This is an optimization exercise on Yosys and OpenROAD, whose aim is small area and a short achievable clock period, not a production implementation. RTL that was checked went through simulation tests only; none was proved equivalent to the original. Some runs may be left out. An edit can pass the tests and still lose a function that they never use. Function not checked in runs 1, 2, 6 to 8, 12, 14 and 15: the RTL went through the layout flow alone.

run_1/m1.png
Scale: 2 px per um. Supply wires on this layer in grey.
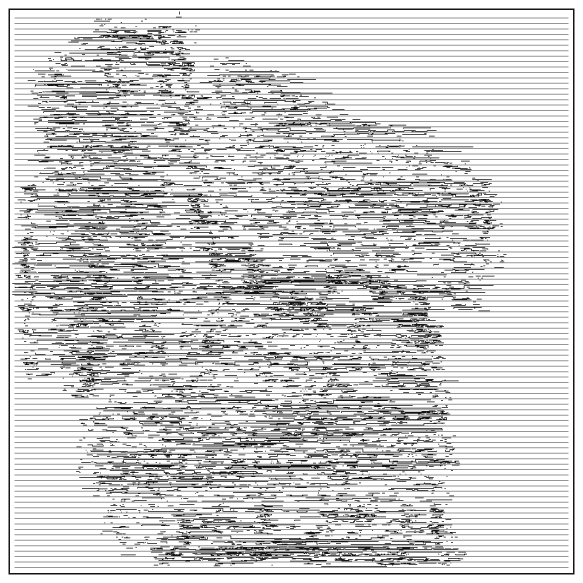
run_1/closeup.png
Region (121, 121) to (161, 161) um. Cells in grey, sequential cells in the stronger grey; small squares are vias.
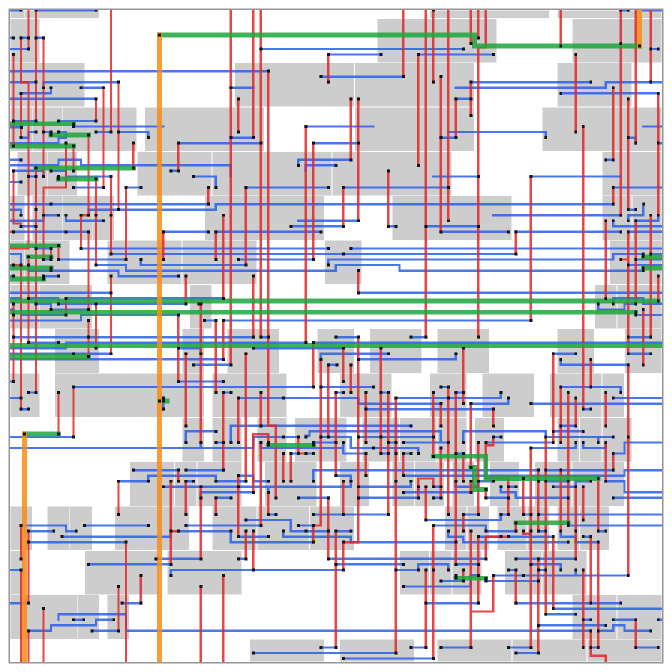
run_1/ff_map.png
Scale: 1.5 px per um. Other sequential cells in the stronger grey, the rest of the logic in the fainter grey.
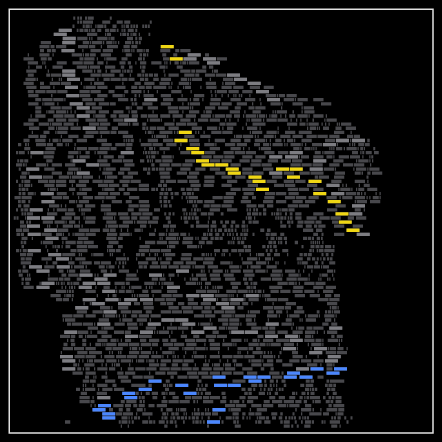
run_1/gates.png
Scale: 2 px per um.
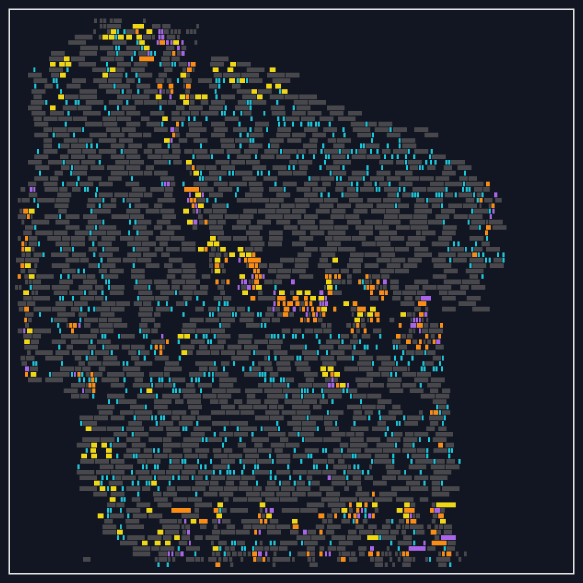
==> flow/design.v, too long to show whole: its modules and the start of the top module <==
// module Filter_IIR: 4275 lines
// module iir_fa: 6 lines
// module iir_ha: 6 lines
module Filter_IIR(Output, Input, clk, reset);
  // ...
==> flow/flow/run.sh <==
#!/bin/bash
export BUFFER_PORTS_ARGS="-buffer_cell sky130_fd_sc_hd__buf_2"
bash standard.sh > standard.log 2>&1
==> flow/standard.sh <==
#!/bin/bash
# synth_recipe.tcl (not shown) runs the flow's synth.tcl, then flattens the netlist and writes it again
# the make line also repeats each setting of config.mk as NAME=value (left out here)
make -C /OpenROAD-flow-scripts/flow DESIGN_CONFIG=/design/flow/config.mk WORK_HOME=/design/flow/orfs CLKGATE_MAP_FILE= SYNTH_SCRIPT=/design/flow/synth_recipe.tcl "${@:-finish}"
==> flow/config.mk <==
export PLATFORM = sky130hd
export DESIGN_NAME = Filter_IIR
export DESIGN_NICKNAME = Filter_IIR
export VERILOG_FILES = /design/flow/design.v
export SDC_FILE = /design/flow/constraint.sdc
export NUM_CORES = 4
export LEC_CHECK = 0
export CAP_MARGIN = 20
export CORE_MARGIN = 2
export CORE_UTILIZATION = 40
export SLEW_MARGIN = 20
export SYNTH_HIERARCHICAL = 1
export SYNTH_MINIMUM_KEEP_SIZE = 0
==> flow/constraint.sdc <==
create_clock -name core_clock -period 40.0 [get_ports {clk}]
set_input_delay 8.0000 -clock core_clock [delete_from_list [all_inputs] [get_ports {clk}]]
set_output_delay 8.0000 -clock core_clock [all_outputs]
set_load 0.01 [all_outputs]
==> run_results.csv, run 1 <==
group,metric,value,unit
setup_path,reg2reg_slack,19.79,ns
finish,drive_above_1_share,5.20,%
clock_network,clockBufferDepth,2,
clock_network,tritoncts,"yes",
sta,rsz0062_at_grt,"no",
setup_path,path_max_fanout,9,
sta,worst_pin_slew,1.11,ns
sta,period_share,70.5,%
sta,maxSlewViolCount,0,
floorplan,start_util,40.5,%
floorplan,die_area,0.0792,mm^2
logic_synthesis,synthFlopType,"dfrtp_1",
global_route,grt_pass1_vias,20700,
drt,antenna_left,0,
sta,max_freq,35.5,MHz
finish,num_antenna_cells,0,
logic_synthesis,syn_area,0.0308,mm^2
clock_network,cts_max_level,4,
logic_synthesis,synth-edff-count,0,
finish,syn_to_final_growth,6.86,%
logic_synthesis,ys_types,72,
logic_synthesis,synth_warnings,7,
placed_design,io_buffers,65,
finish,fillers,7210,
hold_path,holdPathStages,0,
setup_path,cpPeakStageDelay,0.64,ns
logic_synthesis,ys_seq_area_share,13.2,%
drt,dr.pass1.iters,5,
floorplan,num_rows,101,
clock_network,holdBufCountCts,0,
drt,vias,17600,
sta,setup_violations,0,
sta,clock_skew,0.0156,ns
global_route,grt_usage,18.2,%
hold_path,hp-class,"reg2reg",
clock_network,post_cts_buffers,0,
clock_network,cts.repair.resized,0,
clock_network,clkSinkCount,162,
clock_network,cts_buffers,17,
sta,setup_tns,0,ns
status,status,"timing/DRC/antenna clean",
sta,slew_headroom,25.5,%
setup_path,crit_type,"in2out",
setup_path,crit_cells,44,
finish,regArea,0.00405,mm^2
global_route,grt_pass1_wl,111000,um
clock_network,cts.clk_slew.worst_paths,0.08,ns
setup_path,cp_top_family,"compound AO/OA/AOI/OAI gates",
sta,min_period,28.21,ns
sta,hold_viol,0,
setup_path,crit_required,32.00,ns
setup_path,crit_slowest_cell,"xnor2_1",
finish,multiInputGateArea,0.0241,mm^2
drt,wl_per_cell,17.8,um
drt,totalWireLength,65100,um
placed_design,place.gp.congestion,0.924,
floorplan,ios,66,
floorplan,die_h,281,um
finish,final_cell_mix,"786 x fa_1, 649 x inv_1, 356 x ha_1",
finish,num-nets-final,3798,
clock_network,clk_latency,0.50,ns
placed_design,dp_hpwl,59300,um
setup_path,start_kind,"input port",
setup_path,critPathCaptureType,"output port",
logic_synthesis,async_flop_share,100,%
floorplan,die_w,281,um
sta,holdWs,0.402,ns
floorplan,core_area,0.0761,mm^2
logic_synthesis,netlist_instances,2552,
logic_synthesis,ys_ff_latch,162,
setup_path,crit_buf_inv,4,
clock_network,root_buffer,"clkbuf_16",
global_route,grt_max_degree,64,
global_route,antenna_found_initial,0,
finish,largest_reg_flops,24,
setup_path,crit_arrival,20.21,ns
logic_synthesis,syn-num-nets,3728,
run,maxCapViolCount,0,
setup_path,worstRegToRegCells,60,
drt,via_per_inst,4.82,
global_route,overflow,0,
drt,drc,0,
logic_synthesis,avgSynthCellArea,12.1,um^2
drt,drt_iter0_drc,719,
About m1.png:
The layer carries 28.4 mm of wire. The wires run mostly horizontal.

About closeup.png:
Orange stands for M4. Red stands for M2. Blue stands for M1. Green stands for M3.
Sequential cells in the window: 0. Most frequent: ha_1 (13), fa_1 (12). 103 logic cells have their middle in the window.

About ff_map.png:
Yellow stands for s2_d1, placed flops 23. Blue stands for s1_c, placed flops 24.
Another 115 sequential cells are not coloured.

About gates.png:
Yellow stands for xor and xnor cells, cells 128, most used xnor2_1. Orange stands for aoi and oai cells, cells 164, most used a21oi_1. Cyan stands for inv cells, cells 650, most used inv_1. Purple stands for nor cells, cells 93, most used nor2_1.
Non-Filler Instances: 3,665
most common cell after layout, fill and taps aside: fa_1
multi-input combinational area share: 73.3%

-- run 1: final cells by class --
class                           instances  area share [%]
Clock inverter                         15           0.498
Timing Repair Buffer                   75            1.23
Clock buffer                           17            1.29
Inverter                              650            7.41
Multi-Input combinational cell       1716            73.3
Tap cell                             1030            3.92
Sequential cell                       162            12.3
-- run 1: kinds of logic after synthesis --
| group | count (synthesis) | share of synthesized area (%) |
|---|---|---|
| flops | 162 | 13.2 |
| buf+inv | 674 | 8.50 |
| xor+xnor | 128 | 3.73 |
| mux | 1 | 0.0325 |
| simple gates | 197 | 3.29 |
| compound gates | 232 | 5.21 |
| fa+ha+maj | 1158 | 66.1 |
-- run 1: metal layers --
layer	vias up	part of all wire (%)	global-route usage, %
li1	7957	-	-
met1	9376	44	24.4
met2	247	51	31.0
met3	69	3.4	2.93
met4	0	2.0	4.69
met5	-	0	0
-- run 1: synth_stat cells (10+ instances only) --
library cell | n | area share, %
dfrtp_1 | 162 | 13
a21o_1 | 39 | 0.95
a211oi_1 | 10 | 0.24
maj3_1 | 16 | 0.52
nor3_1 | 18 | 0.29
nand2b_1 | 14 | 0.28
buf_4 | 23 | 0.56
nand2_1 | 37 | 0.45
nand4_1 | 11 | 0.22
a21oi_1 | 64 | 1.0
inv_1 | 649 | 7.9
ha_1 | 356 | 14
nor2_1 | 58 | 0.71
nand3_1 | 14 | 0.23
fa_1 | 786 | 51
xor2_1 | 40 | 1.1
o21a_1 | 18 | 0.44
xnor2_1 | 86 | 2.4
o21ai_0 | 40 | 0.65
-- run 1: worst reg2reg max path: cells and delay by family, from the launching register on --
family	cells	cell delay, ns
and+or+nand+nor	5	0.82
DFF	1	0.50
adders and majority gates	37	15.21
xor gates and xnor gates	3	0.83
buffers and inverters	4	0.25
AOI/OAI and AO/OA	11	2.54
-- run 1: through the flow --
stage               std cells  utilization (%)  area [um^2]  setup slack, ns
finish                   3665             43.3        32900            11.79
global route             3665             43.3        32900            10.81
CTS                      3663             43.2        32900            11.78
detailed placement       3631             42.5        32300            11.82
global placement         3631             42.5        32300            12.06
floorplan                2552                -        30800            13.26
--- run 2: outline of the changes from run 1 ---
flow/design.v: 4288 -> 3870 lines; modules unchanged: 2
  Filter_IIR: edited, 4275 -> 3857 lines
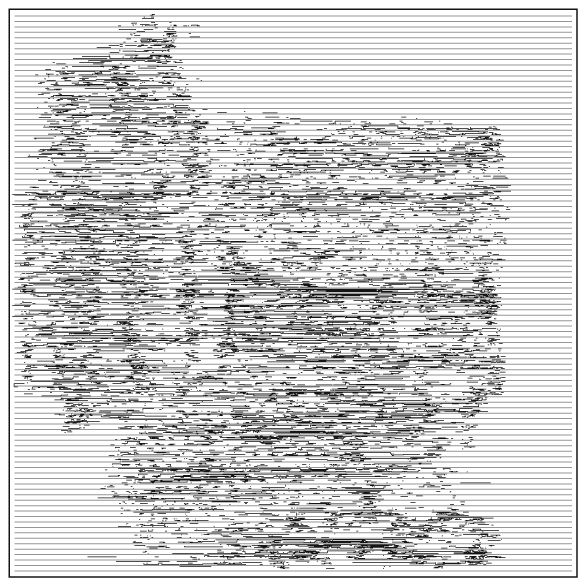
run_2/m1.png
Scale: 2 px per um. Supply wires on this layer in grey.
The layer carries 28.5 mm of wire. The wires run mostly horizontal.

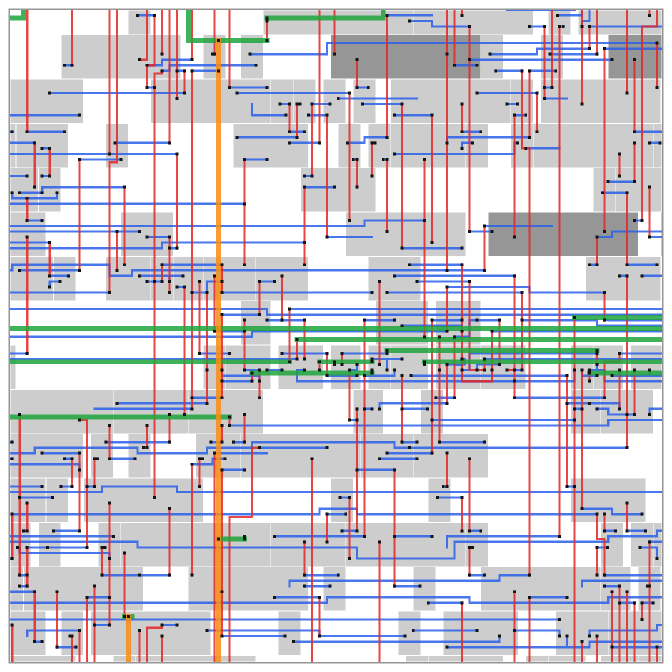
run_2/closeup.png
Region (122, 122) to (162, 162) um. Cells in grey, sequential cells in the stronger grey; small squares are vias.
Blue stands for M1. Green stands for M3. Red stands for M2. Orange stands for M4.
Sequential cells in the window: 2. 101 logic cells have their middle in the window. Most frequent: inv_1 (38), fa_1 (17), ha_1 (12).

==> run 2 against run 1 <==
Highest routed layer unchanged. Final cell count up 2.6%. Design area up 1.3%. Clock-buffer cell count up 1. Register-to-register slack worse by 1.4 ns. Clock skew down 0.0021 ns. Wire length up 2.1%. Critical path depth up 9. Via count up 1.7%. Worst setup slack worse by 0.72 ns. Non-clock buffer count up 4. Still clean on timing, DRC and antenna. Hold slack worse by 0.027 ns. Largest cell class unchanged. Die area up 1.2%.
==> run_results.csv, run 2 <==
group,metric,value,unit
hold_path,hp-class,"reg2reg",
finish,syn_to_final_growth,6.98,%
drt,via_per_inst,4.78,
setup_path,crit_type,"in2out",
finish,largest_reg_flops,24,
clock_network,holdBufCountCts,0,
sta,rsz0062_at_grt,"no",
finish,num_antenna_cells,0,
logic_synthesis,netlist_instances,2633,
sta,min_period,28.93,ns
global_route,antenna_found_initial,1,
logic_synthesis,ys_types,64,
global_route,grt_pass1_vias,21300,
logic_synthesis,avgSynthCellArea,11.8,um^2
clock_network,tritoncts,"yes",
placed_design,io_buffers,65,
setup_path,crit_arrival,20.93,ns
clock_network,cts_buffers,17,
setup_path,crit_required,32.00,ns
logic_synthesis,ys_ff_latch,162,
sta,hold_viol,0,
logic_synthesis,async_flop_share,100,%
clock_network,root_buffer,"clkbuf_16",
logic_synthesis,ys_top_cells_by_area,"fa_1 50%, ha_1 16%, dfrtp_1 13%",
global_route,use_met1,23.3,%
finish,final_cell_mix,"775 x fa_1, 731 x inv_1, 395 x ha_1",
clock_network,clockBufferDepth,2,
sta,period_share,72.3,%
floorplan,core_area,0.0773,mm^2
clock_network,cts.clk_slew.worst_paths,0.08,ns
sta,setup_tns,0,ns
setup_path,start_kind,"input port",
setup_path,crit_slowest_cell,"fa_1",
drt,wl_per_cell,17.7,um
floorplan,die_h,283,um
setup_path,path_common_cell,"fa_1",
sta,clock_skew,0.0135,ns
logic_synthesis,ys_seq_area_share,13.0,%
finish,mostFrequentLayoutCell,"fa_1",
run,maxCapViolCount,0,
global_route,grt_usage,18.0,%
setup_path,critPathCaptureType,"output port",
drt,antenna_left,0,
sta,slew_headroom,31.0,%
placed_design,dpl-instance-area,0.0327,mm^2
logic_synthesis,synth_top_area_cell,"fa_1",
global_route,met2_usage,31.9,%
setup_path,path_max_fanout,9,
placed_design,place.gp.congestion,0.914,
sta,holdWs,0.375,ns
sta,setup_violations,0,
clock_network,clkSinkCount,162,
sta,worst_pin_slew,1.03,ns
floorplan,die_area,0.0802,mm^2
setup_path,reg2reg_slack,18.34,ns
placed_design,dpl_worst_slack,11.05,ns
finish,drive_above_1_share,4.71,%
setup_path,crit_cells,53,
setup_path,cp_top_family,"adder cells",
hold_path,holdPathStages,0,
drt,drc,0,
logic_synthesis,synth_warnings,7,
logic_synthesis,synth-edff-count,0,
global_route,grt_pass1_wl,112000,um
setup_path,cpPeakStageDelay,0.81,ns
global_route,gr-max-usage-layer,"met2",
clock_network,cts_max_level,4,
global_route,overflow,0,
drt,drt_iter0_drc,719,
finish,num-nets-final,3911,
finish,fillers,7240,
logic_synthesis,synthFlopType,"dfrtp_1",
logic_synthesis,synth_top_area_share,49.8,%
finish,finalInstanceArea,0.0334,mm^2
placed_design,dp_hpwl,60700,um
sta,fin_ws,11.07,ns
floorplan,num_rows,102,
drt,dr.pass1.iters,7,
global_route,grt_max_degree,67,
global_route,use_met3,2.36,%
floorplan,start_util,40.3,%
logic_synthesis,syn_area,0.0312,mm^2
clock_network,post_cts_buffers,0,
logic_synthesis,syn-num-nets,3837,
clock_network,cts.repair.resized,0,
floorplan,ios,66,
logic_synthesis,yosysMostFrequentCell,"fa_1",
floorplan,die_w,283,um
logic_synthesis,synth_commonest_cells,"775 x fa_1, 731 x inv_1, 395 x ha_1, 162 x dfrtp_1, 88 x xnor2_1",
sta,maxSlewViolCount,0,
status,status,"timing/DRC/antenna clean",
setup_path,crit_buf_inv,9,
sta,max_freq,34.6,MHz
drt,totalWireLength,66500,um
drt,vias,18000,
clock_network,clk_latency,0.50,ns
setup_path,worstRegToRegCells,67,
## run 2: changes by cell type after synthesis, moves of 5 or more
cell      change
nand2_1       -6
o21bai_1      +6
a211oi_1      -5
nor2_1       -14
a21oi_1       +5
fa_1         -11
inv_1        +82
xor2_1        +5
ha_1         +39
and3_1        -6
o21a_1        -8
## run 2: cell type report
| cell class | instances | area [um^2] | share of cell area, % |
|---|---|---|---|
| Clock buffer | 18 | 439 | 1.32 |
| Sequential cell | 162 | 4050 | 12.2 |
| Tap cell | 1040 | 1300 | 3.90 |
| Multi-Input combinational cell | 1716 | 24200 | 72.6 |
| Timing Repair Buffer | 79 | 437 | 1.31 |
| Clock inverter | 14 | 163 | 0.488 |
| Inverter | 731 | 2740 | 8.23 |
## run 2: routing by layer
| metal | wire length (um) | up-vias |
|---|---|---|
| met5 | 0 | - |
| met4 | 1360 | 0 |
| met3 | 1750 | 70 |
| met2 | 34900 | 196 |
| met1 | 28500 | 9532 |
| li1 | - | 8159 |
## run 2: cells by family after synthesis
logic type | count (synthesis) | synth area share, %
AO/OA/AOI/OAI | 222 | 4.67
XOR/XNOR | 135 | 3.86
adder cells (fa/ha/maj) | 1185 | 66.1
buffers and inverters | 755 | 9.36
flip-flops | 162 | 13.0
multiplexers | 1 | 0.0321
AND/OR/NAND/NOR | 173 | 2.98
## run 2: metrics by stage
| stage | std cells | utilization [%] |
|---|---|---|
| floorplan | 2633 | - |
| global placement | 3728 | 42.3 |
| detailed placement | 3728 | 42.3 |
| CTS | 3760 | 43.1 |
| global route | 3760 | 43.1 |
| finish | 3760 | 43.1 |
## Run 3: large edit since run 2, in outline
flow/design.v: 3870 -> 3741 lines; modules unchanged: 2
  Filter_IIR: edited, 3857 -> 3728 lines
==> flow/run.sh (new file) <==
#!/bin/bash
# synth_recipe.tcl (not shown) runs the flow's synth.tcl, then flattens the netlist and writes it again
# the make line also repeats each setting of config.mk as NAME=value (left out here)
make -C /OpenROAD-flow-scripts/flow DESIGN_CONFIG=/design/flow/config.mk WORK_HOME=/design/flow/orfs CLKGATE_MAP_FILE= SYNTH_SCRIPT=/design/flow/synth_recipe.tcl finish
removed: flow/flow/run.sh
removed: flow/standard.sh
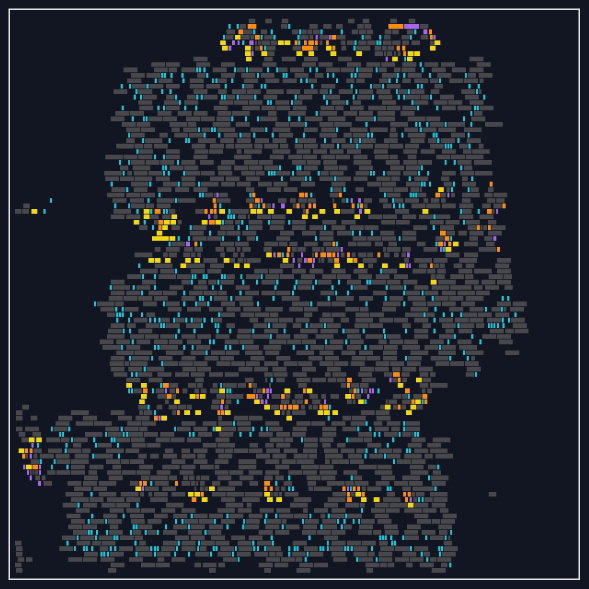
run_3/gates.png
Scale: 2 px per um.
Yellow stands for xor and xnor cells, cells 111, most used xnor2_1. Cyan stands for inv cells, cells 641, most used inv_1. Orange stands for aoi and oai cells, cells 121, most used a21oi_1. Purple stands for nor cells, cells 63, most used nor2_1, where all over the die.

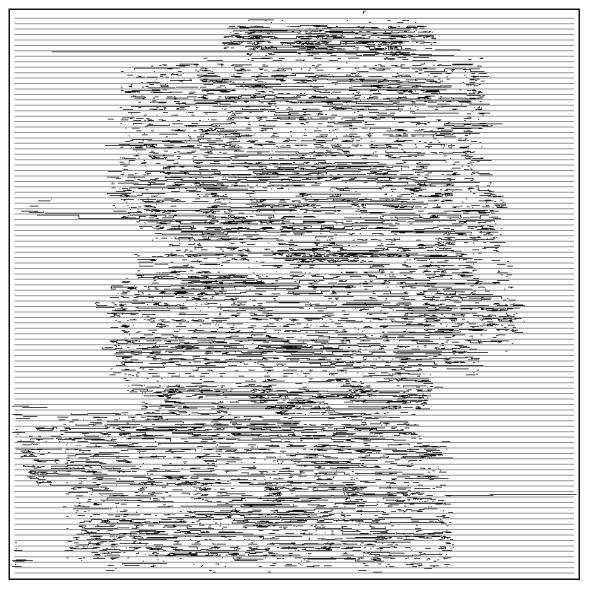
run_3/m1.png
Scale: 2 px per um. Supply wires on this layer in grey.
The wires run mostly horizontal. The layer holds 44% of the routed length.

==> run 3 against run 2 <==
First-iteration DRC count down 12%. Sequential share of layout area fell by 2.0 points. Die area grew 0.77%. Clock skew barely moved.
==> run_results.csv, run 3 <==
group,metric,value,unit
status,status,"timing/DRC/antenna clean",
drt,drt_iter0_drc,632,
logic_synthesis,syn_area,0.0314,mm^2
logic_synthesis,synth_compound_area_share,3.83,%
placed_design,dpl_worst_slack,7.65,ns
floorplan,die_w,284,um
clock_network,clkSinkCount,138,
logic_synthesis,netlist_instances,2476,
setup_path,path_common_cell,"fa_1",
clock_network,cts_buffers,17,
global_route,overflow,0,
setup_path,critPathCaptureType,"output port",
sta,setup_violations,0,
logic_synthesis,ys_top_cells_by_area,"fa_1 60%, ha_1 11%, dfrtp_1 11%",
drt,vias,16900,
logic_synthesis,synthAdderAreaFrac,71.2,%
setup_path,worstRegToRegCells,75,
sta,hold_viol,0,
hold_path,hp-class,"reg2reg",
finish,final_cell_mix,"939 x fa_1, 641 x inv_1, 285 x ha_1",
setup_path,crit_required,32.00,ns
global_route,use_met1,23.1,%
hold_path,holdPathStages,0,
sta,max_freq,30.8,MHz
logic_synthesis,synth_top_area_share,59.8,%
floorplan,start_util,40.5,%
clock_network,holdBufCountCts,0,
placed_design,io_buffers,64,
finish,num_antenna_cells,0,
clock_network,clockBufferDepth,2,
logic_synthesis,avgSynthCellArea,12.7,um^2
drt,wl_per_cell,17.3,um
setup_path,reg2reg_slack,13.12,ns
setup_path,cpPeakStageDelay,0.79,ns
logic_synthesis,ys_ff_latch,138,
finish,num-nets-final,3803,
clock_network,cts_max_level,4,
sta,worst_pin_slew,0.975,ns
global_route,antenna_found_initial,0,
clock_network,root_buffer,"clkbuf_16",
floorplan,core_area,0.0776,mm^2
sta,slew_headroom,34.8,%
floorplan,ios,66,
logic_synthesis,synth_top_area_cell,"fa_1",
clock_network,cts.clk_slew.worst_paths,0.07,ns
global_route,grt_pass1_vias,20100,
clock_network,clk_latency,0.50,ns
logic_synthesis,synthFlopType,"dfrtp_1",
logic_synthesis,ys_seq_area_share,11.0,%
sta,fin_ws,7.51,ns
clock_network,tritoncts,"yes",
setup_path,path_max_fanout,9,
setup_path,crit_arrival,24.49,ns
logic_synthesis,synth_top_family_by_area,"adder cells",
clock_network,cts.repair.resized,0,
run,maxCapViolCount,0,
sta,clock_skew,0.0132,ns
logic_synthesis,synth_xor_area_share,3.14,%
global_route,grt_max_degree,90,
clock_network,post_cts_buffers,0,
global_route,grt_pass1_wl,106000,um
drt,dr.pass1.iters,5,
sta,maxSlewViolCount,0,
[run 3: per-stage QoR]
stage          hold WS, ns  cells  area, um^2  util [%]
2_1_floorplan        0.401   2476       31400         -
3_3_place_gp         0.446   3566       33300      42.9
3_5_place_dp         0.460   3566       33300      42.9
4_1_cts              0.476   3598       33900      43.6
5_1_grt              0.500   3598       33900      43.6
6_report             0.458   3598       33900      43.6
[run 3: metal layers]
metal,vias to the layer above,share of wire [%]
li1,7495,-
met1,9200,44
met2,171,52
met3,57,2.0
met4,0,1.5
met5,-,0
[run 3: critical path, delay by kind of cell, from the launching register on]
family                     cells  cell delay [ns]
adders and majority gates     39            15.16
xor gates and xnor gates       4             1.85
DFF                            1             0.48
AOI/OAI and AO/OA             15             3.96
and+or+nand+nor                8             1.45
buffers and inverters          7             1.06
[run 3: cell families (layout without fill, tap and decap cells)]
| kind of cell | after synthesis | in the layout |
|---|---|---|
| xor gates and xnor gates | 111 | 111 |
| buffers and inverters | 662 | 744 |
| and+or+nand+nor | 163 | 163 |
| adders and majority gates | 1224 | 1224 |
| DFF | 138 | 138 |
| AOI/OAI and AO/OA | 178 | 178 |
[run 3: final cells by class]
cell class	instances	area (um^2)	share of cell area, %
clock buffers	17	425	1.26
clock inverters	15	166	0.492
inverters	641	2410	7.11
multi-input cells	1676	25400	75.0
flip-flops and latches	138	3450	10.2
well taps	1040	1300	3.84
repair buffers	71	694	2.05
==> run 3 -> run 4 <==
==> flow/flow/run.sh (new file) <==
#!/bin/bash
export BUFFER_PORTS_ARGS="-buffer_cell sky130_fd_sc_hd__buf_2"
bash standard.sh > standard.log 2>&1
==> flow/standard.sh (new file) <==
#!/bin/bash
# synth_recipe.tcl (not shown) runs the flow's synth.tcl, then flattens the netlist and writes it again
# the make line also repeats each setting of config.mk as NAME=value (left out here)
make -C /OpenROAD-flow-scripts/flow DESIGN_CONFIG=/design/flow/config.mk WORK_HOME=/design/flow/orfs CLKGATE_MAP_FILE= SYNTH_SCRIPT=/design/flow/synth_recipe.tcl "${@:-finish}"
removed: flow/run.sh
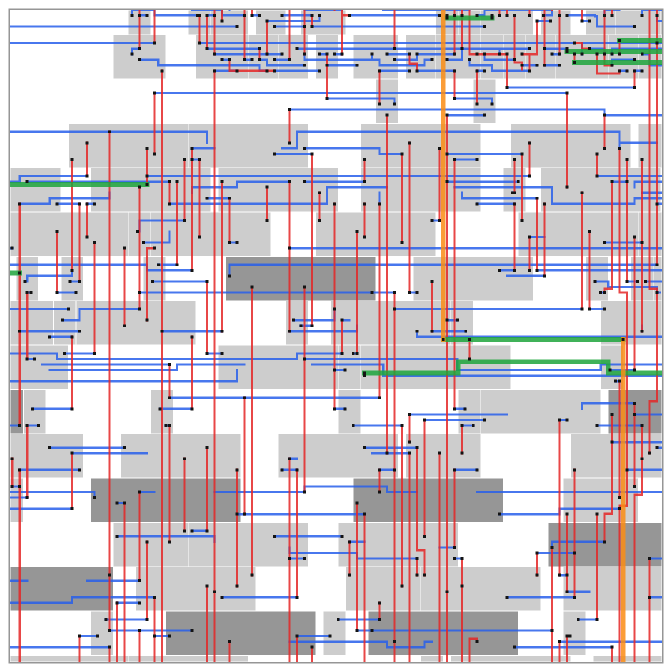
run_4/closeup.png
Region (122, 122) to (162, 162) um. Cells in grey, sequential cells in the stronger grey; small squares are vias.
Red stands for M2. Green stands for M3. Blue stands for M1. Orange stands for M4.
85 logic cells have their middle in the window. Sequential cells in the window: 7. Most frequent: fa_1 (27), inv_1 (20), dfrtp_1 (7).

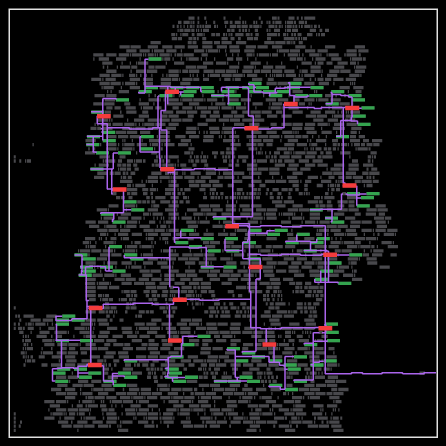
run_4/clock_wires.png
Scale: 1.5 px per um.
Purple stands for clock wires, length 2,860 um. Red stands for clock-net drivers, count 17. Green stands for flip-flops, count 138.
There are 18 routed clock nets.
skew final: 0.0118 ns
worst-skew pair later-pin latency: 0.49 ns

==> run 4 against run 3 <==
Die area did not move. Still clean on timing, DRC and antenna. Largest cell class unchanged. Register-to-register slack better by 0.04 ns. Sequential share of layout area increased by 0.096 points. Highest routed layer unchanged. Clock-buffer cell count grew 1.
==> run_results.csv, run 4 <==
group,metric,value,unit
status,status,"timing/DRC/antenna clean",
clock_network,root_buffer,"clkbuf_16",
floorplan,die_w,284,um
setup_path,path_max_fanout,9,
finish,mostFrequentLayoutCell,"fa_1",
setup_path,path_common_cell,"fa_1",
placed_design,placed_cells,3567,
logic_synthesis,async_flop_share,100,%
logic_synthesis,ys_ff_latch,138,
drt,vias,17000,
clock_network,cts.clk_slew.worst_paths,0.06,ns
run,maxCapViolCount,0,
logic_synthesis,synth_warnings,7,
logic_synthesis,synth_commonest_cells,"939 x fa_1, 641 x inv_1, 285 x ha_1, 138 x dfrtp_1, 63 x xnor2_1",
logic_synthesis,ys_types,56,
sta,setup_tns,0,ns
finish,final_cell_mix,"939 x fa_1, 641 x inv_1, 285 x ha_1",
clock_network,clkSinkCount,138,
global_route,grt_max_degree,72,
setup_path,crit_slowest_cell,"xor2_1",
logic_synthesis,synthFlopType,"dfrtp_1",
hold_path,holdPathStages,0,
logic_synthesis,ys_seq_area_share,11.0,%
drt,wl_per_cell,17.0,um
logic_synthesis,ys_top_cells_by_area,"fa_1 60%, ha_1 11%, dfrtp_1 11%",
floorplan,die_area,0.0808,mm^2
global_route,overflow,0,
finish,fillers,7228,
clock_network,cts_max_level,4,
sta,max_freq,31.3,MHz
drt,drt_iter0_drc,808,
placed_design,place.gp.congestion,0.824,
sta,maxSlewViolCount,0,
setup_path,crit_required,32.00,ns
setup_path,reg2reg_slack,13.16,ns
finish,num-nets-final,3804,
logic_synthesis,synth_top_area_share,59.8,%
finish,drive_above_1_share,4.85,%
setup_path,start_kind,"register",
drt,totalWireLength,61300,um
logic_synthesis,syn_area,0.0314,mm^2
placed_design,io_buffers,64,
finish,syn_to_final_growth,6.73,%
sta,period_share,79.9,%
sta,rsz0062_at_grt,"no",
global_route,grt_pass1_vias,19900,
floorplan,die_h,284,um
sta,worst_pin_slew,1.01,ns
global_route,grt_pass1_wl,104000,um
logic_synthesis,synth-edff-count,0,
setup_path,crit_type,"reg2out",
drt,dr.pass1.iters,7,
drt,antenna_left,0,
clock_network,cts.repair.resized,0,
logic_synthesis,netlist_instances,2476,
sta,slew_headroom,32.4,%
drt,drc,0,
floorplan,start_util,40.5,%
floorplan,num_rows,102,
clock_network,post_cts_buffers,0,
clock_network,tritoncts,"yes",
sta,setup_violations,0,
logic_synthesis,yosysMostFrequentCell,"fa_1",
floorplan,ios,66,
sta,hold_viol,0,
drt,via_per_inst,4.72,
finish,num_antenna_cells,0,
setup_path,critPathCaptureType,"output port",
clock_network,holdBufCountCts,0,
logic_synthesis,avgSynthCellArea,12.7,um^2
finish,final_util,43.2,%
global_route,antenna_found_initial,0,
hold_path,hp-class,"reg2reg",
clock_network,clockBufferDepth,2,
clock_network,cts_buffers,17,
logic_synthesis,synth_top_area_cell,"fa_1",
setup_path,cpPeakStageDelay,0.74,ns
floorplan,core_area,0.0776,mm^2
setup_path,worstRegToRegCells,73,
finish,instances_no_fill,3598,
global_route,grt_usage,16.7,%
setup_path,crit_arrival,23.95,ns
placed_design,dp_hpwl,55100,um
logic_synthesis,syn-num-nets,3734,
sta,min_period,31.95,ns
run 4: per-layer routing:
layer	GRT usage (%)	part of all wire, %	vias to the layer above
met3	2.09	2.4	45
met4	3.92	1.4	0
li1	-	-	7496
met1	22.9	44	9257
met5	0	0	-
met2	28.3	52	180
run 4: logic make-up after synthesis:
logic type | count (synthesis) | share of synthesized area (%)
compound gates | 178 | 3.83
xor+xnor | 111 | 3.14
fa+ha+maj | 1224 | 71.2
buf+inv | 662 | 8.16
flops | 138 | 11.0
simple gates | 163 | 2.70
run 4: cell type report:
type	count	area [um^2]	share of cell area [%]
Sequential cell	138	3450	10.3
Tap cell	1040	1300	3.88
Clock inverter	13	145	0.433
Inverter	641	2410	7.17
Timing Repair Buffer	72	387	1.15
Clock buffer	18	439	1.31
Multi-Input combinational cell	1676	25400	75.8
run 4: per-stage QoR:
step / instance area, um^2 / hold slack, ns / setup WS [ns]
3_3_place_gp: 33000 / 0.466 / 8.79
5_1_grt: 33500 / 0.494 / 6.58
2_1_floorplan: 31400 / 0.401 / 10.99
3_5_place_dp: 33000 / 0.470 / 8.40
6_report: 33500 / 0.473 / 8.05
4_1_cts: 33500 / 0.481 / 7.76
run 4: worst max-delay path, delay by kind of cell (launching register included):
kind	cells	cell delay, ns
AOI/OAI and AO/OA	15	4.03
xor gates and xnor gates	4	1.68
adders and majority gates	39	15.25
buffers and inverters	5	0.52
DFF	1	0.49
and+or+nand+nor	8	1.46
==> run 4 -> run 5 <==
--- a/flow/config.mk
+++ b/flow/config.mk
@@ -9,3 +9,4 @@
 export CORE_MARGIN = 2
-export CORE_UTILIZATION = 40
+export CORE_UTILIZATION = 60
+export GPL_TIMING_DRIVEN = 1
 export SLEW_MARGIN = 20
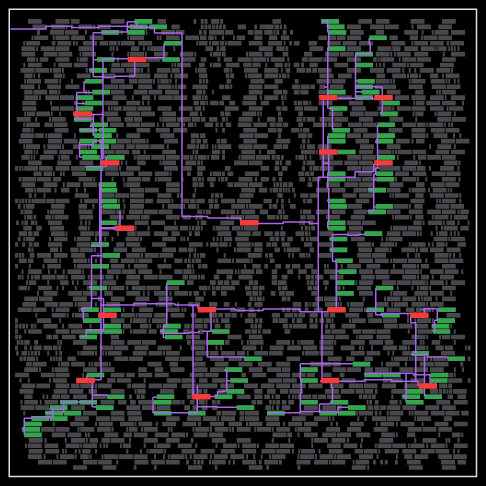
run_5/clock_wires.png
Scale: 2 px per um.
Green stands for flip-flops, count 138. Purple stands for clock wires, length 2,190 um. Red stands for clock-net drivers, count 17.
Position of the flops: all over the die.

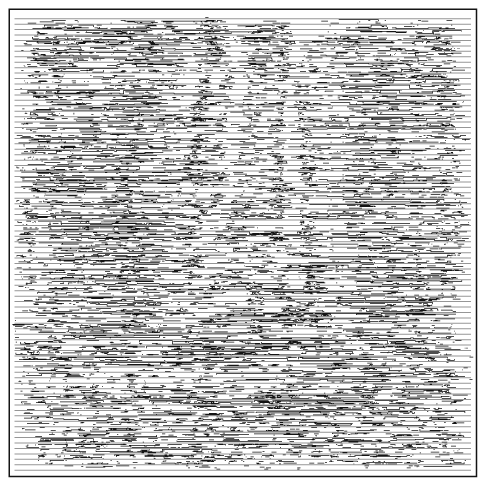
run_5/m1.png
Scale: 2 px per um. Supply wires on this layer in grey.
The layer holds 44% of the routed length. The layer carries 28.1 mm of wire. 3,484 nets have wire on it.

==> run 5 against run 4 <==
Still clean on timing, DRC and antenna. Area after synthesis is the same. First-iteration DRC count shrank 29%. Sequential cell count is the same. Wire length grew 3.0%. Die area shrank 33%. Worst setup slack gained 0.12 ns. Fmax grew 0.39%. Clock skew grew 0.0047 ns. Utilization grew 21 points. Design area shrank 1.0%.
==> run_results.csv, run 5 <==
group,metric,value,unit
placed_design,io_buffers,64,
setup_path,critPathCaptureType,"output port",
sta,rsz0062_at_grt,"no",
setup_path,crit_buf_inv,7,
logic_synthesis,ys_ff_latch,138,
logic_synthesis,synthFlopType,"dfrtp_1",
setup_path,crit_required,32.00,ns
floorplan,core_area,0.0515,mm^2
logic_synthesis,synth_top_area_cell,"fa_1",
finish,final_cell_mix,"939 x fa_1, 641 x inv_1, 285 x ha_1",
logic_synthesis,synth_commonest_cells,"939 x fa_1, 641 x inv_1, 285 x ha_1, 138 x dfrtp_1, 63 x xnor2_1",
placed_design,place.gp.congestion,0.903,
drt,totalWireLength,63100,um
finish,mostFrequentLayoutCell,"fa_1",
floorplan,start_util,61.0,%
floorplan,die_h,233,um
logic_synthesis,async_flop_share,100,%
sta,hold_viol,0,
setup_path,reg2reg_slack,13.11,ns
finish,num_antenna_cells,0,
setup_path,start_kind,"register",
setup_path,crit_cells,73,
global_route,grt_usage,26.6,%
sta,setup_violations,0,
clock_network,root_buffer,"clkbuf_16",
setup_path,cpPeakStageDelay,0.75,ns
setup_path,cp_top_family,"adder cells",
drt,drc,0,
clock_network,clockBufferDepth,2,
clock_network,tritoncts,"yes",
clock_network,clkSinkCount,138,
logic_synthesis,syn-num-nets,3734,
global_route,antenna_found_initial,1,
finish,regArea,0.00345,mm^2
drt,via_per_inst,5.25,
drt,drt_iter0_drc,576,
sta,clock_skew,0.0165,ns
finish,drive_above_1_share,4.96,%
global_route,grt_pass1_wl,108000,um
drt,antenna_left,0,
status,status,"timing/DRC/antenna clean",
hold_path,holdPathStages,0,
logic_synthesis,syn_area,0.0314,mm^2
drt,dr.pass1.iters,5,
finish,syn_to_final_growth,5.63,%
placed_design,dp_hpwl,56100,um
sta,period_share,79.6,%
clock_network,cts_max_level,4,
finish,num-nets-final,3806,
clock_network,cts.clk_slew.worst_paths,0.06,ns
setup_path,crit_arrival,23.83,ns
run,maxCapViolCount,0,
clock_network,holdBufCountCts,0,
drt,wl_per_cell,19.5,um
clock_network,cts.repair.resized,0,
setup_path,crit_slowest_cell,"xor2_1",
global_route,overflow,0,
logic_synthesis,ys_types,56,
floorplan,die_w,233,um
clock_network,cts_buffers,17,
setup_path,path_max_fanout,9,
setup_path,crit_type,"reg2out",
==> run 5: kinds of logic (layout without fill, tap and decap cells) <==
kind of cell,Yosys count,after routing,synth area share [%]
flip-flops,138,138,11.0
buffers and inverters,662,747,8.16
XOR/XNOR,111,111,3.14
adder cells (fa/ha/maj),1224,1224,71.2
AND/OR/NAND/NOR,163,163,2.70
AO/OA/AOI/OAI,178,178,3.83
==> run 5: layout make-up <==
class | instances | area share (%)
clock buffers | 17 | 1.28
well taps | 680 | 2.56
repair buffers | 74 | 1.21
inverters | 641 | 7.25
flip-flops and latches | 138 | 10.4
multi-input cells | 1676 | 76.5
clock inverters | 15 | 0.746
==> run 5: through the flow <==
step,cell area [um^2],hold slack (ns),instances,worst slack (ns),utilization (%)
after CTS,33200,0.495,3241,8.15,64.4
after floorplan,31400,0.401,2476,10.99,-
final,33200,0.502,3241,8.17,64.4
after detailed placement,32500,0.479,3209,8.75,63.1
after global placement,32500,0.458,3209,9.01,63.1
after global routing,33200,0.518,3241,6.85,64.4
==> run 5: metal layers <==
metal	share of wire, %	GRT usage (%)
met1	44	38.1
met2	49	42.4
met3	4.6	4.69
met4	2.2	7.60
met5	0	0
==> run 6: too many edits to list; what changed since run 5 <==
flow/design.v: 3741 -> 3548 lines; modules unchanged: 2
  Filter_IIR: edited, 3728 -> 3535 lines
==> flow/run.sh (new file) <==
#!/bin/bash
# synth_recipe.tcl (not shown) runs the flow's synth.tcl, then flattens the netlist and writes it again
# the make line also repeats each setting of config.mk as NAME=value (left out here)
make -C /OpenROAD-flow-scripts/flow DESIGN_CONFIG=/design/flow/config.mk WORK_HOME=/design/flow/orfs CLKGATE_MAP_FILE= SYNTH_SCRIPT=/design/flow/synth_recipe.tcl finish
--- a/flow/config.mk
+++ b/flow/config.mk
@@ -8,6 +8,5 @@
 export CAP_MARGIN = 20
 export CORE_MARGIN = 2
-export CORE_UTILIZATION = 60
-export GPL_TIMING_DRIVEN = 1
+export CORE_UTILIZATION = 40
 export SLEW_MARGIN = 20
 export SYNTH_HIERARCHICAL = 1
removed: flow/flow/run.sh
removed: flow/standard.sh
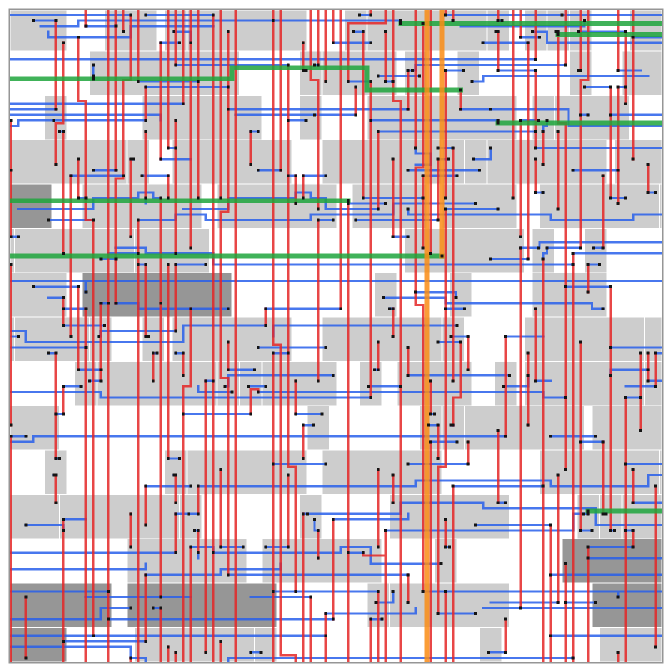
run_6/closeup.png
Region (123, 123) to (163, 163) um. Cells in grey, sequential cells in the stronger grey; small squares are vias.
Red stands for M2. Green stands for M3. Blue stands for M1. Orange stands for M4.
86 logic cells have their middle in the window. Sequential cells in the window: 4. Most frequent: inv_1 (41), fa_1 (29), ha_1 (9).

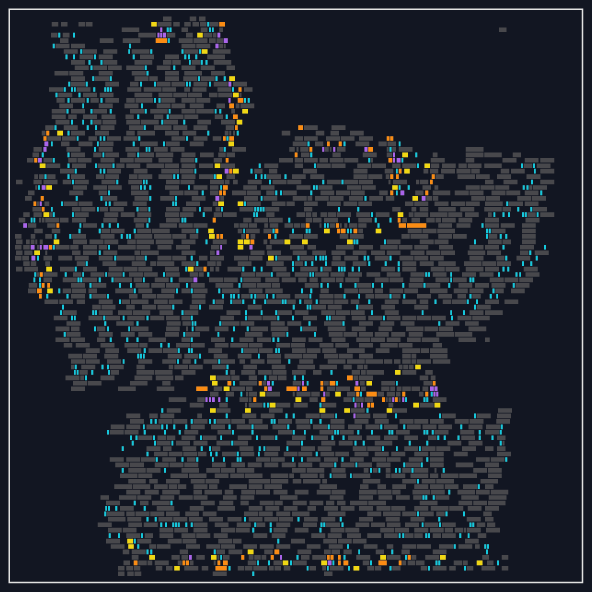
run_6/gates.png
Scale: 2 px per um.
multi-input combinational area share: 74.8%
Non-Filler Instances: 3,602

==> run 6 against run 5 <==
Die area is 51% higher. Fmax is 4.3% lower. Critical endpoint is now Output[27].
==> run_results.csv, run 6 <==
group,metric,value,unit
status,status,"timing/DRC/antenna clean",
logic_synthesis,ys_ff_latch,138,
setup_path,crit_arrival,25.25,ns
setup_path,reg2reg_slack,13.18,ns
logic_synthesis,netlist_instances,2466,
logic_synthesis,ys_seq_area_share,10.9,%
logic_synthesis,synth_commonest_cells,"985 x fa_1, 687 x inv_1, 281 x ha_1, 138 x dfrtp_1, 47 x xnor2_1",
floorplan,start_util,40.3,%
finish,final_cell_mix,"985 x fa_1, 687 x inv_1, 281 x ha_1",
setup_path,worstRegToRegCells,73,
sta,slew_headroom,33.0,%
drt,vias,17200,
drt,via_per_inst,4.78,
global_route,overflow,0,
finish,num_antenna_cells,0,
finish,num-nets-final,3839,
run,maxCapViolCount,0,
setup_path,crit_required,32.00,ns
floorplan,core_area,0.0789,mm^2
logic_synthesis,ys_top_cells_by_area,"fa_1 62%, ha_1 11%, dfrtp_1 11%",
hold_path,holdPathStages,0,
floorplan,die_w,286,um
sta,setup_tns,0,ns
global_route,antenna_found_initial,0,
drt,dr.pass1.iters,6,
sta,max_freq,30.1,MHz
logic_synthesis,synth_top_area_share,62.0,%
setup_path,start_kind,"register",
hold_path,hp-class,"reg2reg",
setup_path,crit_type,"reg2out",
sta,rsz0062_at_grt,"no",
clock_network,clk_latency,0.48,ns
clock_network,cts.repair.resized,0,
setup_path,crit_cells,81,
clock_network,cts_max_level,4,
logic_synthesis,async_flop_share,100,%
clock_network,holdBufCountCts,0,
logic_synthesis,synth_warnings,7,
global_route,grt_pass1_vias,21100,
global_route,grt_pass1_wl,113000,um
drt,antenna_left,0,
sta,period_share,83.1,%
clock_network,cts_buffers,17,
clock_network,clockBufferDepth,2,
logic_synthesis,avgSynthCellArea,12.9,um^2
drt,drt_iter0_drc,672,
placed_design,placed_cells,3570,
finish,syn_to_final_growth,7.77,%
setup_path,crit_slowest_cell,"clkdlybuf4s50_1",
finish,fillers,7219,
setup_path,critPathCaptureType,"output port",
logic_synthesis,syn_area,0.0318,mm^2
clock_network,post_cts_buffers,0,
placed_design,io_buffers,64,
logic_synthesis,synthFlopType,"dfrtp_1",
placed_design,dp_hpwl,59800,um
logic_synthesis,yosysMostFrequentCell,"fa_1",
logic_synthesis,synth-edff-count,0,
placed_design,place.gp.congestion,0.897,
logic_synthesis,syn-num-nets,3766,
logic_synthesis,synth_top_area_cell,"fa_1",
sta,min_period,33.25,ns
sta,worst_pin_slew,0.998,ns
sta,clock_skew,0.0105,ns
global_route,grt_max_degree,85,
sta,maxSlewViolCount,0,
setup_path,cpPeakStageDelay,0.65,ns
setup_path,path_common_cell,"fa_1",
sta,setup_violations,0,
setup_path,crit_buf_inv,11,
global_route,grt_usage,18.1,%
drt,drc,0,
setup_path,path_max_fanout,9,
clock_network,clkSinkCount,138,
floorplan,die_h,286,um
logic_synthesis,ys_types,62,
floorplan,num_rows,103,
drt,wl_per_cell,18.6,um
finish,drive_above_1_share,2.39,%
finish,mostFrequentLayoutCell,"fa_1",
finish,final_util,43.4,%
clock_network,root_buffer,"clkbuf_16",
floorplan,ios,66,
clock_network,tritoncts,"yes",
drt,totalWireLength,67100,um
sta,hold_viol,0,
floorplan,die_area,0.0818,mm^2
clock_network,cts.clk_slew.worst_paths,0.06,ns
setup_path,cp_top_family,"adder cells",
==> run 6: changes by cell type after synthesis, moves of 6 or more <==
cell | before | now
xor2_1 | 47 | 21
xnor2_1 | 63 | 47
fa_1 | 939 | 985
o21bai_1 | 10 | 4
inv_1 | 641 | 687
nor2_1 | 47 | 25
a21oi_1 | 58 | 46
nand2b_1 | 17 | 4
nand3_1 | 15 | 9
nor2b_1 | 4 | 12
and2_1 | 10 | 4
==> run 6: cell families after synthesis <==
logic type	after synthesis	share of synthesized area, %
xor gates and xnor gates	68	1.87
AOI/OAI and AO/OA	155	3.46
adders and majority gates	1266	73.1
and+or+nand+nor	131	2.11
DFF	138	10.9
buffers and inverters	707	8.58
muxes	1	0.0315
==> run 6: worst reg2reg max path, delay by kind of cell, from the launching register on <==
kind                     cells  cell delay (ns)
flip-flops                   1             0.49
AND/OR/NAND/NOR              3             0.50
XOR/XNOR                     2             1.24
adder cells (fa/ha/maj)     58            23.29
AO/OA/AOI/OAI                3             0.64
buffers and inverters        7             0.51
==> run 6: through the flow <==
| stage | setup WS (ns) | hold WS, ns | area (um^2) |
|---|---|---|---|
| floorplan | 9.10 | 0.401 | 31800 |
| global placement | 7.49 | 0.454 | 33700 |
| detailed placement | 7.23 | 0.458 | 33700 |
| CTS | 6.66 | 0.473 | 34300 |
| global route | 5.45 | 0.490 | 34300 |
| finish | 6.75 | 0.481 | 34300 |
==> run 6: final cells by class <==
class	count	area, um^2	share of cell area [%]
repair buffers	74	717	2.09
flip-flops and latches	138	3450	10.1
multi-input cells	1621	25600	74.8
well taps	1050	1310	3.83
clock inverters	12	126	0.369
inverters	687	2580	7.53
clock buffers	20	457	1.33
==> run 6: per-layer routing <==
layer	part of all wire (%)	global-route usage, %
met4	2.4	5.46
met2	52	31.3
met3	3.2	2.47
met5	0	0
met1	42	23.8
--- run 7: outline of the changes from run 6 ---
flow/design.v: 3548 -> 3737 lines; modules unchanged: 2
  Filter_IIR: edited, 3535 -> 3724 lines
==> flow/flow/run.sh (new file) <==
#!/bin/bash
export BUFFER_PORTS_ARGS="-buffer_cell sky130_fd_sc_hd__buf_2"
bash standard.sh > standard.log 2>&1
==> flow/standard.sh (new file) <==
#!/bin/bash
# synth_recipe.tcl (not shown) runs the flow's synth.tcl, then flattens the netlist and writes it again
# the make line also repeats each setting of config.mk as NAME=value (left out here)
make -C /OpenROAD-flow-scripts/flow DESIGN_CONFIG=/design/flow/config.mk WORK_HOME=/design/flow/orfs CLKGATE_MAP_FILE= SYNTH_SCRIPT=/design/flow/synth_recipe.tcl "${@:-finish}"
removed: flow/run.sh
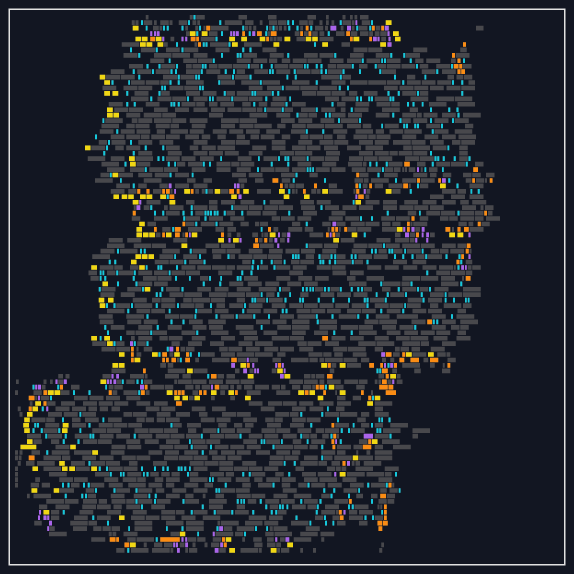
run_7/gates.png
Scale: 2 px per um.
Purple stands for nor cells, cells 104, most used nor2_1, where all over the die. Yellow stands for xor and xnor cells, cells 146, most used xnor2_1. Orange stands for aoi and oai cells, cells 160, most used a21oi_1. Cyan stands for inv cells, cells 607, most used inv_1.
multi-input combinational area share: 75.3%
Non-Filler Instances: 3,516

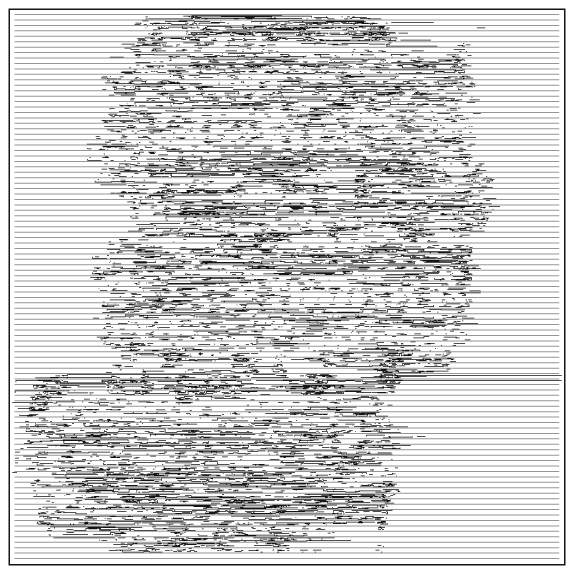
run_7/m1.png
Scale: 2 px per um. Supply wires on this layer in grey.
The layer holds 45% of the routed length. 3,402 nets have wire on it. The wires run mostly horizontal. The longest straight run is 92.5 um.
Routed WL: 59,800 um
total vias in the final route: 16.8k
global routing met1 resource utilization: 23.4%

==> run 7 against run 6 <==
Still clean on timing, DRC and antenna. Non-clock buffer count down 9. Register-to-register slack improved by 3.5 ns. Via count decreased by 2.3%. Critical path type unchanged. Largest cell class unchanged.
==> run_results.csv, run 7 <==
group,metric,value,unit
clock_network,clockBufferDepth,2,
drt,drc,0,
clock_network,tritoncts,"yes",
placed_design,dp_hpwl,54100,um
setup_path,path_common_cell,"fa_1",
setup_path,path_max_fanout,9,
floorplan,core_area,0.0741,mm^2
floorplan,num_rows,100,
logic_synthesis,synth-edff-count,0,
logic_synthesis,netlist_instances,2475,
status,status,"timing/DRC/antenna clean",
logic_synthesis,syn_area,0.0298,mm^2
sta,min_period,30.03,ns
floorplan,die_w,277,um
drt,dr.pass1.iters,5,
clock_network,root_buffer,"clkbuf_16",
setup_path,crit_arrival,22.03,ns
sta,slew_headroom,27.3,%
finish,final_cell_mix,"784 x fa_1, 607 x inv_1, 340 x ha_1",
hold_path,hp-class,"reg2reg",
drt,antenna_left,0,
clock_network,clkSinkCount,138,
setup_path,crit_slowest_cell,"fa_1",
finish,syn_to_final_growth,6.49,%
drt,drt_iter0_drc,674,
sta,hold_viol,0,
sta,clock_skew,0.0173,ns
placed_design,place.gp.congestion,0.874,
setup_path,critPathCaptureType,"output port",
run,maxCapViolCount,0,
sta,worst_pin_slew,1.08,ns
clock_network,post_cts_buffers,0,
setup_path,worstRegToRegCells,78,
setup_path,start_kind,"register",
sta,setup_violations,0,
logic_synthesis,ys_types,67,
sta,setup_tns,0,ns
floorplan,start_util,40.2,%
sta,holdWs,0.388,ns
placed_design,dpl_worst_slack,10.25,ns
sta,period_share,75.1,%
clock_network,cts.clk_slew.worst_paths,0.06,ns
logic_synthesis,ys_seq_area_share,11.6,%
finish,num-nets-final,3692,
logic_synthesis,synth_warnings,7,
logic_synthesis,syn-num-nets,3633,
setup_path,crit_required,32.00,ns
drt,wl_per_cell,17.0,um
clock_network,clk_latency,0.50,ns
clock_network,cts_buffers,17,
logic_synthesis,avgSynthCellArea,12.0,um^2
logic_synthesis,synthFlopType,"dfrtp_1",
global_route,use_met3,1.85,%
finish,mostFrequentLayoutCell,"fa_1",
logic_synthesis,async_flop_share,100,%
clock_network,holdBufCountCts,0,
hold_path,holdPathStages,0,
placed_design,io_buffers,64,
global_route,overflow,0,
==> run 7: cell types whose count changed after synthesis, moves of 27 or more <==
cell,previous run,this run
inv_1,687,607
ha_1,281,340
fa_1,985,784
xnor2_1,47,97
xor2_1,21,48
nor2_1,25,61
==> run 7: layer usage <==
metal / up-vias / share of wire, %
li1: 7718 / -
met1: 8888 / 45
met2: 164 / 52
met3: 54 / 2.1
met4: 0 / 1.8
met5: - / 0
==> run 7: cell families after synthesis <==
kind of cell	Yosys count	share of synthesized area [%]
adder cells (fa/ha/maj)	1143	67.6
buffers and inverters	632	8.27
AO/OA/AOI/OAI	221	5.01
AND/OR/NAND/NOR	195	3.24
XOR/XNOR	146	4.34
flip-flops	138	11.6
==> run 7: metrics by stage <==
step / util (%) / instance area (um^2)
5_1_grt: 42.9 / 31700
4_1_cts: 42.9 / 31700
6_report: 42.9 / 31700
3_5_place_dp: 42.1 / 31200
2_1_floorplan: - / 29800
3_3_place_gp: 42.1 / 31200
==> run 7: layout make-up <==
type                    instances  area (um^2)
clock inverters                14          138
clock buffers                  18          439
multi-input cells            1705        23900
repair buffers                 65          334
well taps                     969         1210
inverters                     607         2280
flip-flops and latches        138         3450
fillers                      6898        42300
==> run 7: critical path: cells and delay by family (launching register included) <==
family                   cells  cell delay [ns]
AND/OR/NAND/NOR              7             1.00
buffers and inverters        8             0.96
adder cells (fa/ha/maj)     38            14.54
flip-flops                   1             0.40
AO/OA/AOI/OAI               15             3.01
XOR/XNOR                     4             1.59
## Run 8: large edit since run 7, in outline
flow/design.v: 3737 -> 3694 lines; modules unchanged: 2
  Filter_IIR: edited, 3724 -> 3681 lines
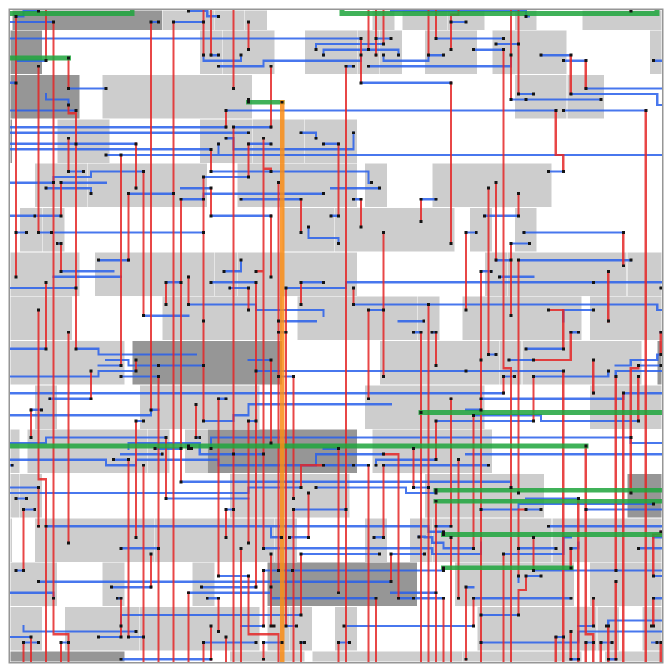
run_8/closeup.png
Region (119, 119) to (159, 159) um. Cells in grey, sequential cells in the stronger grey; small squares are vias.
Green stands for M3. Red stands for M2. Orange stands for M4. Blue stands for M1.
Sequential cells in the window: 3. 75 logic cells have their middle in the window. Most frequent: fa_1 (31), inv_1 (23), xnor2_1 (7).

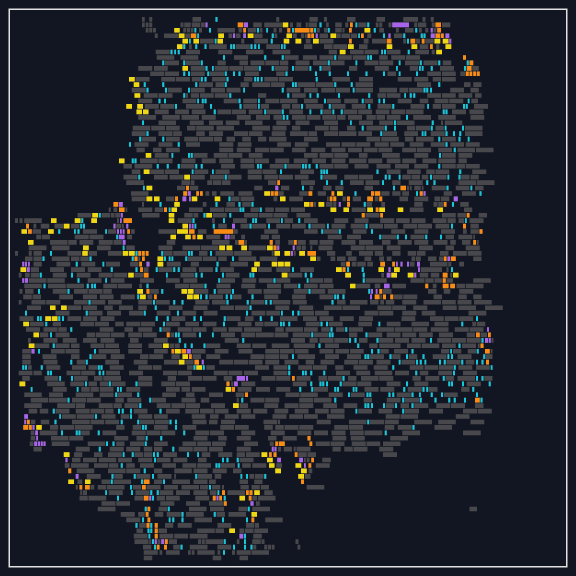
run_8/gates.png
Scale: 2 px per um.
Yellow stands for xor and xnor cells, cells 135, most used xnor2_1. Purple stands for nor cells, cells 87, most used nor2_1, where all over the die. Orange stands for aoi and oai cells, cells 148, most used a21oi_1. Cyan stands for inv cells, cells 614, most used inv_1.

==> run 8 against run 7 <==
Still clean on timing, DRC and antenna. Clock skew fell by 0.0048 ns. Area after synthesis rose by 0.78%. Synthesized cell count fell by 0.89%. Critical path depth fell by 3. Worst setup slack improved by 0.28 ns. Final cell count fell by 0.63%. Global-route usage rose by 0.79 points.
==> run_results.csv, run 8 <==
group,metric,value,unit
status,status,"timing/DRC/antenna clean",
setup_path,start_kind,"register",
sta,max_freq,33.6,MHz
drt,drc,0,
logic_synthesis,netlist_instances,2453,
placed_design,place.gp.congestion,0.871,
setup_path,cpPeakStageDelay,0.56,ns
finish,final_cell_mix,"820 x fa_1, 614 x inv_1, 326 x ha_1",
clock_network,cts.repair.resized,0,
hold_path,holdPathStages,0,
floorplan,num_rows,100,
global_route,grt_pass1_vias,20400,
clock_network,clockBufferDepth,2,
sta,fin_ws,10.25,ns
logic_synthesis,synth_xor_area_share,3.96,%
logic_synthesis,syn_area,0.0300,mm^2
hold_path,hp-class,"reg2reg",
logic_synthesis,synth_commonest_cells,"820 x fa_1, 614 x inv_1, 326 x ha_1, 138 x dfrtp_1, 91 x xnor2_1",
clock_network,cts_buffers,17,
drt,totalWireLength,62700,um
logic_synthesis,synth_warnings,7,
sta,maxSlewViolCount,0,
logic_synthesis,syn-num-nets,3633,
floorplan,core_area,0.0744,mm^2
sta,worst_pin_slew,0.980,ns
logic_synthesis,ys_top_cells_by_area,"fa_1 55%, ha_1 14%, dfrtp_1 11%",
global_route,overflow,0,
logic_synthesis,synthFlopType,"dfrtp_1",
floorplan,ios,66,
setup_path,path_max_fanout,9,
sta,period_share,74.4,%
logic_synthesis,avgSynthCellArea,12.2,um^2
run,maxCapViolCount,0,
sta,rsz0062_at_grt,"no",
setup_path,reg2reg_slack,17.45,ns
clock_network,cts_max_level,4,
logic_synthesis,synth_top_area_cell,"fa_1",
sta,clock_skew,0.0125,ns
sta,holdWs,0.405,ns
logic_synthesis,async_flop_share,100,%
floorplan,die_w,278,um
sta,slew_headroom,34.2,%
finish,drive_above_1_share,4.59,%
logic_synthesis,synth_compound_area_share,4.44,%
placed_design,io_buffers,64,
floorplan,die_h,278,um
setup_path,path_common_cell,"fa_1",
setup_path,crit_slowest_cell,"fa_1",
drt,wl_per_cell,17.9,um
finish,final_util,43.1,%
finish,mostFrequentLayoutCell,"fa_1",
logic_synthesis,synth_top_area_share,54.6,%
finish,syn_to_final_growth,6.71,%
setup_path,crit_arrival,21.75,ns
clock_network,cts.clk_slew.worst_paths,0.07,ns
drt,dr.pass1.iters,4,
sta,hold_viol,0,
finish,num-nets-final,3692,
floorplan,start_util,40.4,%
sta,min_period,29.75,ns
global_route,grt_usage,18.0,%
logic_synthesis,yosysMostFrequentCell,"fa_1",
drt,via_per_inst,4.84,
logic_synthesis,ys_types,66,
setup_path,crit_required,32.00,ns
sta,setup_tns,0,ns
setup_path,worstRegToRegCells,69,
floorplan,die_area,0.0773,mm^2
clock_network,root_buffer,"clkbuf_16",
drt,vias,16900,
global_route,grt_max_degree,88,
drt,antenna_left,0,
clock_network,post_cts_buffers,0,
clock_network,holdBufCountCts,0,
global_route,grt_pass1_wl,108000,um
clock_network,clkSinkCount,138,
logic_synthesis,synth_top_family_by_area,"adder cells",
clock_network,tritoncts,"yes",
logic_synthesis,ys_ff_latch,138,
setup_path,crit_type,"reg2out",
logic_synthesis,synth-edff-count,0,
clock_network,clk_latency,0.49,ns
drt,drt_iter0_drc,588,
logic_synthesis,synthMuxAreaShare,0,%
global_route,antenna_found_initial,0,
logic_synthesis,ys_seq_area_share,11.5,%
sta,setup_violations,0,
==> run 8: cell count changes after synthesis, sizes merged, moves of 6 or more <==
cell / previous run / this run
and2: 11 / 5
a21o: 26 / 20
nor3: 24 / 17
nor2: 61 / 53
ha: 340 / 326
inv: 607 / 614
fa: 784 / 820
==> run 8: critical path, delay by kind of cell (launching register included) <==
kind                       cells  cell delay, ns
DFF                            1            0.41
xor gates and xnor gates       3            1.06
and+or+nand+nor                4            0.93
AOI/OAI and AO/OA             15            2.78
buffers and inverters          8            0.84
adders and majority gates     39           15.20
==> run 8: final cells by class <==
type | count | area, um^2
fillers | 6835 | 42400
inverters | 614 | 2300
multi-input cells | 1676 | 24100
repair buffers | 65 | 334
clock buffers | 25 | 495
well taps | 969 | 1210
flip-flops and latches | 138 | 3450
clock inverters | 7 | 160
==> run 8: cell families (layout without fill, tap and decap cells) <==
group | Yosys count | count (layout)
AOI/OAI and AO/OA | 200 | 200
DFF | 138 | 138
and+or+nand+nor | 179 | 179
buffers and inverters | 639 | 711
adders and majority gates | 1162 | 1162
xor gates and xnor gates | 135 | 135
==> run 8: per-layer routing <==
layer  global-route usage [%]  vias up  part of all wire, %  wire length, um
met3                     2.49       61                  2.9             1800
met4                     4.42        0                  1.9             1170
met2                     32.0      253                   53            33500
met5                        0        -                    0                0
li1                         -     7586                    -                -
met1                     23.4     9024                   42            26200
==> run 8: metrics by stage <==
step / std cells / cell area, um^2
after global placement: 3462 / 31400
after floorplan: 2453 / 30000
final: 3494 / 32100
after detailed placement: 3462 / 31400
after global routing: 3494 / 32100
after CTS: 3494 / 32100
==> run 9: too many edits to list; what changed since run 8 <==
flow/design.v: 3694 -> 3497 lines; modules unchanged: 2
  Filter_IIR: edited, 3681 -> 3484 lines
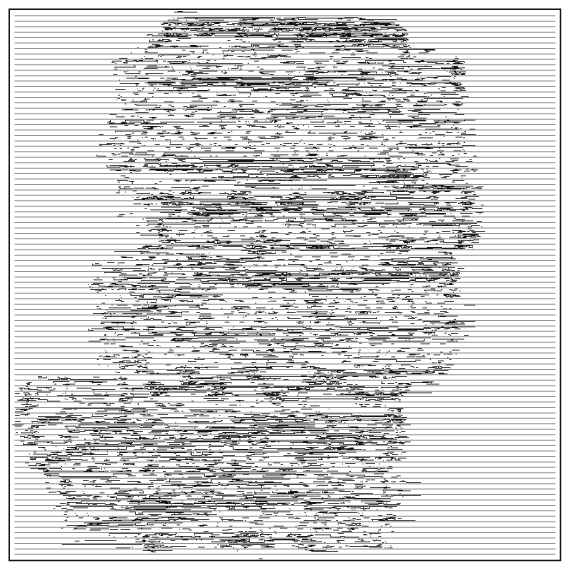
run_9/m1.png
Scale: 2 px per um. Supply wires on this layer in grey.
3,360 nets have wire on it. The longest straight run is 65.3 um. The layer holds 44% of the routed length.

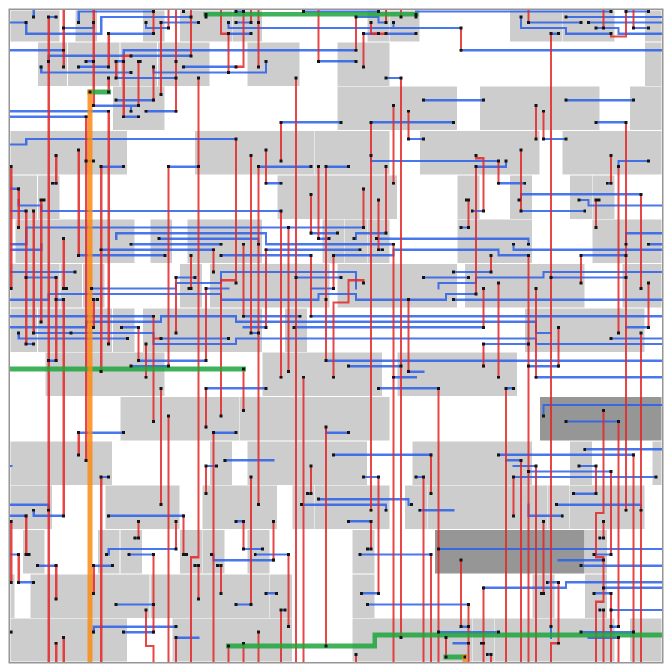
run_9/closeup.png
Region (117, 117) to (157, 157) um. Cells in grey, sequential cells in the stronger grey; small squares are vias.

==> run 9 against run 8 <==
Clock-buffer cell count shrank 8. Area after synthesis shrank 2.3%. First-iteration DRC count grew 31%. Final cell count shrank 1.1%. Global-route usage shrank 0.90 points. Die area shrank 2.3%. Synthesized cell count shrank 1.5%. Clock skew grew 0.0081 ns. Critical path depth shrank 9. Hold slack lost 0.026 ns.
==> run_results.csv, run 9 <==
group,metric,value,unit
sta,worst_pin_slew,0.925,ns
logic_synthesis,synth_warnings,7,
sta,period_share,77.8,%
placed_design,place.gp.congestion,0.849,
placed_design,dp_hpwl,53200,um
global_route,gr-max-usage-layer,"met2",
global_route,met2_usage,29.0,%
sta,clock_skew,0.0206,ns
floorplan,die_h,275,um
floorplan,num_rows,99,
placed_design,io_buffers,64,
sta,min_period,31.12,ns
logic_synthesis,ys_seq_area_share,11.8,%
clock_network,holdBufCountCts,0,
clock_network,cts_buffers,17,
finish,drive_above_1_share,4.76,%
floorplan,die_w,275,um
drt,drt_iter0_drc,773,
sta,maxSlewViolCount,0,
setup_path,cpPeakStageDelay,0.62,ns
logic_synthesis,ys_ff_latch,138,
global_route,antenna_found_initial,0,
setup_path,start_kind,"input port",
drt,totalWireLength,58100,um
floorplan,core_area,0.0728,mm^2
sta,max_freq,32.1,MHz
clock_network,tritoncts,"yes",
floorplan,start_util,40.3,%
global_route,grt_max_degree,90,
finish,syn_to_final_growth,6.96,%
logic_synthesis,syn_area,0.0294,mm^2
finish,final_cell_mix,"789 x fa_1, 594 x inv_1, 320 x ha_1",
global_route,grt_pass1_wl,99500,um
logic_synthesis,async_flop_share,100,%
logic_synthesis,ys_types,63,
hold_path,hp-class,"reg2reg",
sta,setup_violations,0,
sta,hold_viol,0,
drt,drc,0,
logic_synthesis,ys_top_cells_by_area,"fa_1 54%, ha_1 14%, dfrtp_1 12%",
floorplan,ios,66,
drt,antenna_left,0,
global_route,grt_pass1_vias,19000,
status,status,"timing/DRC/antenna clean",
logic_synthesis,synthFlopType,"dfrtp_1",
global_route,overflow,0,
drt,wl_per_cell,16.8,um
finish,mostFrequentLayoutCell,"fa_1",
drt,via_per_inst,4.76,
sta,rsz0062_at_grt,"no",
global_route,use_met3,2.24,%
logic_synthesis,synth-edff-count,0,
logic_synthesis,yosysMostFrequentCell,"fa_1",
clock_network,cts.repair.resized,0,
setup_path,crit_type,"in2out",
drt,vias,16500,
sta,setup_tns,0,ns
clock_network,root_buffer,"clkbuf_16",
run,maxCapViolCount,0,
finish,num-nets-final,3628,
setup_path,critPathCaptureType,"output port",
clock_network,cts_max_level,4,
logic_synthesis,avgSynthCellArea,12.1,um^2
setup_path,crit_arrival,23.12,ns
global_route,grt_usage,17.1,%
setup_path,crit_slowest_cell,"xor2_1",
drt,dr.pass1.iters,5,
floorplan,die_area,0.0756,mm^2
clock_network,clk_latency,0.50,ns
sta,holdWs,0.379,ns
logic_synthesis,synth_top_area_share,53.8,%
setup_path,path_common_cell,"a21oi_1",
hold_path,holdPathStages,0,
clock_network,clockBufferDepth,2,
clock_network,cts.clk_slew.worst_paths,0.07,ns
setup_path,worstRegToRegCells,75,
sta,slew_headroom,38.1,%
finish,num_antenna_cells,0,
setup_path,crit_required,32.00,ns
logic_synthesis,synth_top_area_cell,"fa_1",
logic_synthesis,synth_commonest_cells,"789 x fa_1, 594 x inv_1, 320 x ha_1, 138 x dfrtp_1, 95 x xnor2_1",
setup_path,reg2reg_slack,14.78,ns
logic_synthesis,netlist_instances,2417,
clock_network,post_cts_buffers,0,
global_route,use_met1,23.5,%
clock_network,clkSinkCount,138,
setup_path,path_max_fanout,9,
logic_synthesis,syn-num-nets,3560,
run 9: final cells by class:
type | instances | area (um^2)
fillers | 6715 | 41400
multi-input cells | 1668 | 23500
flip-flops and latches | 138 | 3450
inverters | 595 | 2230
well taps | 959 | 1200
clock buffers | 17 | 425
repair buffers | 65 | 334
clock inverters | 15 | 203
run 9: cell families after synthesis:
family / after synthesis / synth area share [%]
AOI/OAI and AO/OA: 199 / 4.47
adders and majority gates: 1127 / 68.1
and+or+nand+nor: 199 / 3.33
buffers and inverters: 611 / 8.02
xor gates and xnor gates: 143 / 4.36
DFF: 138 / 11.8
run 9: stage by stage:
| stage | cells | util, % | worst slack, ns | cell area, um^2 |
|---|---|---|---|---|
| after detailed placement | 3425 | 42.2 | 8.86 | 30800 |
| final | 3457 | 43.1 | 8.88 | 31400 |
| after global routing | 3457 | 43.1 | 7.78 | 31400 |
| after floorplan | 2417 | - | 11.20 | 29400 |
| after global placement | 3425 | 42.2 | 9.29 | 30800 |
| after CTS | 3457 | 43.1 | 8.82 | 31400 |
run 9: critical path: cells and delay by family:
family / cells / cell delay [ns]
compound gates: 28 / 6.52
xor+xnor: 2 / 0.87
fa+ha+maj: 11 / 4.31
buf+inv: 4 / 0.55
simple gates: 15 / 2.85
run 9: layer usage:
metal | wire (um) | part of all wire (%)
met1 | 25700 | 44
met2 | 30000 | 52
met3 | 1290 | 2.2
met4 | 1100 | 1.9
met5 | 0 | 0
==> run 10: too many edits to list; what changed since run 9 <==
flow/design.v: 3497 -> 3442 lines; modules unchanged: 2
  Filter_IIR: edited, 3484 -> 3429 lines
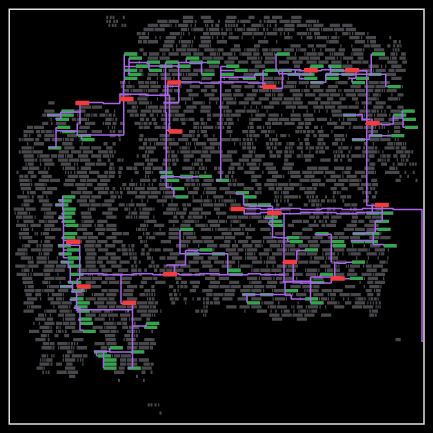
run_10/clock_wires.png
Scale: 1.5 px per um.
skew final: 0.0155 ns

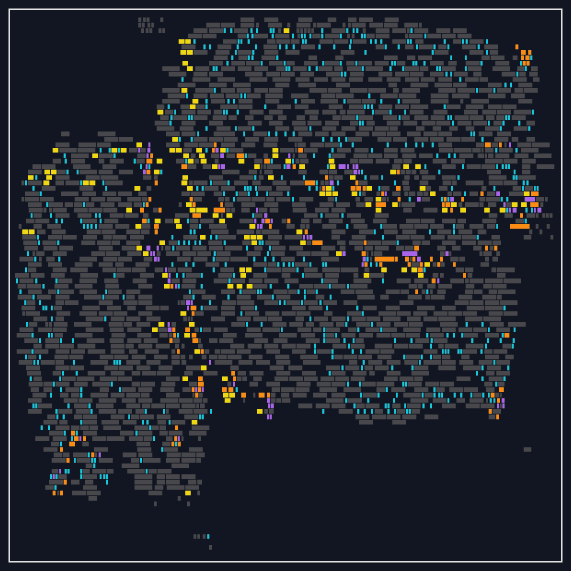
run_10/gates.png
Scale: 2 px per um.
Cyan stands for inv cells, cells 586, most used inv_1, where all over the die. Yellow stands for xor and xnor cells, cells 126, most used xnor2_1. Purple stands for nor cells, cells 79, most used nor2_1. Orange stands for aoi and oai cells, cells 123, most used a21oi_1.

==> run 10 against run 9 <==
Largest cell class unchanged. Critical path depth grew 12. Fmax is 2.6% higher. Sequential share of layout area hardly changed. Hold slack better by 0.012 ns. Via count decreased by 0.52%.
==> run_results.csv, run 10 <==
group,metric,value,unit
finish,drive_above_1_share,5.11,%
logic_synthesis,synth_commonest_cells,"825 x fa_1, 585 x inv_1, 301 x ha_1, 138 x dfrtp_1, 81 x xnor2_1",
hold_path,holdPathStages,0,
logic_synthesis,ys_seq_area_share,11.7,%
setup_path,crit_type,"reg2out",
logic_synthesis,avgSynthCellArea,12.5,um^2
setup_path,reg2reg_slack,14.72,ns
drt,dr.pass1.iters,4,
clock_network,holdBufCountCts,0,
sta,slew_headroom,33.8,%
finish,fillers,6726,
placed_design,dpl_worst_slack,9.57,ns
finish,num-nets-final,3574,
clock_network,clk_latency,0.49,ns
clock_network,cts_max_level,4,
floorplan,start_util,40.4,%
drt,antenna_left,0,
clock_network,root_buffer,"clkbuf_16",
global_route,grt_usage,18.3,%
global_route,overflow,0,
sta,holdWs,0.390,ns
placed_design,dp_hpwl,56400,um
placed_design,place.gp.congestion,0.891,
sta,hold_viol,0,
drt,vias,16400,
placed_design,io_buffers,64,
logic_synthesis,ys_ff_latch,138,
finish,num_antenna_cells,0,
sta,max_freq,33.0,MHz
logic_synthesis,ys_top_cells_by_area,"fa_1 56%, ha_1 13%, dfrtp_1 12%",
global_route,grt_pass1_wl,106000,um
logic_synthesis,netlist_instances,2353,
global_route,grt_pass1_vias,19800,
setup_path,start_kind,"register",
sta,rsz0062_at_grt,"no",
clock_network,clkSinkCount,138,
setup_path,cp_top_family,"adder cells",
setup_path,worstRegToRegCells,72,
logic_synthesis,synthFlopType,"dfrtp_1",
run,maxCapViolCount,0,
logic_synthesis,synth-edff-count,0,
global_route,grt_max_degree,76,
sta,worst_pin_slew,0.985,ns
drt,wl_per_cell,18.3,um
logic_synthesis,synth_top_area_share,56.0,%
floorplan,core_area,0.0730,mm^2
floorplan,num_rows,99,
setup_path,crit_required,32.00,ns
sta,setup_tns,0,ns
sta,fin_ws,9.66,ns
sta,setup_violations,0,
setup_path,cpPeakStageDelay,0.68,ns
global_route,antenna_found_initial,1,
clock_network,cts_buffers,17,
logic_synthesis,yosysMostFrequentCell,"fa_1",
logic_synthesis,syn-num-nets,3513,
clock_network,cts.clk_slew.worst_paths,0.06,ns
drt,totalWireLength,61900,um
status,status,"timing/DRC/antenna clean",
logic_synthesis,synth_warnings,7,
sta,min_period,30.34,ns
clock_network,post_cts_buffers,0,
logic_synthesis,async_flop_share,100,%
clock_network,clockBufferDepth,2,
floorplan,die_h,275,um
finish,final_util,43.1,%
setup_path,crit_cells,72,
finish,syn_to_final_growth,6.58,%
setup_path,path_common_cell,"fa_1",
sta,period_share,75.8,%
hold_path,hp-class,"reg2reg",
setup_path,path_max_fanout,9,
finish,final_cell_mix,"825 x fa_1, 585 x inv_1, 301 x ha_1",
drt,via_per_inst,4.84,
clock_network,cts.repair.resized,0,
-- run 10: cells by family (layout without fill, tap and decap cells) --
logic type      after synthesis  count (layout)  share of synthesized area, %
fa+ha+maj                  1143            1143                          69.4
buf+inv                     610             684                          8.07
compound gates              180             180                          4.32
simple gates                155             155                          2.72
flops                       138             138                          11.7
xor+xnor                    126             126                          3.77
mux                           1               1                        0.0340
-- run 10: final cells by class --
type | count | area [um^2] | share of cell area [%]
clock buffers | 18 | 439 | 1.40
clock inverters | 14 | 136 | 0.434
inverters | 586 | 2200 | 7.00
multi-input cells | 1605 | 23700 | 75.3
flip-flops and latches | 138 | 3450 | 11.0
well taps | 959 | 1200 | 3.82
repair buffers | 66 | 345 | 1.10
-- run 10: layer usage --
layer | up-vias | global-route usage [%] | part of all wire (%)
met3 | 67 | 3.75 | 4.1
met2 | 207 | 31.7 | 52
met4 | 2 | 3.78 | 1.7
met1 | 8855 | 23.8 | 42
li1 | 7251 | - | -
met5 | - | 0 | 0.013
-- run 10: per-stage QoR --
step	cell area, um^2	cells
after CTS	31400	3386
after floorplan	29500	2353
after global placement	30800	3354
final	31400	3386
after detailed placement	30800	3354
after global routing	31400	3386
==> run 10 -> run 11 <==
--- a/flow/config.mk
+++ b/flow/config.mk
@@ -10,2 +10,4 @@
 export CORE_UTILIZATION = 40
+export CTS_BUF_LIST = sky130_fd_sc_hd__clkbuf_8
+export CTS_CLUSTER_SIZE = 30
 export SLEW_MARGIN = 20
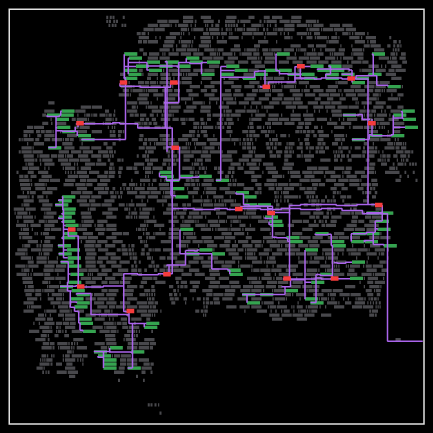
run_11/clock_wires.png
Scale: 1.5 px per um.
Green stands for flip-flops, count 138. Red stands for clock-net drivers, count 17. Purple stands for clock wires, length 2,580 um.
There are 18 routed clock nets.

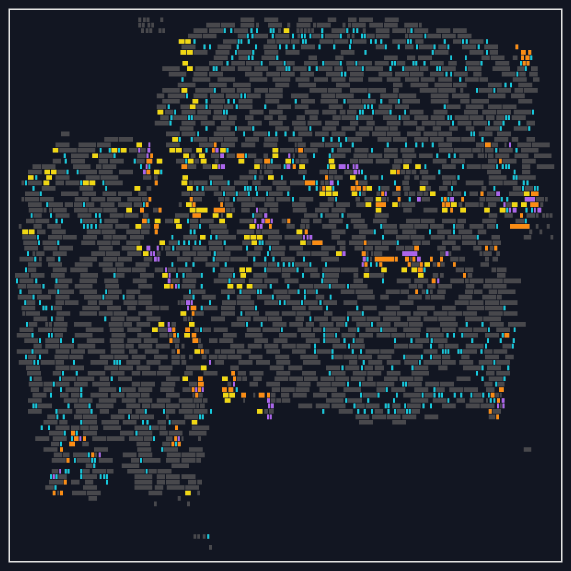
run_11/gates.png
Scale: 2 px per um.
Non-Filler Instances: 3,386
multi-input combinational area share: 75.7%

==> run 11 against run 10 <==
Global-route usage about the same. Via count up 0.12%. Utilization down 0.26 points. Sequential share of layout area up 0.067 points. Hold slack better by 0.0029 ns. Area after synthesis unchanged. Non-clock buffer count unchanged. Wire length about the same. Critical endpoint unchanged. Largest cell class unchanged. Highest routed layer unchanged.
==> run_results.csv, run 11 <==
group,metric,value,unit
logic_synthesis,synth_top_area_cell,"fa_1",
setup_path,worstRegToRegCells,73,
sta,rsz0062_at_grt,"no",
logic_synthesis,synth_top_area_share,56.0,%
finish,syn_to_final_growth,5.93,%
drt,wl_per_cell,18.3,um
placed_design,dp_hpwl,56400,um
global_route,overflow,0,
floorplan,start_util,40.4,%
clock_network,post_cts_buffers,0,
global_route,grt_pass1_wl,105000,um
sta,min_period,30.47,ns
setup_path,critPathCaptureType,"output port",
finish,final_cell_mix,"825 x fa_1, 585 x inv_1, 301 x ha_1",
global_route,grt_max_degree,76,
sta,clock_skew,0.0236,ns
floorplan,core_area,0.0730,mm^2
logic_synthesis,async_flop_share,100,%
setup_path,crit_slowest_cell,"xor2_1",
finish,drive_above_1_share,5.11,%
clock_network,cts_buffers,17,
clock_network,root_buffer,"clkbuf_8",
sta,setup_violations,0,
sta,hold_viol,0,
clock_network,tritoncts,"yes",
setup_path,crit_type,"reg2out",
clock_network,holdBufCountCts,0,
drt,vias,16400,
setup_path,start_kind,"register",
placed_design,place.gp.congestion,0.891,
logic_synthesis,syn-num-nets,3513,
clock_network,clockBufferDepth,2,
floorplan,ios,66,
sta,max_freq,32.8,MHz
setup_path,path_max_fanout,9,
drt,via_per_inst,4.84,
setup_path,path_common_cell,"fa_1",
drt,drc,0,
finish,mostFrequentLayoutCell,"fa_1",
placed_design,dpl_worst_slack,9.57,ns
drt,drt_iter0_drc,629,
setup_path,crit_required,32.00,ns
sta,worst_pin_slew,0.992,ns
global_route,antenna_found_initial,1,
finish,num_antenna_cells,0,
logic_synthesis,syn_area,0.0295,mm^2
logic_synthesis,synthFlopType,"dfrtp_1",
logic_synthesis,avgSynthCellArea,12.5,um^2
run,maxCapViolCount,0,
setup_path,cpPeakStageDelay,0.69,ns
clock_network,cts.repair.resized,0,
hold_path,holdPathStages,0,
logic_synthesis,ys_types,66,
logic_synthesis,ys_seq_area_share,11.7,%
logic_synthesis,synth-edff-count,0,
floorplan,die_w,275,um
placed_design,io_buffers,64,
clock_network,cts.clk_slew.worst_paths,0.09,ns
logic_synthesis,ys_top_cells_by_area,"fa_1 56%, ha_1 13%, dfrtp_1 12%",
sta,setup_tns,0,ns
sta,period_share,76.2,%
finish,final_util,42.8,%
drt,antenna_left,0,
logic_synthesis,yosysMostFrequentCell,"fa_1",
sta,slew_headroom,33.4,%
sta,fin_ws,9.53,ns
hold_path,hp-class,"reg2reg",
clock_network,cts_max_level,4,
logic_synthesis,ys_ff_latch,138,
sta,maxSlewViolCount,0,
floorplan,num_rows,99,
drt,totalWireLength,61900,um
status,status,"timing/DRC/antenna clean",
logic_synthesis,netlist_instances,2353,
setup_path,crit_arrival,22.47,ns
clock_network,clk_latency,0.57,ns
floorplan,die_h,275,um
logic_synthesis,synth_warnings,7,
==> run 11: area by class of cell <==
type                    instances  area [um^2]
fillers                      6748        41700
multi-input cells            1605        23700
flip-flops and latches        138         3450
inverters                     586         2200
well taps                     959         1200
repair buffers                 66          345
clock buffers                  18          248
clock inverters                14          136
==> run 11: critical path: cells and delay by family, from the launching register on <==
family | cells | cell delay (ns)
buffers and inverters | 5 | 0.62
xor gates and xnor gates | 3 | 1.62
adders and majority gates | 36 | 14.33
AOI/OAI and AO/OA | 17 | 3.79
DFF | 1 | 0.41
and+or+nand+nor | 11 | 1.14
==> run 11: cells by family (layout without fill, tap and decap cells) <==
group | count (synthesis) | in the layout | share of synthesized area, %
mux | 1 | 1 | 0.0340
compound gates | 180 | 180 | 4.32
xor+xnor | 126 | 126 | 3.77
fa+ha+maj | 1143 | 1143 | 69.4
flops | 138 | 138 | 11.7
buf+inv | 610 | 684 | 8.07
simple gates | 155 | 155 | 2.72
==> run 11: per-stage QoR <==
stage                     hold slack (ns)  instances  area (um^2)
after detailed placement            0.381       3354        30800
after CTS                           0.402       3386        31200
after floorplan                     0.354       2353        29500
after global routing                0.418       3386        31200
after global placement              0.369       3354        30800
final                               0.393       3386        31200
==> run 11: routing by layer <==
layer / up-vias / track usage [%] / part of all wire [%]
met5: - / 0 / 0.021
met4: 2 / 4.22 / 1.8
met3: 74 / 3.44 / 4.1
met2: 233 / 31.7 / 52
met1: 8834 / 23.8 / 42
li1: 7259 / - / -
--- run 12: outline of the changes from run 11 ---
flow/design.v: 3442 -> 3733 lines; modules unchanged: 2
  Filter_IIR: edited, 3429 -> 3720 lines
--- a/flow/config.mk
+++ b/flow/config.mk
@@ -9,6 +9,4 @@
 export CORE_MARGIN = 2
 export CORE_UTILIZATION = 40
-export CTS_BUF_LIST = sky130_fd_sc_hd__clkbuf_8
-export CTS_CLUSTER_SIZE = 30
 export SLEW_MARGIN = 20
 export SYNTH_HIERARCHICAL = 1
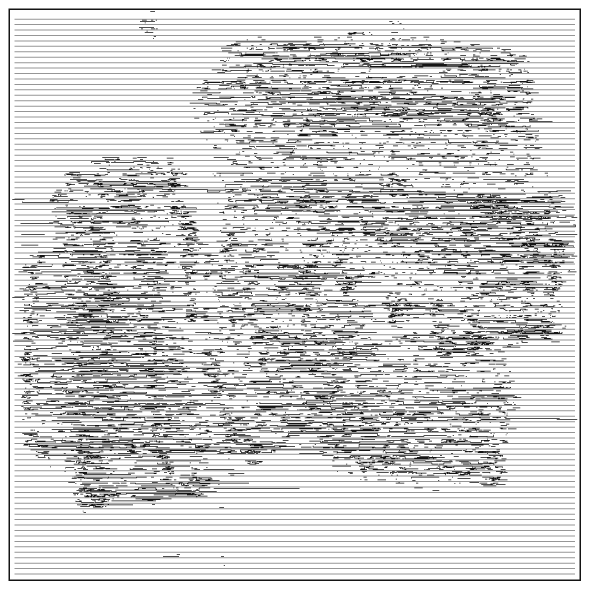
run_12/m1.png
Scale: 2 px per um. Supply wires on this layer in grey.
The wires run mostly horizontal. The layer holds 42% of the routed length.
total vias in the final route: 17.6k
global routing met1 resource utilization: 23.6%

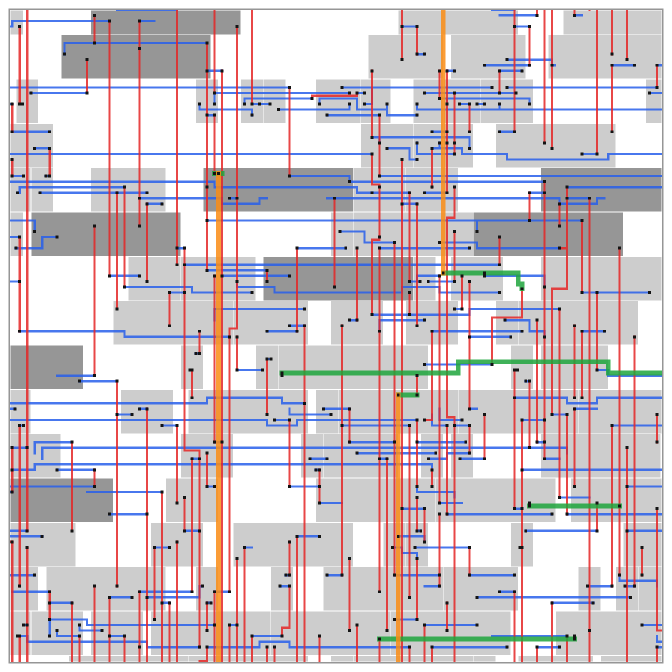
run_12/closeup.png
Region (122, 122) to (162, 162) um. Cells in grey, sequential cells in the stronger grey; small squares are vias.
Red stands for M2. Green stands for M3. Orange stands for M4. Blue stands for M1.
Sequential cells in the window: 8. 88 logic cells have their middle in the window. Most frequent: inv_1 (24), fa_1 (23), xnor2_1 (10).

==> run 12 against run 11 <==
Utilization rose by 0.46 points. Final cell count rose by 8.7%. Highest routed layer is now met4. Via count rose by 7.0%. Still clean. Synthesized cell count rose by 9.0%. Sequential share of layout area rose by 1.0 points.
==> run_results.csv, run 12 <==
group,metric,value,unit
status,status,"timing/DRC/antenna clean",
floorplan,core_area,0.0777,mm^2
logic_synthesis,ys_seq_area_share,12.9,%
hold_path,holdPathStages,0,
floorplan,die_h,285,um
floorplan,ios,66,
setup_path,start_kind,"input port",
clock_network,root_buffer,"clkbuf_16",
floorplan,start_util,40.6,%
clock_network,clkSinkCount,162,
setup_path,crit_arrival,20.23,ns
sta,setup_violations,0,
finish,final_util,43.3,%
logic_synthesis,synth_top_family_by_area,"adder cells",
sta,worst_pin_slew,1.00,ns
setup_path,reg2reg_slack,19.68,ns
placed_design,io_buffers,64,
finish,fillers,7152,
placed_design,dpl-instance-area,0.0330,mm^2
setup_path,cpPeakStageDelay,0.79,ns
sta,rsz0062_at_grt,"no",
setup_path,path_max_fanout,9,
global_route,grt_pass1_wl,113000,um
sta,hold_viol,0,
logic_synthesis,ys_ff_latch,162,
placed_design,dp_hpwl,60600,um
setup_path,crit_required,32.00,ns
drt,totalWireLength,66100,um
logic_synthesis,avgSynthCellArea,12.3,um^2
logic_synthesis,yosysMostFrequentCell,"fa_1",
logic_synthesis,syn_area,0.0315,mm^2
logic_synthesis,synthSimpleGateAreaFrac,2.58,%
logic_synthesis,synthFlopType,"dfrtp_1",
clock_network,clk_latency,0.50,ns
logic_synthesis,synth_commonest_cells,"867 x fa_1, 740 x inv_1, 311 x ha_1, 162 x dfrtp_1, 85 x xnor2_1",
floorplan,die_area,0.0811,mm^2
global_route,grt_usage,18.1,%
sta,period_share,70.6,%
hold_path,hp-class,"reg2reg",
logic_synthesis,synth_top_area_cell,"fa_1",
sta,setup_tns,0,ns
logic_synthesis,synth_top_area_share,55.1,%
logic_synthesis,synthAdderAreaFrac,67.9,%
global_route,met2_usage,31.4,%
global_route,overflow,0,
sta,clock_skew,0.0206,ns
logic_synthesis,netlist_instances,2564,
global_route,grt_max_degree,62,
placed_design,place.gp.congestion,0.886,
clock_network,cts_buffers,17,
global_route,grt_pass1_vias,21200,
drt,drt_iter0_drc,762,
finish,instances_no_fill,3680,
finish,num_antenna_cells,0,
logic_synthesis,ys_types,69,
placed_design,placed_cells,3648,
sta,min_period,28.23,ns
setup_path,path_common_cell,"fa_1",
drt,wl_per_cell,18.0,um
finish,finalInstanceArea,0.0336,mm^2
logic_synthesis,async_flop_share,100,%
logic_synthesis,synthMuxAreaShare,0.0635,%
logic_synthesis,syn-num-nets,3776,
setup_path,worstRegToRegCells,59,
finish,final_cell_mix,"867 x fa_1, 740 x inv_1, 311 x ha_1",
finish,mostFrequentLayoutCell,"fa_1",
setup_path,crit_slowest_cell,"xor2_1",
clock_network,holdBufCountCts,0,
setup_path,crit_type,"in2out",
global_route,gr-max-usage-layer,"met2",
drt,dr.pass1.iters,5,
floorplan,die_w,285,um
clock_network,cts.clk_slew.worst_paths,0.08,ns
floorplan,num_rows,102,
clock_network,post_cts_buffers,0,
clock_network,cts.repair.resized,0,
clock_network,tritoncts,"yes",
finish,num-nets-final,3839,
setup_path,critPathCaptureType,"output port",
global_route,antenna_found_initial,0,
finish,drive_above_1_share,4.96,%
drt,antenna_left,0,
logic_synthesis,ys_top_cells_by_area,"fa_1 55%, dfrtp_1 13%, ha_1 12%",
clock_network,clockBufferDepth,2,
global_route,use_met3,3.32,%
logic_synthesis,synth_xor_area_share,3.22,%
sta,slew_headroom,32.8,%
drt,drc,0,
finish,largest_reg_flops,24,
clock_network,cts_max_level,4,
finish,syn_to_final_growth,6.67,%
logic_synthesis,synth_compound_area_share,3.99,%
logic_synthesis,synth_warnings,7,
logic_synthesis,synth-edff-count,0,
sta,maxSlewViolCount,0,
sta,max_freq,35.4,MHz
drt,via_per_inst,4.77,
run,maxCapViolCount,0,
run 12: changes by cell type in the layout (fill, tap and decap cells not counted), moves of 8 or more:
cell / change
xor2_1: -13
nand2_1: -9
clkbuf_16: +17
a21o_1: -16
nor3_1: +8
dfrtp_1: +24
o21a_1: +11
inv_1: +155
ha_1: +10
clkbuf_8: -18
fa_1: +42
run 12: kinds of logic after synthesis:
| family | after synthesis |
|---|---|
| adder cells (fa/ha/maj) | 1193 |
| buffers and inverters | 765 |
| AO/OA/AOI/OAI | 172 |
| flip-flops | 162 |
| AND/OR/NAND/NOR | 154 |
| XOR/XNOR | 116 |
| multiplexers | 2 |
run 12: cell type report:
class                   instances  area (um^2)  share of cell area (%)
well taps                    1040         1300                    3.87
clock inverters                15          191                   0.569
multi-input cells            1637        24500                    72.9
flip-flops and latches        162         4050                    12.1
clock buffers                  17          425                    1.27
repair buffers                 69          364                    1.08
inverters                     740         2780                    8.26
run 12: metal layers:
layer  up-vias  routed length (um)
met1      9442               27900
met5         -                   0
li1       7763                   -
met4         0                1180
met3        70                2420
met2       282               34700
run 12: per-stage QoR:
step / setup slack (ns) / hold WS, ns
global route: 11.05 / 0.437
detailed placement: 11.71 / 0.376
finish: 11.77 / 0.422
global placement: 11.85 / 0.364
floorplan: 13.43 / 0.354
CTS: 11.65 / 0.418
run 12: critical path, delay by kind of cell:
kind / cells / cell delay, ns
AOI/OAI and AO/OA: 21 / 4.99
adders and majority gates: 10 / 4.57
xor gates and xnor gates: 2 / 1.26
and+or+nand+nor: 5 / 0.95
buffers and inverters: 3 / 0.45
## Run 13: large edit since run 12, in outline
flow/design.v: 3733 -> 3610 lines; modules unchanged: 2
  Filter_IIR: edited, 3720 -> 3597 lines
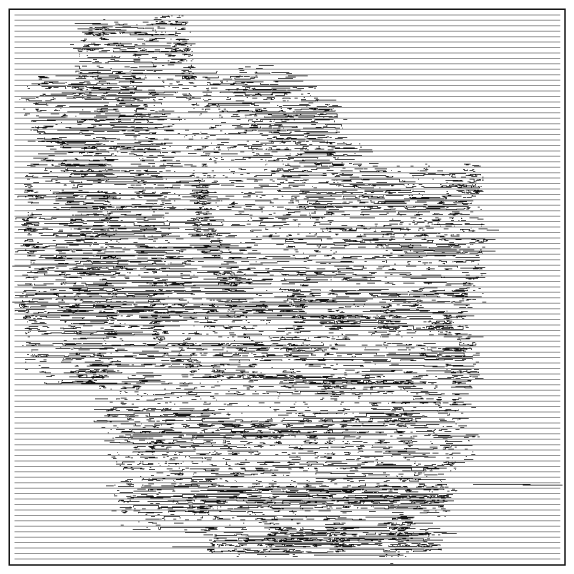
run_13/m1.png
Scale: 2 px per um. Supply wires on this layer in grey.
The wires run mostly horizontal. The layer carries 27.0 mm of wire. 3,438 nets have wire on it.
global routing met1 resource utilization: 23.6%
total vias in the final route: 16.7k
Routed WL: 60,100 um

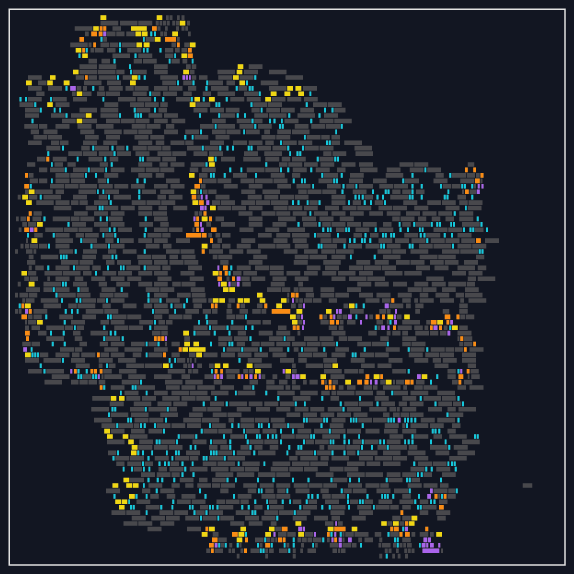
run_13/gates.png
Scale: 2 px per um.
Non-Filler Instances: 3,501
multi-input combinational area share: 72.8%

==> run 13 against run 12 <==
First-iteration DRC count is 0.13% lower. Highest routed layer unchanged. Non-clock buffer count is 3 lower. Die area is 5.2% lower. Worst setup slack worse by 0.58 ns.
==> run_results.csv, run 13 <==
group,metric,value,unit
status,status,"timing/DRC/antenna clean",
logic_synthesis,yosysMostFrequentCell,"fa_1",
clock_network,cts_max_level,4,
sta,hold_viol,0,
floorplan,ios,66,
setup_path,cpPeakStageDelay,0.72,ns
sta,setup_violations,0,
logic_synthesis,ys_seq_area_share,13.6,%
setup_path,path_max_fanout,9,
logic_synthesis,synth_warnings,7,
placed_design,place.gp.congestion,0.911,
setup_path,crit_required,32.00,ns
logic_synthesis,ys_types,61,
finish,mostFrequentLayoutCell,"fa_1",
clock_network,clkSinkCount,162,
finish,fillers,6895,
clock_network,cts_buffers,17,
logic_synthesis,synth-edff-count,0,
finish,largest_reg_flops,24,
setup_path,crit_arrival,20.81,ns
sta,min_period,28.81,ns
finish,drive_above_1_share,4.74,%
setup_path,crit_type,"in2out",
sta,clock_skew,0.0178,ns
sta,rsz0062_at_grt,"no",
drt,via_per_inst,4.77,
setup_path,critPathCaptureType,"output port",
clock_network,cts.repair.resized,0,
floorplan,start_util,40.2,%
clock_network,root_buffer,"clkbuf_16",
run,maxCapViolCount,0,
logic_synthesis,synth_top_area_share,51.7,%
hold_path,hp-class,"reg2reg",
floorplan,core_area,0.0742,mm^2
global_route,grt_pass1_wl,103000,um
finish,num-nets-final,3653,
hold_path,holdPathStages,0,
clock_network,holdBufCountCts,0,
logic_synthesis,netlist_instances,2459,
drt,drt_iter0_drc,761,
global_route,grt_pass1_vias,19700,
clock_network,tritoncts,"yes",
logic_synthesis,ys_ff_latch,162,
sta,slew_headroom,29.1,%
logic_synthesis,async_flop_share,100,%
clock_network,post_cts_buffers,0,
logic_synthesis,ys_top_cells_by_area,"fa_1 52%, ha_1 14%, dfrtp_1 14%",
drt,dr.pass1.iters,5,
sta,worst_pin_slew,1.05,ns
finish,final_cell_mix,"771 x fa_1, 656 x inv_1, 329 x ha_1",
setup_path,crit_slowest_cell,"nor3_1",
floorplan,die_area,0.0768,mm^2
clock_network,clk_latency,0.50,ns
finish,finalInstanceArea,0.0318,mm^2
global_route,overflow,0,
sta,max_freq,34.7,MHz
drt,antenna_left,0,
global_route,antenna_found_initial,0,
floorplan,die_w,277,um
logic_synthesis,synth_top_area_cell,"fa_1",
logic_synthesis,synth_commonest_cells,"771 x fa_1, 656 x inv_1, 329 x ha_1, 162 x dfrtp_1, 89 x xnor2_1",
finish,syn_to_final_growth,6.55,%
clock_network,clockBufferDepth,2,
## run 13: metal layers
metal / wire, um / vias up / track usage (%) / part of all wire [%]
li1: - / 7599 / - / -
met1: 27000 / 8837 / 23.6 / 45
met2: 30400 / 199 / 29.4 / 51
met3: 1560 / 53 / 2.46 / 2.6
met4: 1140 / 0 / 4.36 / 1.9
met5: 0 / - / 0 / 0
## run 13: cell families after synthesis
kind of cell / share of synthesized area, %
xor+xnor: 3.91
compound gates: 4.42
fa+ha+maj: 66.1
buf+inv: 8.88
flops: 13.6
simple gates: 3.07
## run 13: layout make-up
class / count / area share [%]
flip-flops and latches: 162 / 12.7
multi-input cells: 1616 / 72.8
clock inverters: 15 / 0.507
clock buffers: 17 / 1.34
repair buffers: 66 / 1.08
inverters: 656 / 7.74
well taps: 969 / 3.81
## run 13: worst max-delay path, delay by kind of cell
family,cells,cell delay (ns)
and+or+nand+nor,9,2.51
buffers and inverters,5,0.53
AOI/OAI and AO/OA,18,4.20
xor gates and xnor gates,3,1.35
adders and majority gates,10,4.21
## run 13: through the flow
stage | utilization (%) | hold WS [ns] | setup slack, ns | cells
final | 42.9 | 0.434 | 11.19 | 3501
after global placement | 42.1 | 0.395 | 11.39 | 3469
after global routing | 42.9 | 0.435 | 10.20 | 3501
after detailed placement | 42.1 | 0.398 | 11.05 | 3469
after floorplan | - | 0.354 | 12.91 | 2459
after CTS | 42.9 | 0.427 | 11.03 | 3501
==> run 14: too many edits to list; what changed since run 13 <==
flow/design.v: 3610 -> 3609 lines; modules unchanged: 2
  Filter_IIR: edited, 3597 -> 3596 lines
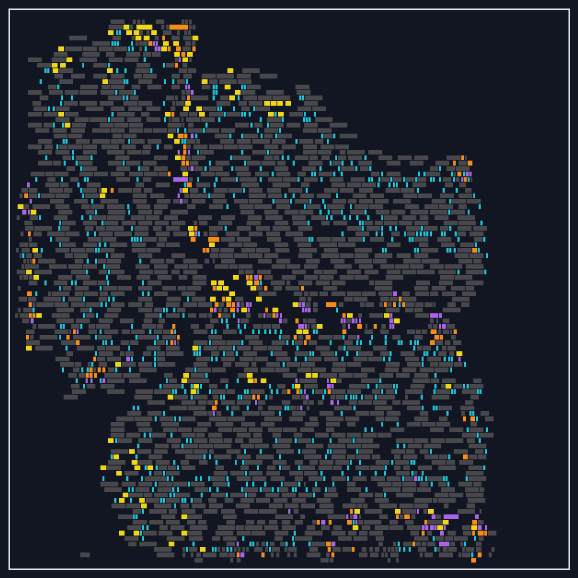
run_14/gates.png
Scale: 2 px per um.
Purple stands for nor cells, cells 100, most used nor2_1. Orange stands for aoi and oai cells, cells 119, most used a21oi_1, where all over the die. Yellow stands for xor and xnor cells, cells 118, most used xnor2_1. Cyan stands for inv cells, cells 644, most used inv_1, where all over the die.
multi-input combinational area share: 73.2%
Non-Filler Instances: 3,524

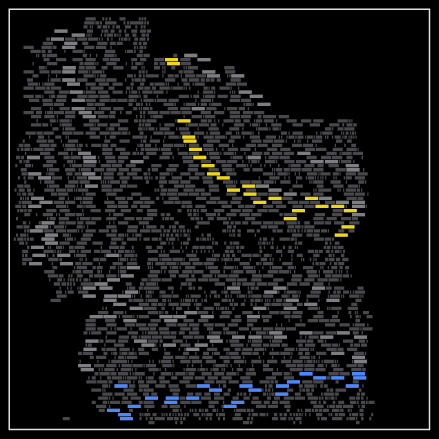
run_14/ff_map.png
Scale: 1.5 px per um. Other sequential cells in the stronger grey, the rest of the logic in the fainter grey.
Blue stands for s1_c, placed flops 24. Yellow stands for s2_d1, placed flops 23.
Another 115 sequential cells are not coloured.
Reg area: 0.00405 mm^2
Final Util: 43.3%
Seq area share: 12.5%

==> run 14 against run 13 <==
Highest routed layer unchanged. Clock skew shrank 0.0049 ns. Die area up 1.5%. Critical path type unchanged. First-iteration DRC count is 17% lower. Critical endpoint is now Output[24]. Final cell count grew 0.66%. Synthesized cell count rose by 0.53%. Utilization grew 0.44 points. Still clean on timing, DRC and antenna. Non-clock buffer count increased by 6.
==> run_results.csv, run 14 <==
group,metric,value,unit
status,status,"timing/DRC/antenna clean",
sta,rsz0062_at_grt,"no",
finish,syn_to_final_growth,6.77,%
global_route,grt_pass1_vias,20400,
setup_path,path_common_cell,"fa_1",
sta,worst_pin_slew,1.04,ns
placed_design,dp_hpwl,58600,um
global_route,antenna_found_initial,0,
clock_network,holdBufCountCts,0,
sta,fin_ws,12.14,ns
logic_synthesis,synthFlopType,"dfrtp_1",
setup_path,path_max_fanout,9,
sta,hold_viol,0,
clock_network,cts.clk_slew.worst_paths,0.07,ns
floorplan,core_area,0.0747,mm^2
finish,num-nets-final,3720,
drt,dr.pass1.iters,5,
logic_synthesis,synth_warnings,7,
global_route,overflow,0,
drt,via_per_inst,4.84,
logic_synthesis,syn-num-nets,3650,
placed_design,placed_cells,3492,
drt,totalWireLength,64300,um
sta,period_share,69.6,%
logic_synthesis,synth_top_area_share,52.3,%
drt,drt_iter0_drc,628,
logic_synthesis,synth_top_area_cell,"fa_1",
clock_network,cts.repair.resized,0,
sta,setup_violations,0,
finish,largest_reg_flops,24,
floorplan,die_h,279,um
floorplan,die_w,279,um
clock_network,root_buffer,"clkbuf_16",
run,maxCapViolCount,0,
logic_synthesis,synthMuxAreaShare,0,%
setup_path,crit_slowest_cell,"xor2_1",
clock_network,cts_buffers,17,
setup_path,crit_arrival,19.86,ns
setup_path,critPathCaptureType,"output port",
setup_path,worstRegToRegCells,63,
clock_network,tritoncts,"yes",
setup_path,crit_type,"in2out",
floorplan,die_area,0.0780,mm^2
placed_design,place.gp.congestion,0.927,
sta,max_freq,35.9,MHz
sta,clock_skew,0.0129,ns
placed_design,io_buffers,65,
placed_design,dpl_worst_slack,12.15,ns
logic_synthesis,ys_ff_latch,162,
logic_synthesis,yosysMostFrequentCell,"fa_1",
hold_path,holdPathStages,0,
finish,fillers,6836,
logic_synthesis,synth-edff-count,0,
sta,maxSlewViolCount,0,
drt,wl_per_cell,18.2,um
logic_synthesis,avgSynthCellArea,12.3,um^2
global_route,grt_pass1_wl,109000,um
logic_synthesis,synth_top_family_by_area,"adder cells",
global_route,grt_max_degree,104,
logic_synthesis,synth_xor_area_share,3.46,%
setup_path,start_kind,"input port",
logic_synthesis,synthAdderAreaFrac,67.3,%
drt,vias,17100,
clock_network,cts_max_level,4,
logic_synthesis,ys_seq_area_share,13.4,%
setup_path,cpPeakStageDelay,0.68,ns
floorplan,start_util,40.6,%
logic_synthesis,async_flop_share,100,%
finish,final_cell_mix,"791 x fa_1, 644 x inv_1, 353 x ha_1",
logic_synthesis,netlist_instances,2472,
logic_synthesis,synth_commonest_cells,"791 x fa_1, 644 x inv_1, 353 x ha_1, 162 x dfrtp_1, 83 x xnor2_1",
clock_network,post_cts_buffers,0,
logic_synthesis,syn_area,0.0303,mm^2
drt,antenna_left,0,
clock_network,clk_latency,0.50,ns
logic_synthesis,synthSimpleGateAreaFrac,3.21,%
finish,num_antenna_cells,0,
logic_synthesis,synth_compound_area_share,4.13,%
finish,mostFrequentLayoutCell,"fa_1",
setup_path,crit_required,32.00,ns
sta,setup_tns,0,ns
clock_network,clkSinkCount,162,
hold_path,hp-class,"reg2reg",
sta,min_period,27.86,ns
finish,drive_above_1_share,4.85,%
logic_synthesis,ys_top_cells_by_area,"fa_1 52%, ha_1 15%, dfrtp_1 13%",
setup_path,reg2reg_slack,19.74,ns
sta,slew_headroom,30.4,%
clock_network,clockBufferDepth,2,
floorplan,ios,66,
logic_synthesis,ys_types,64,
drt,drc,0,
floorplan,num_rows,100,
global_route,grt_usage,18.3,%
[run 14: critical path: cells and delay by family]
kind            cells  cell delay [ns]
simple gates        4             0.62
buf+inv             5             0.59
fa+ha+maj          10             4.40
compound gates     20             4.71
xor+xnor            3             1.55
[run 14: layout make-up]
| cell class | count | area (um^2) | share of cell area [%] |
|---|---|---|---|
| timing repair buffer | 72 | 387 | 1.20 |
| inverter | 644 | 2420 | 7.47 |
| clock inverter | 10 | 124 | 0.383 |
| tap | 969 | 1210 | 3.75 |
| clock buffer | 22 | 484 | 1.50 |
| sequential | 162 | 4050 | 12.5 |
| multi-input combinational | 1645 | 23700 | 73.2 |
[run 14: layer usage]
| metal | vias up | part of all wire, % | GRT usage (%) |
|---|---|---|---|
| li1 | 7664 | - | - |
| met1 | 9072 | 43 | 24.0 |
| met2 | 256 | 51 | 31.6 |
| met3 | 81 | 3.1 | 2.92 |
| met4 | 0 | 2.4 | 5.17 |
| met5 | - | 0 | 0 |
[run 14: logic make-up after synthesis]
logic type               after synthesis
AND/OR/NAND/NOR                      183
buffers and inverters                665
flip-flops                           162
adder cells (fa/ha/maj)             1159
XOR/XNOR                             118
AO/OA/AOI/OAI                        185
[run 14: through the flow]
step	instance area [um^2]	hold slack, ns	utilization, %
4_1_cts	32300	0.417	43.3
2_1_floorplan	30300	0.354	-
5_1_grt	32400	0.413	43.3
3_3_place_gp	31700	0.376	42.5
3_5_place_dp	31700	0.394	42.5
6_report	32400	0.407	43.3
==> run 14 -> run 15 <==
--- a/flow/config.mk
+++ b/flow/config.mk
@@ -10,2 +10,4 @@
 export CORE_UTILIZATION = 40
+export CTS_BUF_LIST = sky130_fd_sc_hd__clkbuf_8
+export CTS_CLUSTER_SIZE = 30
 export SLEW_MARGIN = 20
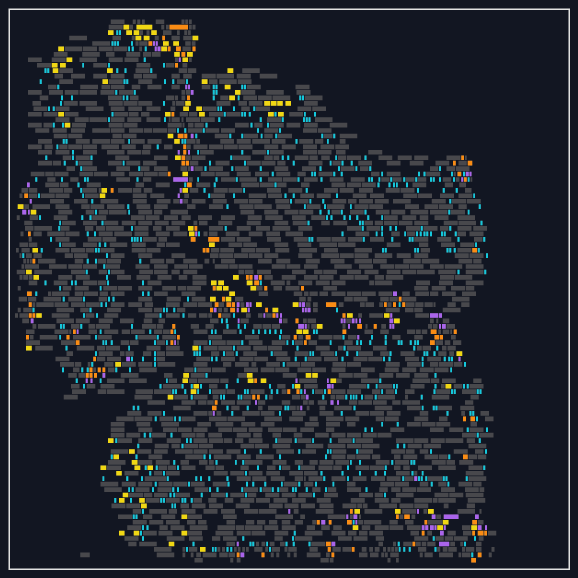
run_15/gates.png
Scale: 2 px per um.
Cyan stands for inv cells, cells 644, most used inv_1, where all over the die. Yellow stands for xor and xnor cells, cells 118, most used xnor2_1. Orange stands for aoi and oai cells, cells 119, most used a21oi_1, where all over the die. Purple stands for nor cells, cells 100, most used nor2_1.
multi-input combinational area share: 73.6%
Non-Filler Instances: 3,525

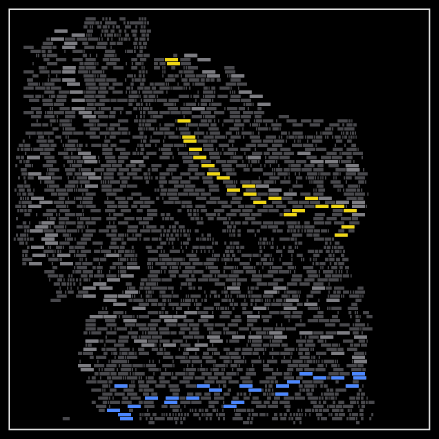
run_15/ff_map.png
Scale: 1.5 px per um. Other sequential cells in the stronger grey, the rest of the logic in the fainter grey.
Yellow stands for s2_d1, placed flops 23. Blue stands for s1_c, placed flops 24.
Another 115 sequential cells are not coloured.

==> run 15 against run 14 <==
Global-route usage about the same. Critical path depth did not move. Sequential cell count unchanged. Clock skew is 0.0039 ns higher. Non-clock buffer count did not move. Sequential share of layout area is 0.074 points higher.
==> run_results.csv, run 15 <==
group,metric,value,unit
setup_path,path_max_fanout,9,
logic_synthesis,ys_top_cells_by_area,"fa_1 52%, ha_1 15%, dfrtp_1 13%",
floorplan,die_area,0.0780,mm^2
clock_network,holdBufCountCts,0,
clock_network,cts.repair.resized,0,
clock_network,post_cts_buffers,0,
placed_design,dp_hpwl,58600,um
sta,max_freq,35.8,MHz
sta,hold_viol,0,
logic_synthesis,synth_top_area_cell,"fa_1",
global_route,grt_pass1_wl,109000,um
logic_synthesis,synth_warnings,7,
floorplan,ios,66,
status,status,"timing/DRC/antenna clean",
placed_design,dpl_worst_slack,12.15,ns
clock_network,clkSinkCount,162,
logic_synthesis,synth_commonest_cells,"791 x fa_1, 644 x inv_1, 353 x ha_1, 162 x dfrtp_1, 83 x xnor2_1",
finish,syn_to_final_growth,6.15,%
clock_network,cts_max_level,4,
sta,clock_skew,0.0167,ns
global_route,overflow,0,
drt,drc,0,
sta,maxSlewViolCount,0,
setup_path,cpPeakStageDelay,0.68,ns
hold_path,holdPathStages,0,
logic_synthesis,ys_types,64,
logic_synthesis,netlist_instances,2472,
floorplan,num_rows,100,
sta,worst_pin_slew,1.05,ns
run,maxCapViolCount,0,
logic_synthesis,ys_ff_latch,162,
drt,via_per_inst,4.83,
drt,antenna_left,0,
logic_synthesis,syn_area,0.0303,mm^2
setup_path,worstRegToRegCells,63,
global_route,antenna_found_initial,1,
sta,min_period,27.90,ns
logic_synthesis,async_flop_share,100,%
setup_path,start_kind,"input port",
sta,rsz0062_at_grt,"no",
setup_path,crit_type,"in2out",
finish,final_cell_mix,"791 x fa_1, 645 x inv_1, 353 x ha_1",
floorplan,start_util,40.6,%
logic_synthesis,syn-num-nets,3650,
logic_synthesis,yosysMostFrequentCell,"fa_1",
placed_design,dpl-instance-area,0.0317,mm^2
logic_synthesis,synthFlopType,"dfrtp_1",
setup_path,path_common_cell,"fa_1",
sta,fin_ws,12.10,ns
floorplan,die_h,279,um
finish,mostFrequentLayoutCell,"fa_1",
clock_network,cts.clk_slew.worst_paths,0.10,ns
sta,slew_headroom,29.9,%
logic_synthesis,avgSynthCellArea,12.3,um^2
clock_network,cts_buffers,17,
sta,setup_violations,0,
logic_synthesis,ys_seq_area_share,13.4,%
clock_network,clockBufferDepth,2,
floorplan,die_w,279,um
finish,drive_above_1_share,4.85,%
setup_path,critPathCaptureType,"output port",
sta,setup_tns,0,ns
global_route,grt_pass1_vias,20300,
setup_path,reg2reg_slack,19.71,ns
global_route,grt_usage,18.3,%
sta,period_share,69.7,%
setup_path,crit_arrival,19.90,ns
setup_path,crit_slowest_cell,"xor2_1",
finish,largest_reg_flops,24,
run 15: critical path, delay by kind of cell:
| family | cells | cell delay, ns |
|---|---|---|
| buffers and inverters | 5 | 0.60 |
| xor gates and xnor gates | 3 | 1.55 |
| AOI/OAI and AO/OA | 20 | 4.76 |
| and+or+nand+nor | 4 | 0.61 |
| adders and majority gates | 10 | 4.40 |
run 15: routing by layer:
| metal | global-route usage, % | share of wire [%] |
|---|---|---|
| met5 | 0 | 0 |
| met4 | 4.66 | 2.2 |
| met3 | 3.16 | 3.5 |
| met2 | 31.7 | 51 |
| met1 | 23.9 | 43 |
run 15: cell type report:
| class | instances | area [um^2] | area share, % |
|---|---|---|---|
| Clock inverter | 11 | 128 | 0.397 |
| Timing Repair Buffer | 72 | 387 | 1.20 |
| Inverter | 644 | 2420 | 7.52 |
| Tap cell | 969 | 1210 | 3.77 |
| Multi-Input combinational cell | 1645 | 23700 | 73.6 |
| Sequential cell | 162 | 4050 | 12.6 |
| Antenna cell | 1 | 2.50 | 0.00778 |
| Clock buffer | 21 | 289 | 0.899 |
run 15: cell families (layout without fill, tap and decap cells):
group,Yosys count,in the layout,share of synthesized area (%)
AO/OA/AOI/OAI,185,185,4.13
XOR/XNOR,118,118,3.46
adder cells (fa/ha/maj),1159,1159,67.3
buffers and inverters,665,748,8.49
flip-flops,162,162,13.4
other,0,1,0
AND/OR/NAND/NOR,183,183,3.21
run 15: metrics by stage:
| stage | hold WS (ns) | cells |
|---|---|---|
| floorplan | 0.354 | 2472 |
| detailed placement | 0.394 | 3492 |
| finish | 0.408 | 3525 |
| global route | 0.418 | 3525 |
| global placement | 0.376 | 3492 |
| CTS | 0.423 | 3524 |
==> run 16: too many edits to list; what changed since run 15 <==
flow/design.v: 3609 -> 3789 lines; modules unchanged: 2
  Filter_IIR: edited, 3596 -> 3776 lines
--- a/flow/config.mk
+++ b/flow/config.mk
@@ -9,6 +9,4 @@
 export CORE_MARGIN = 2
 export CORE_UTILIZATION = 40
-export CTS_BUF_LIST = sky130_fd_sc_hd__clkbuf_8
-export CTS_CLUSTER_SIZE = 30
 export SLEW_MARGIN = 20
 export SYNTH_HIERARCHICAL = 1
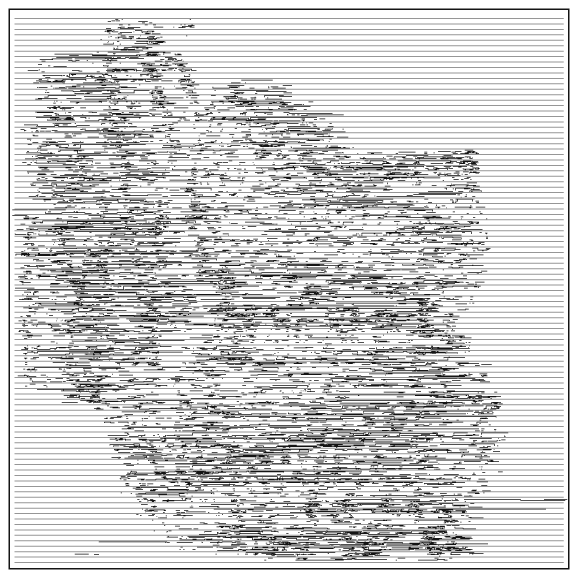
run_16/m1.png
Scale: 2 px per um. Supply wires on this layer in grey.
total vias in the final route: 17.1k
global routing met1 resource utilization: 23.9%
Routed WL: 63,800 um

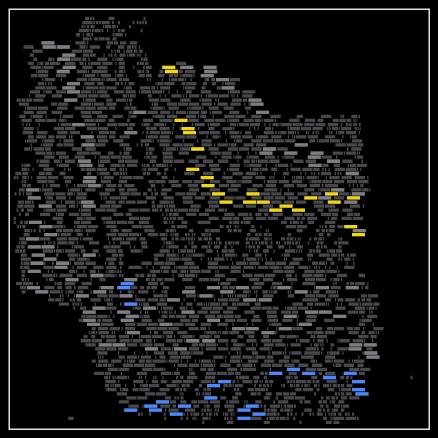
run_16/ff_map.png
Scale: 1.5 px per um. Other sequential cells in the stronger grey, the rest of the logic in the fainter grey.
Yellow stands for s2_d1, placed flops 23. Blue stands for s1_c, placed flops 24.
Another 115 sequential cells are not coloured.

==> run 16 against run 15 <==
Worst setup slack better by 0.17 ns. Synthesized cell count is 0.20% higher. Register-to-register slack better by 0.57 ns. Design area is 0.51% higher. Clock-buffer cell count is 4 lower. Final cell count is 0.11% higher.
==> run_results.csv, run 16 <==
group,metric,value,unit
setup_path,path_common_cell,"fa_1",
setup_path,cpPeakStageDelay,0.64,ns
logic_synthesis,ys_ff_latch,162,
floorplan,die_w,279,um
global_route,grt_max_degree,68,
drt,via_per_inst,4.85,
finish,mostFrequentLayoutCell,"fa_1",
clock_network,post_cts_buffers,0,
drt,met2_length,32600,um
sta,clock_skew,0.0142,ns
floorplan,core_area,0.0747,mm^2
sta,maxSlewViolCount,0,
finish,largest_reg_flops,24,
sta,setup_violations,0,
drt,top_layer,"met4",
sta,max_freq,36.1,MHz
logic_synthesis,syn-num-nets,3655,
global_route,overflow,0,
status,status,"timing/DRC/antenna clean",
logic_synthesis,yosysMostFrequentCell,"fa_1",
setup_path,critPathCaptureType,"output port",
floorplan,start_util,40.5,%
drt,dr.pass1.iters,6,
floorplan,num_rows,100,
clock_network,clkSinkCount,162,
drt,met1_length,27700,um
global_route,grt_pass1_wl,108000,um
global_route,grt_usage,18.1,%
placed_design,dp_hpwl,57900,um
setup_path,path_max_fanout,9,
floorplan,ios,66,
run,maxCapViolCount,0,
finish,fillers,6829,
clock_network,root_buffer,"clkbuf_16",
setup_path,reg2reg_slack,20.28,ns
setup_path,worstRegToRegCells,56,
setup_path,start_kind,"input port",
logic_synthesis,avgSynthCellArea,12.2,um^2
logic_synthesis,synth_top_area_cell,"fa_1",
drt,wl_per_cell,18.1,um
global_route,grt_pass1_vias,20400,
floorplan,die_h,279,um
logic_synthesis,ys_seq_area_share,13.4,%
finish,final_cell_mix,"791 x fa_1, 650 x inv_1, 353 x ha_1",
logic_synthesis,ys_types,57,
finish,num_antenna_cells,0,
drt,drc,0,
hold_path,holdPathStages,0,
hold_path,hp-class,"reg2reg",
logic_synthesis,ys_top_cells_by_area,"fa_1 52%, ha_1 15%, dfrtp_1 13%",
logic_synthesis,syn_area,0.0302,mm^2
clock_network,cts_max_level,4,
logic_synthesis,synth-edff-count,0,
clock_network,cts_buffers,17,
logic_synthesis,netlist_instances,2477,
clock_network,holdBufCountCts,0,
finish,drive_above_1_share,4.84,%
drt,wl_met3,1980,um
global_route,antenna_found_initial,0,
finish,instances_no_fill,3529,
logic_synthesis,synth_warnings,7,
setup_path,crit_slowest_cell,"a2111oi_0",
setup_path,cp_top_family,"compound AO/OA/AOI/OAI gates",
logic_synthesis,synth_top_area_share,52.4,%
setup_path,crit_cells,42,
clock_network,cts.repair.resized,0,
sta,worst_pin_slew,1.03,ns
clock_network,tritoncts,"yes",
logic_synthesis,async_flop_share,100,%
[run 16: metrics by stage]
stage | cell area [um^2] | hold WS (ns) | setup WS [ns] | util [%]
after floorplan | 30200 | 0.354 | 13.80 | -
after global placement | 31700 | 0.370 | 12.44 | 42.4
after detailed placement | 31700 | 0.367 | 12.20 | 42.4
after CTS | 32300 | 0.396 | 12.13 | 43.3
after global routing | 32300 | 0.418 | 11.08 | 43.3
final | 32300 | 0.389 | 12.28 | 43.3
[run 16: cell type report]
type                       count  area, um^2  area share, %
tap                          969        1210           3.75
timing repair buffer          75         407           1.26
multi-input combinational   1641       23600           73.0
clock buffer                  17         425           1.32
clock inverter                15         195          0.604
sequential                   162        4050           12.5
inverter                     650        2440           7.55
[run 16: logic make-up after synthesis]
family | after synthesis | share of synthesized area (%)
AO/OA/AOI/OAI | 175 | 3.86
buffers and inverters | 674 | 8.65
XOR/XNOR | 117 | 3.41
adder cells (fa/ha/maj) | 1159 | 67.4
AND/OR/NAND/NOR | 190 | 3.22
flip-flops | 162 | 13.4
[run 16: metal layers]
layer,vias up,track usage (%)
li1,7650,-
met1,9134,23.9
met2,245,30.9
met3,78,2.90
met4,0,5.27
met5,-,0

[what the ideal ports hide]
The results above use ideal ports. As a check the final layouts listed here were re-extracted and re-timed, cells and wires unchanged. Step 1 sets driving cells, clkbuf_16 on the clock port and buf_2 on the other inputs (assumed; they add their load-dependent delay and slew). Step 2, shift: input delay + t, output delay - t, t = (earliest + latest rising clock arrival at the registers) / 2. This alone moves slack from input paths to output paths. Slacks: ideal ports / drivers / drivers and shift; pairs: ideal ports / drivers.
run	t (ns)	setup WS [ns]	worst hold slack (ns)	slew at the worst register clock pin (ns)
run 1	0.544	11.795 / 11.769 / 11.769	0.402 / 0.402 / 0.402	0.08 / 0.08
run 2	0.550	11.075 / 11.051 / 11.051	0.375 / 0.375 / 0.375	0.08 / 0.08
run 3	0.552	7.512 / 7.451 / 7.646	0.458 / 0.458 / 0.458	0.07 / 0.07
run 4	0.550	8.051 / 7.989 / 8.539	0.473 / 0.473 / 0.473	0.07 / 0.07
run 5	0.534	8.175 / 8.115 / 8.649	0.502 / 0.502 / 0.502	0.07 / 0.07
run 6	0.534	6.754 / 6.694 / 7.228	0.481 / 0.481 / 0.481	0.07 / 0.07
run 7	0.551	9.966 / 9.902 / 10.372	0.388 / 0.388 / 0.388	0.08 / 0.08
run 8	0.536	10.249 / 10.194 / 10.730	0.405 / 0.405 / 0.405	0.07 / 0.07
run 9	0.548	8.880 / 8.855 / 8.855	0.379 / 0.379 / 0.379	0.08 / 0.08
run 10	0.534	9.665 / 9.613 / 9.774	0.390 / 0.390 / 0.390	0.07 / 0.07
run 11	0.612	9.529 / 9.476 / 9.685	0.393 / 0.393 / 0.393	0.10 / 0.10
run 12	0.552	11.765 / 11.741 / 11.741	0.422 / 0.422 / 0.422	0.08 / 0.08
run 13	0.566	11.189 / 11.165 / 11.165	0.434 / 0.434 / 0.434	0.08 / 0.08
run 14	0.548	12.141 / 12.115 / 12.115	0.407 / 0.407 / 0.407	0.07 / 0.07
run 15	0.629	12.104 / 12.078 / 12.078	0.408 / 0.408 / 0.408	0.10 / 0.10
run 16	0.555	12.277 / 12.248 / 12.248	0.389 / 0.389 / 0.389	0.08 / 0.08
After both steps every run listed still meets setup and hold. For run 16, which loses most, drivers alone change the setup slack by -0.029 ns; drivers and shift together by -0.029 ns.
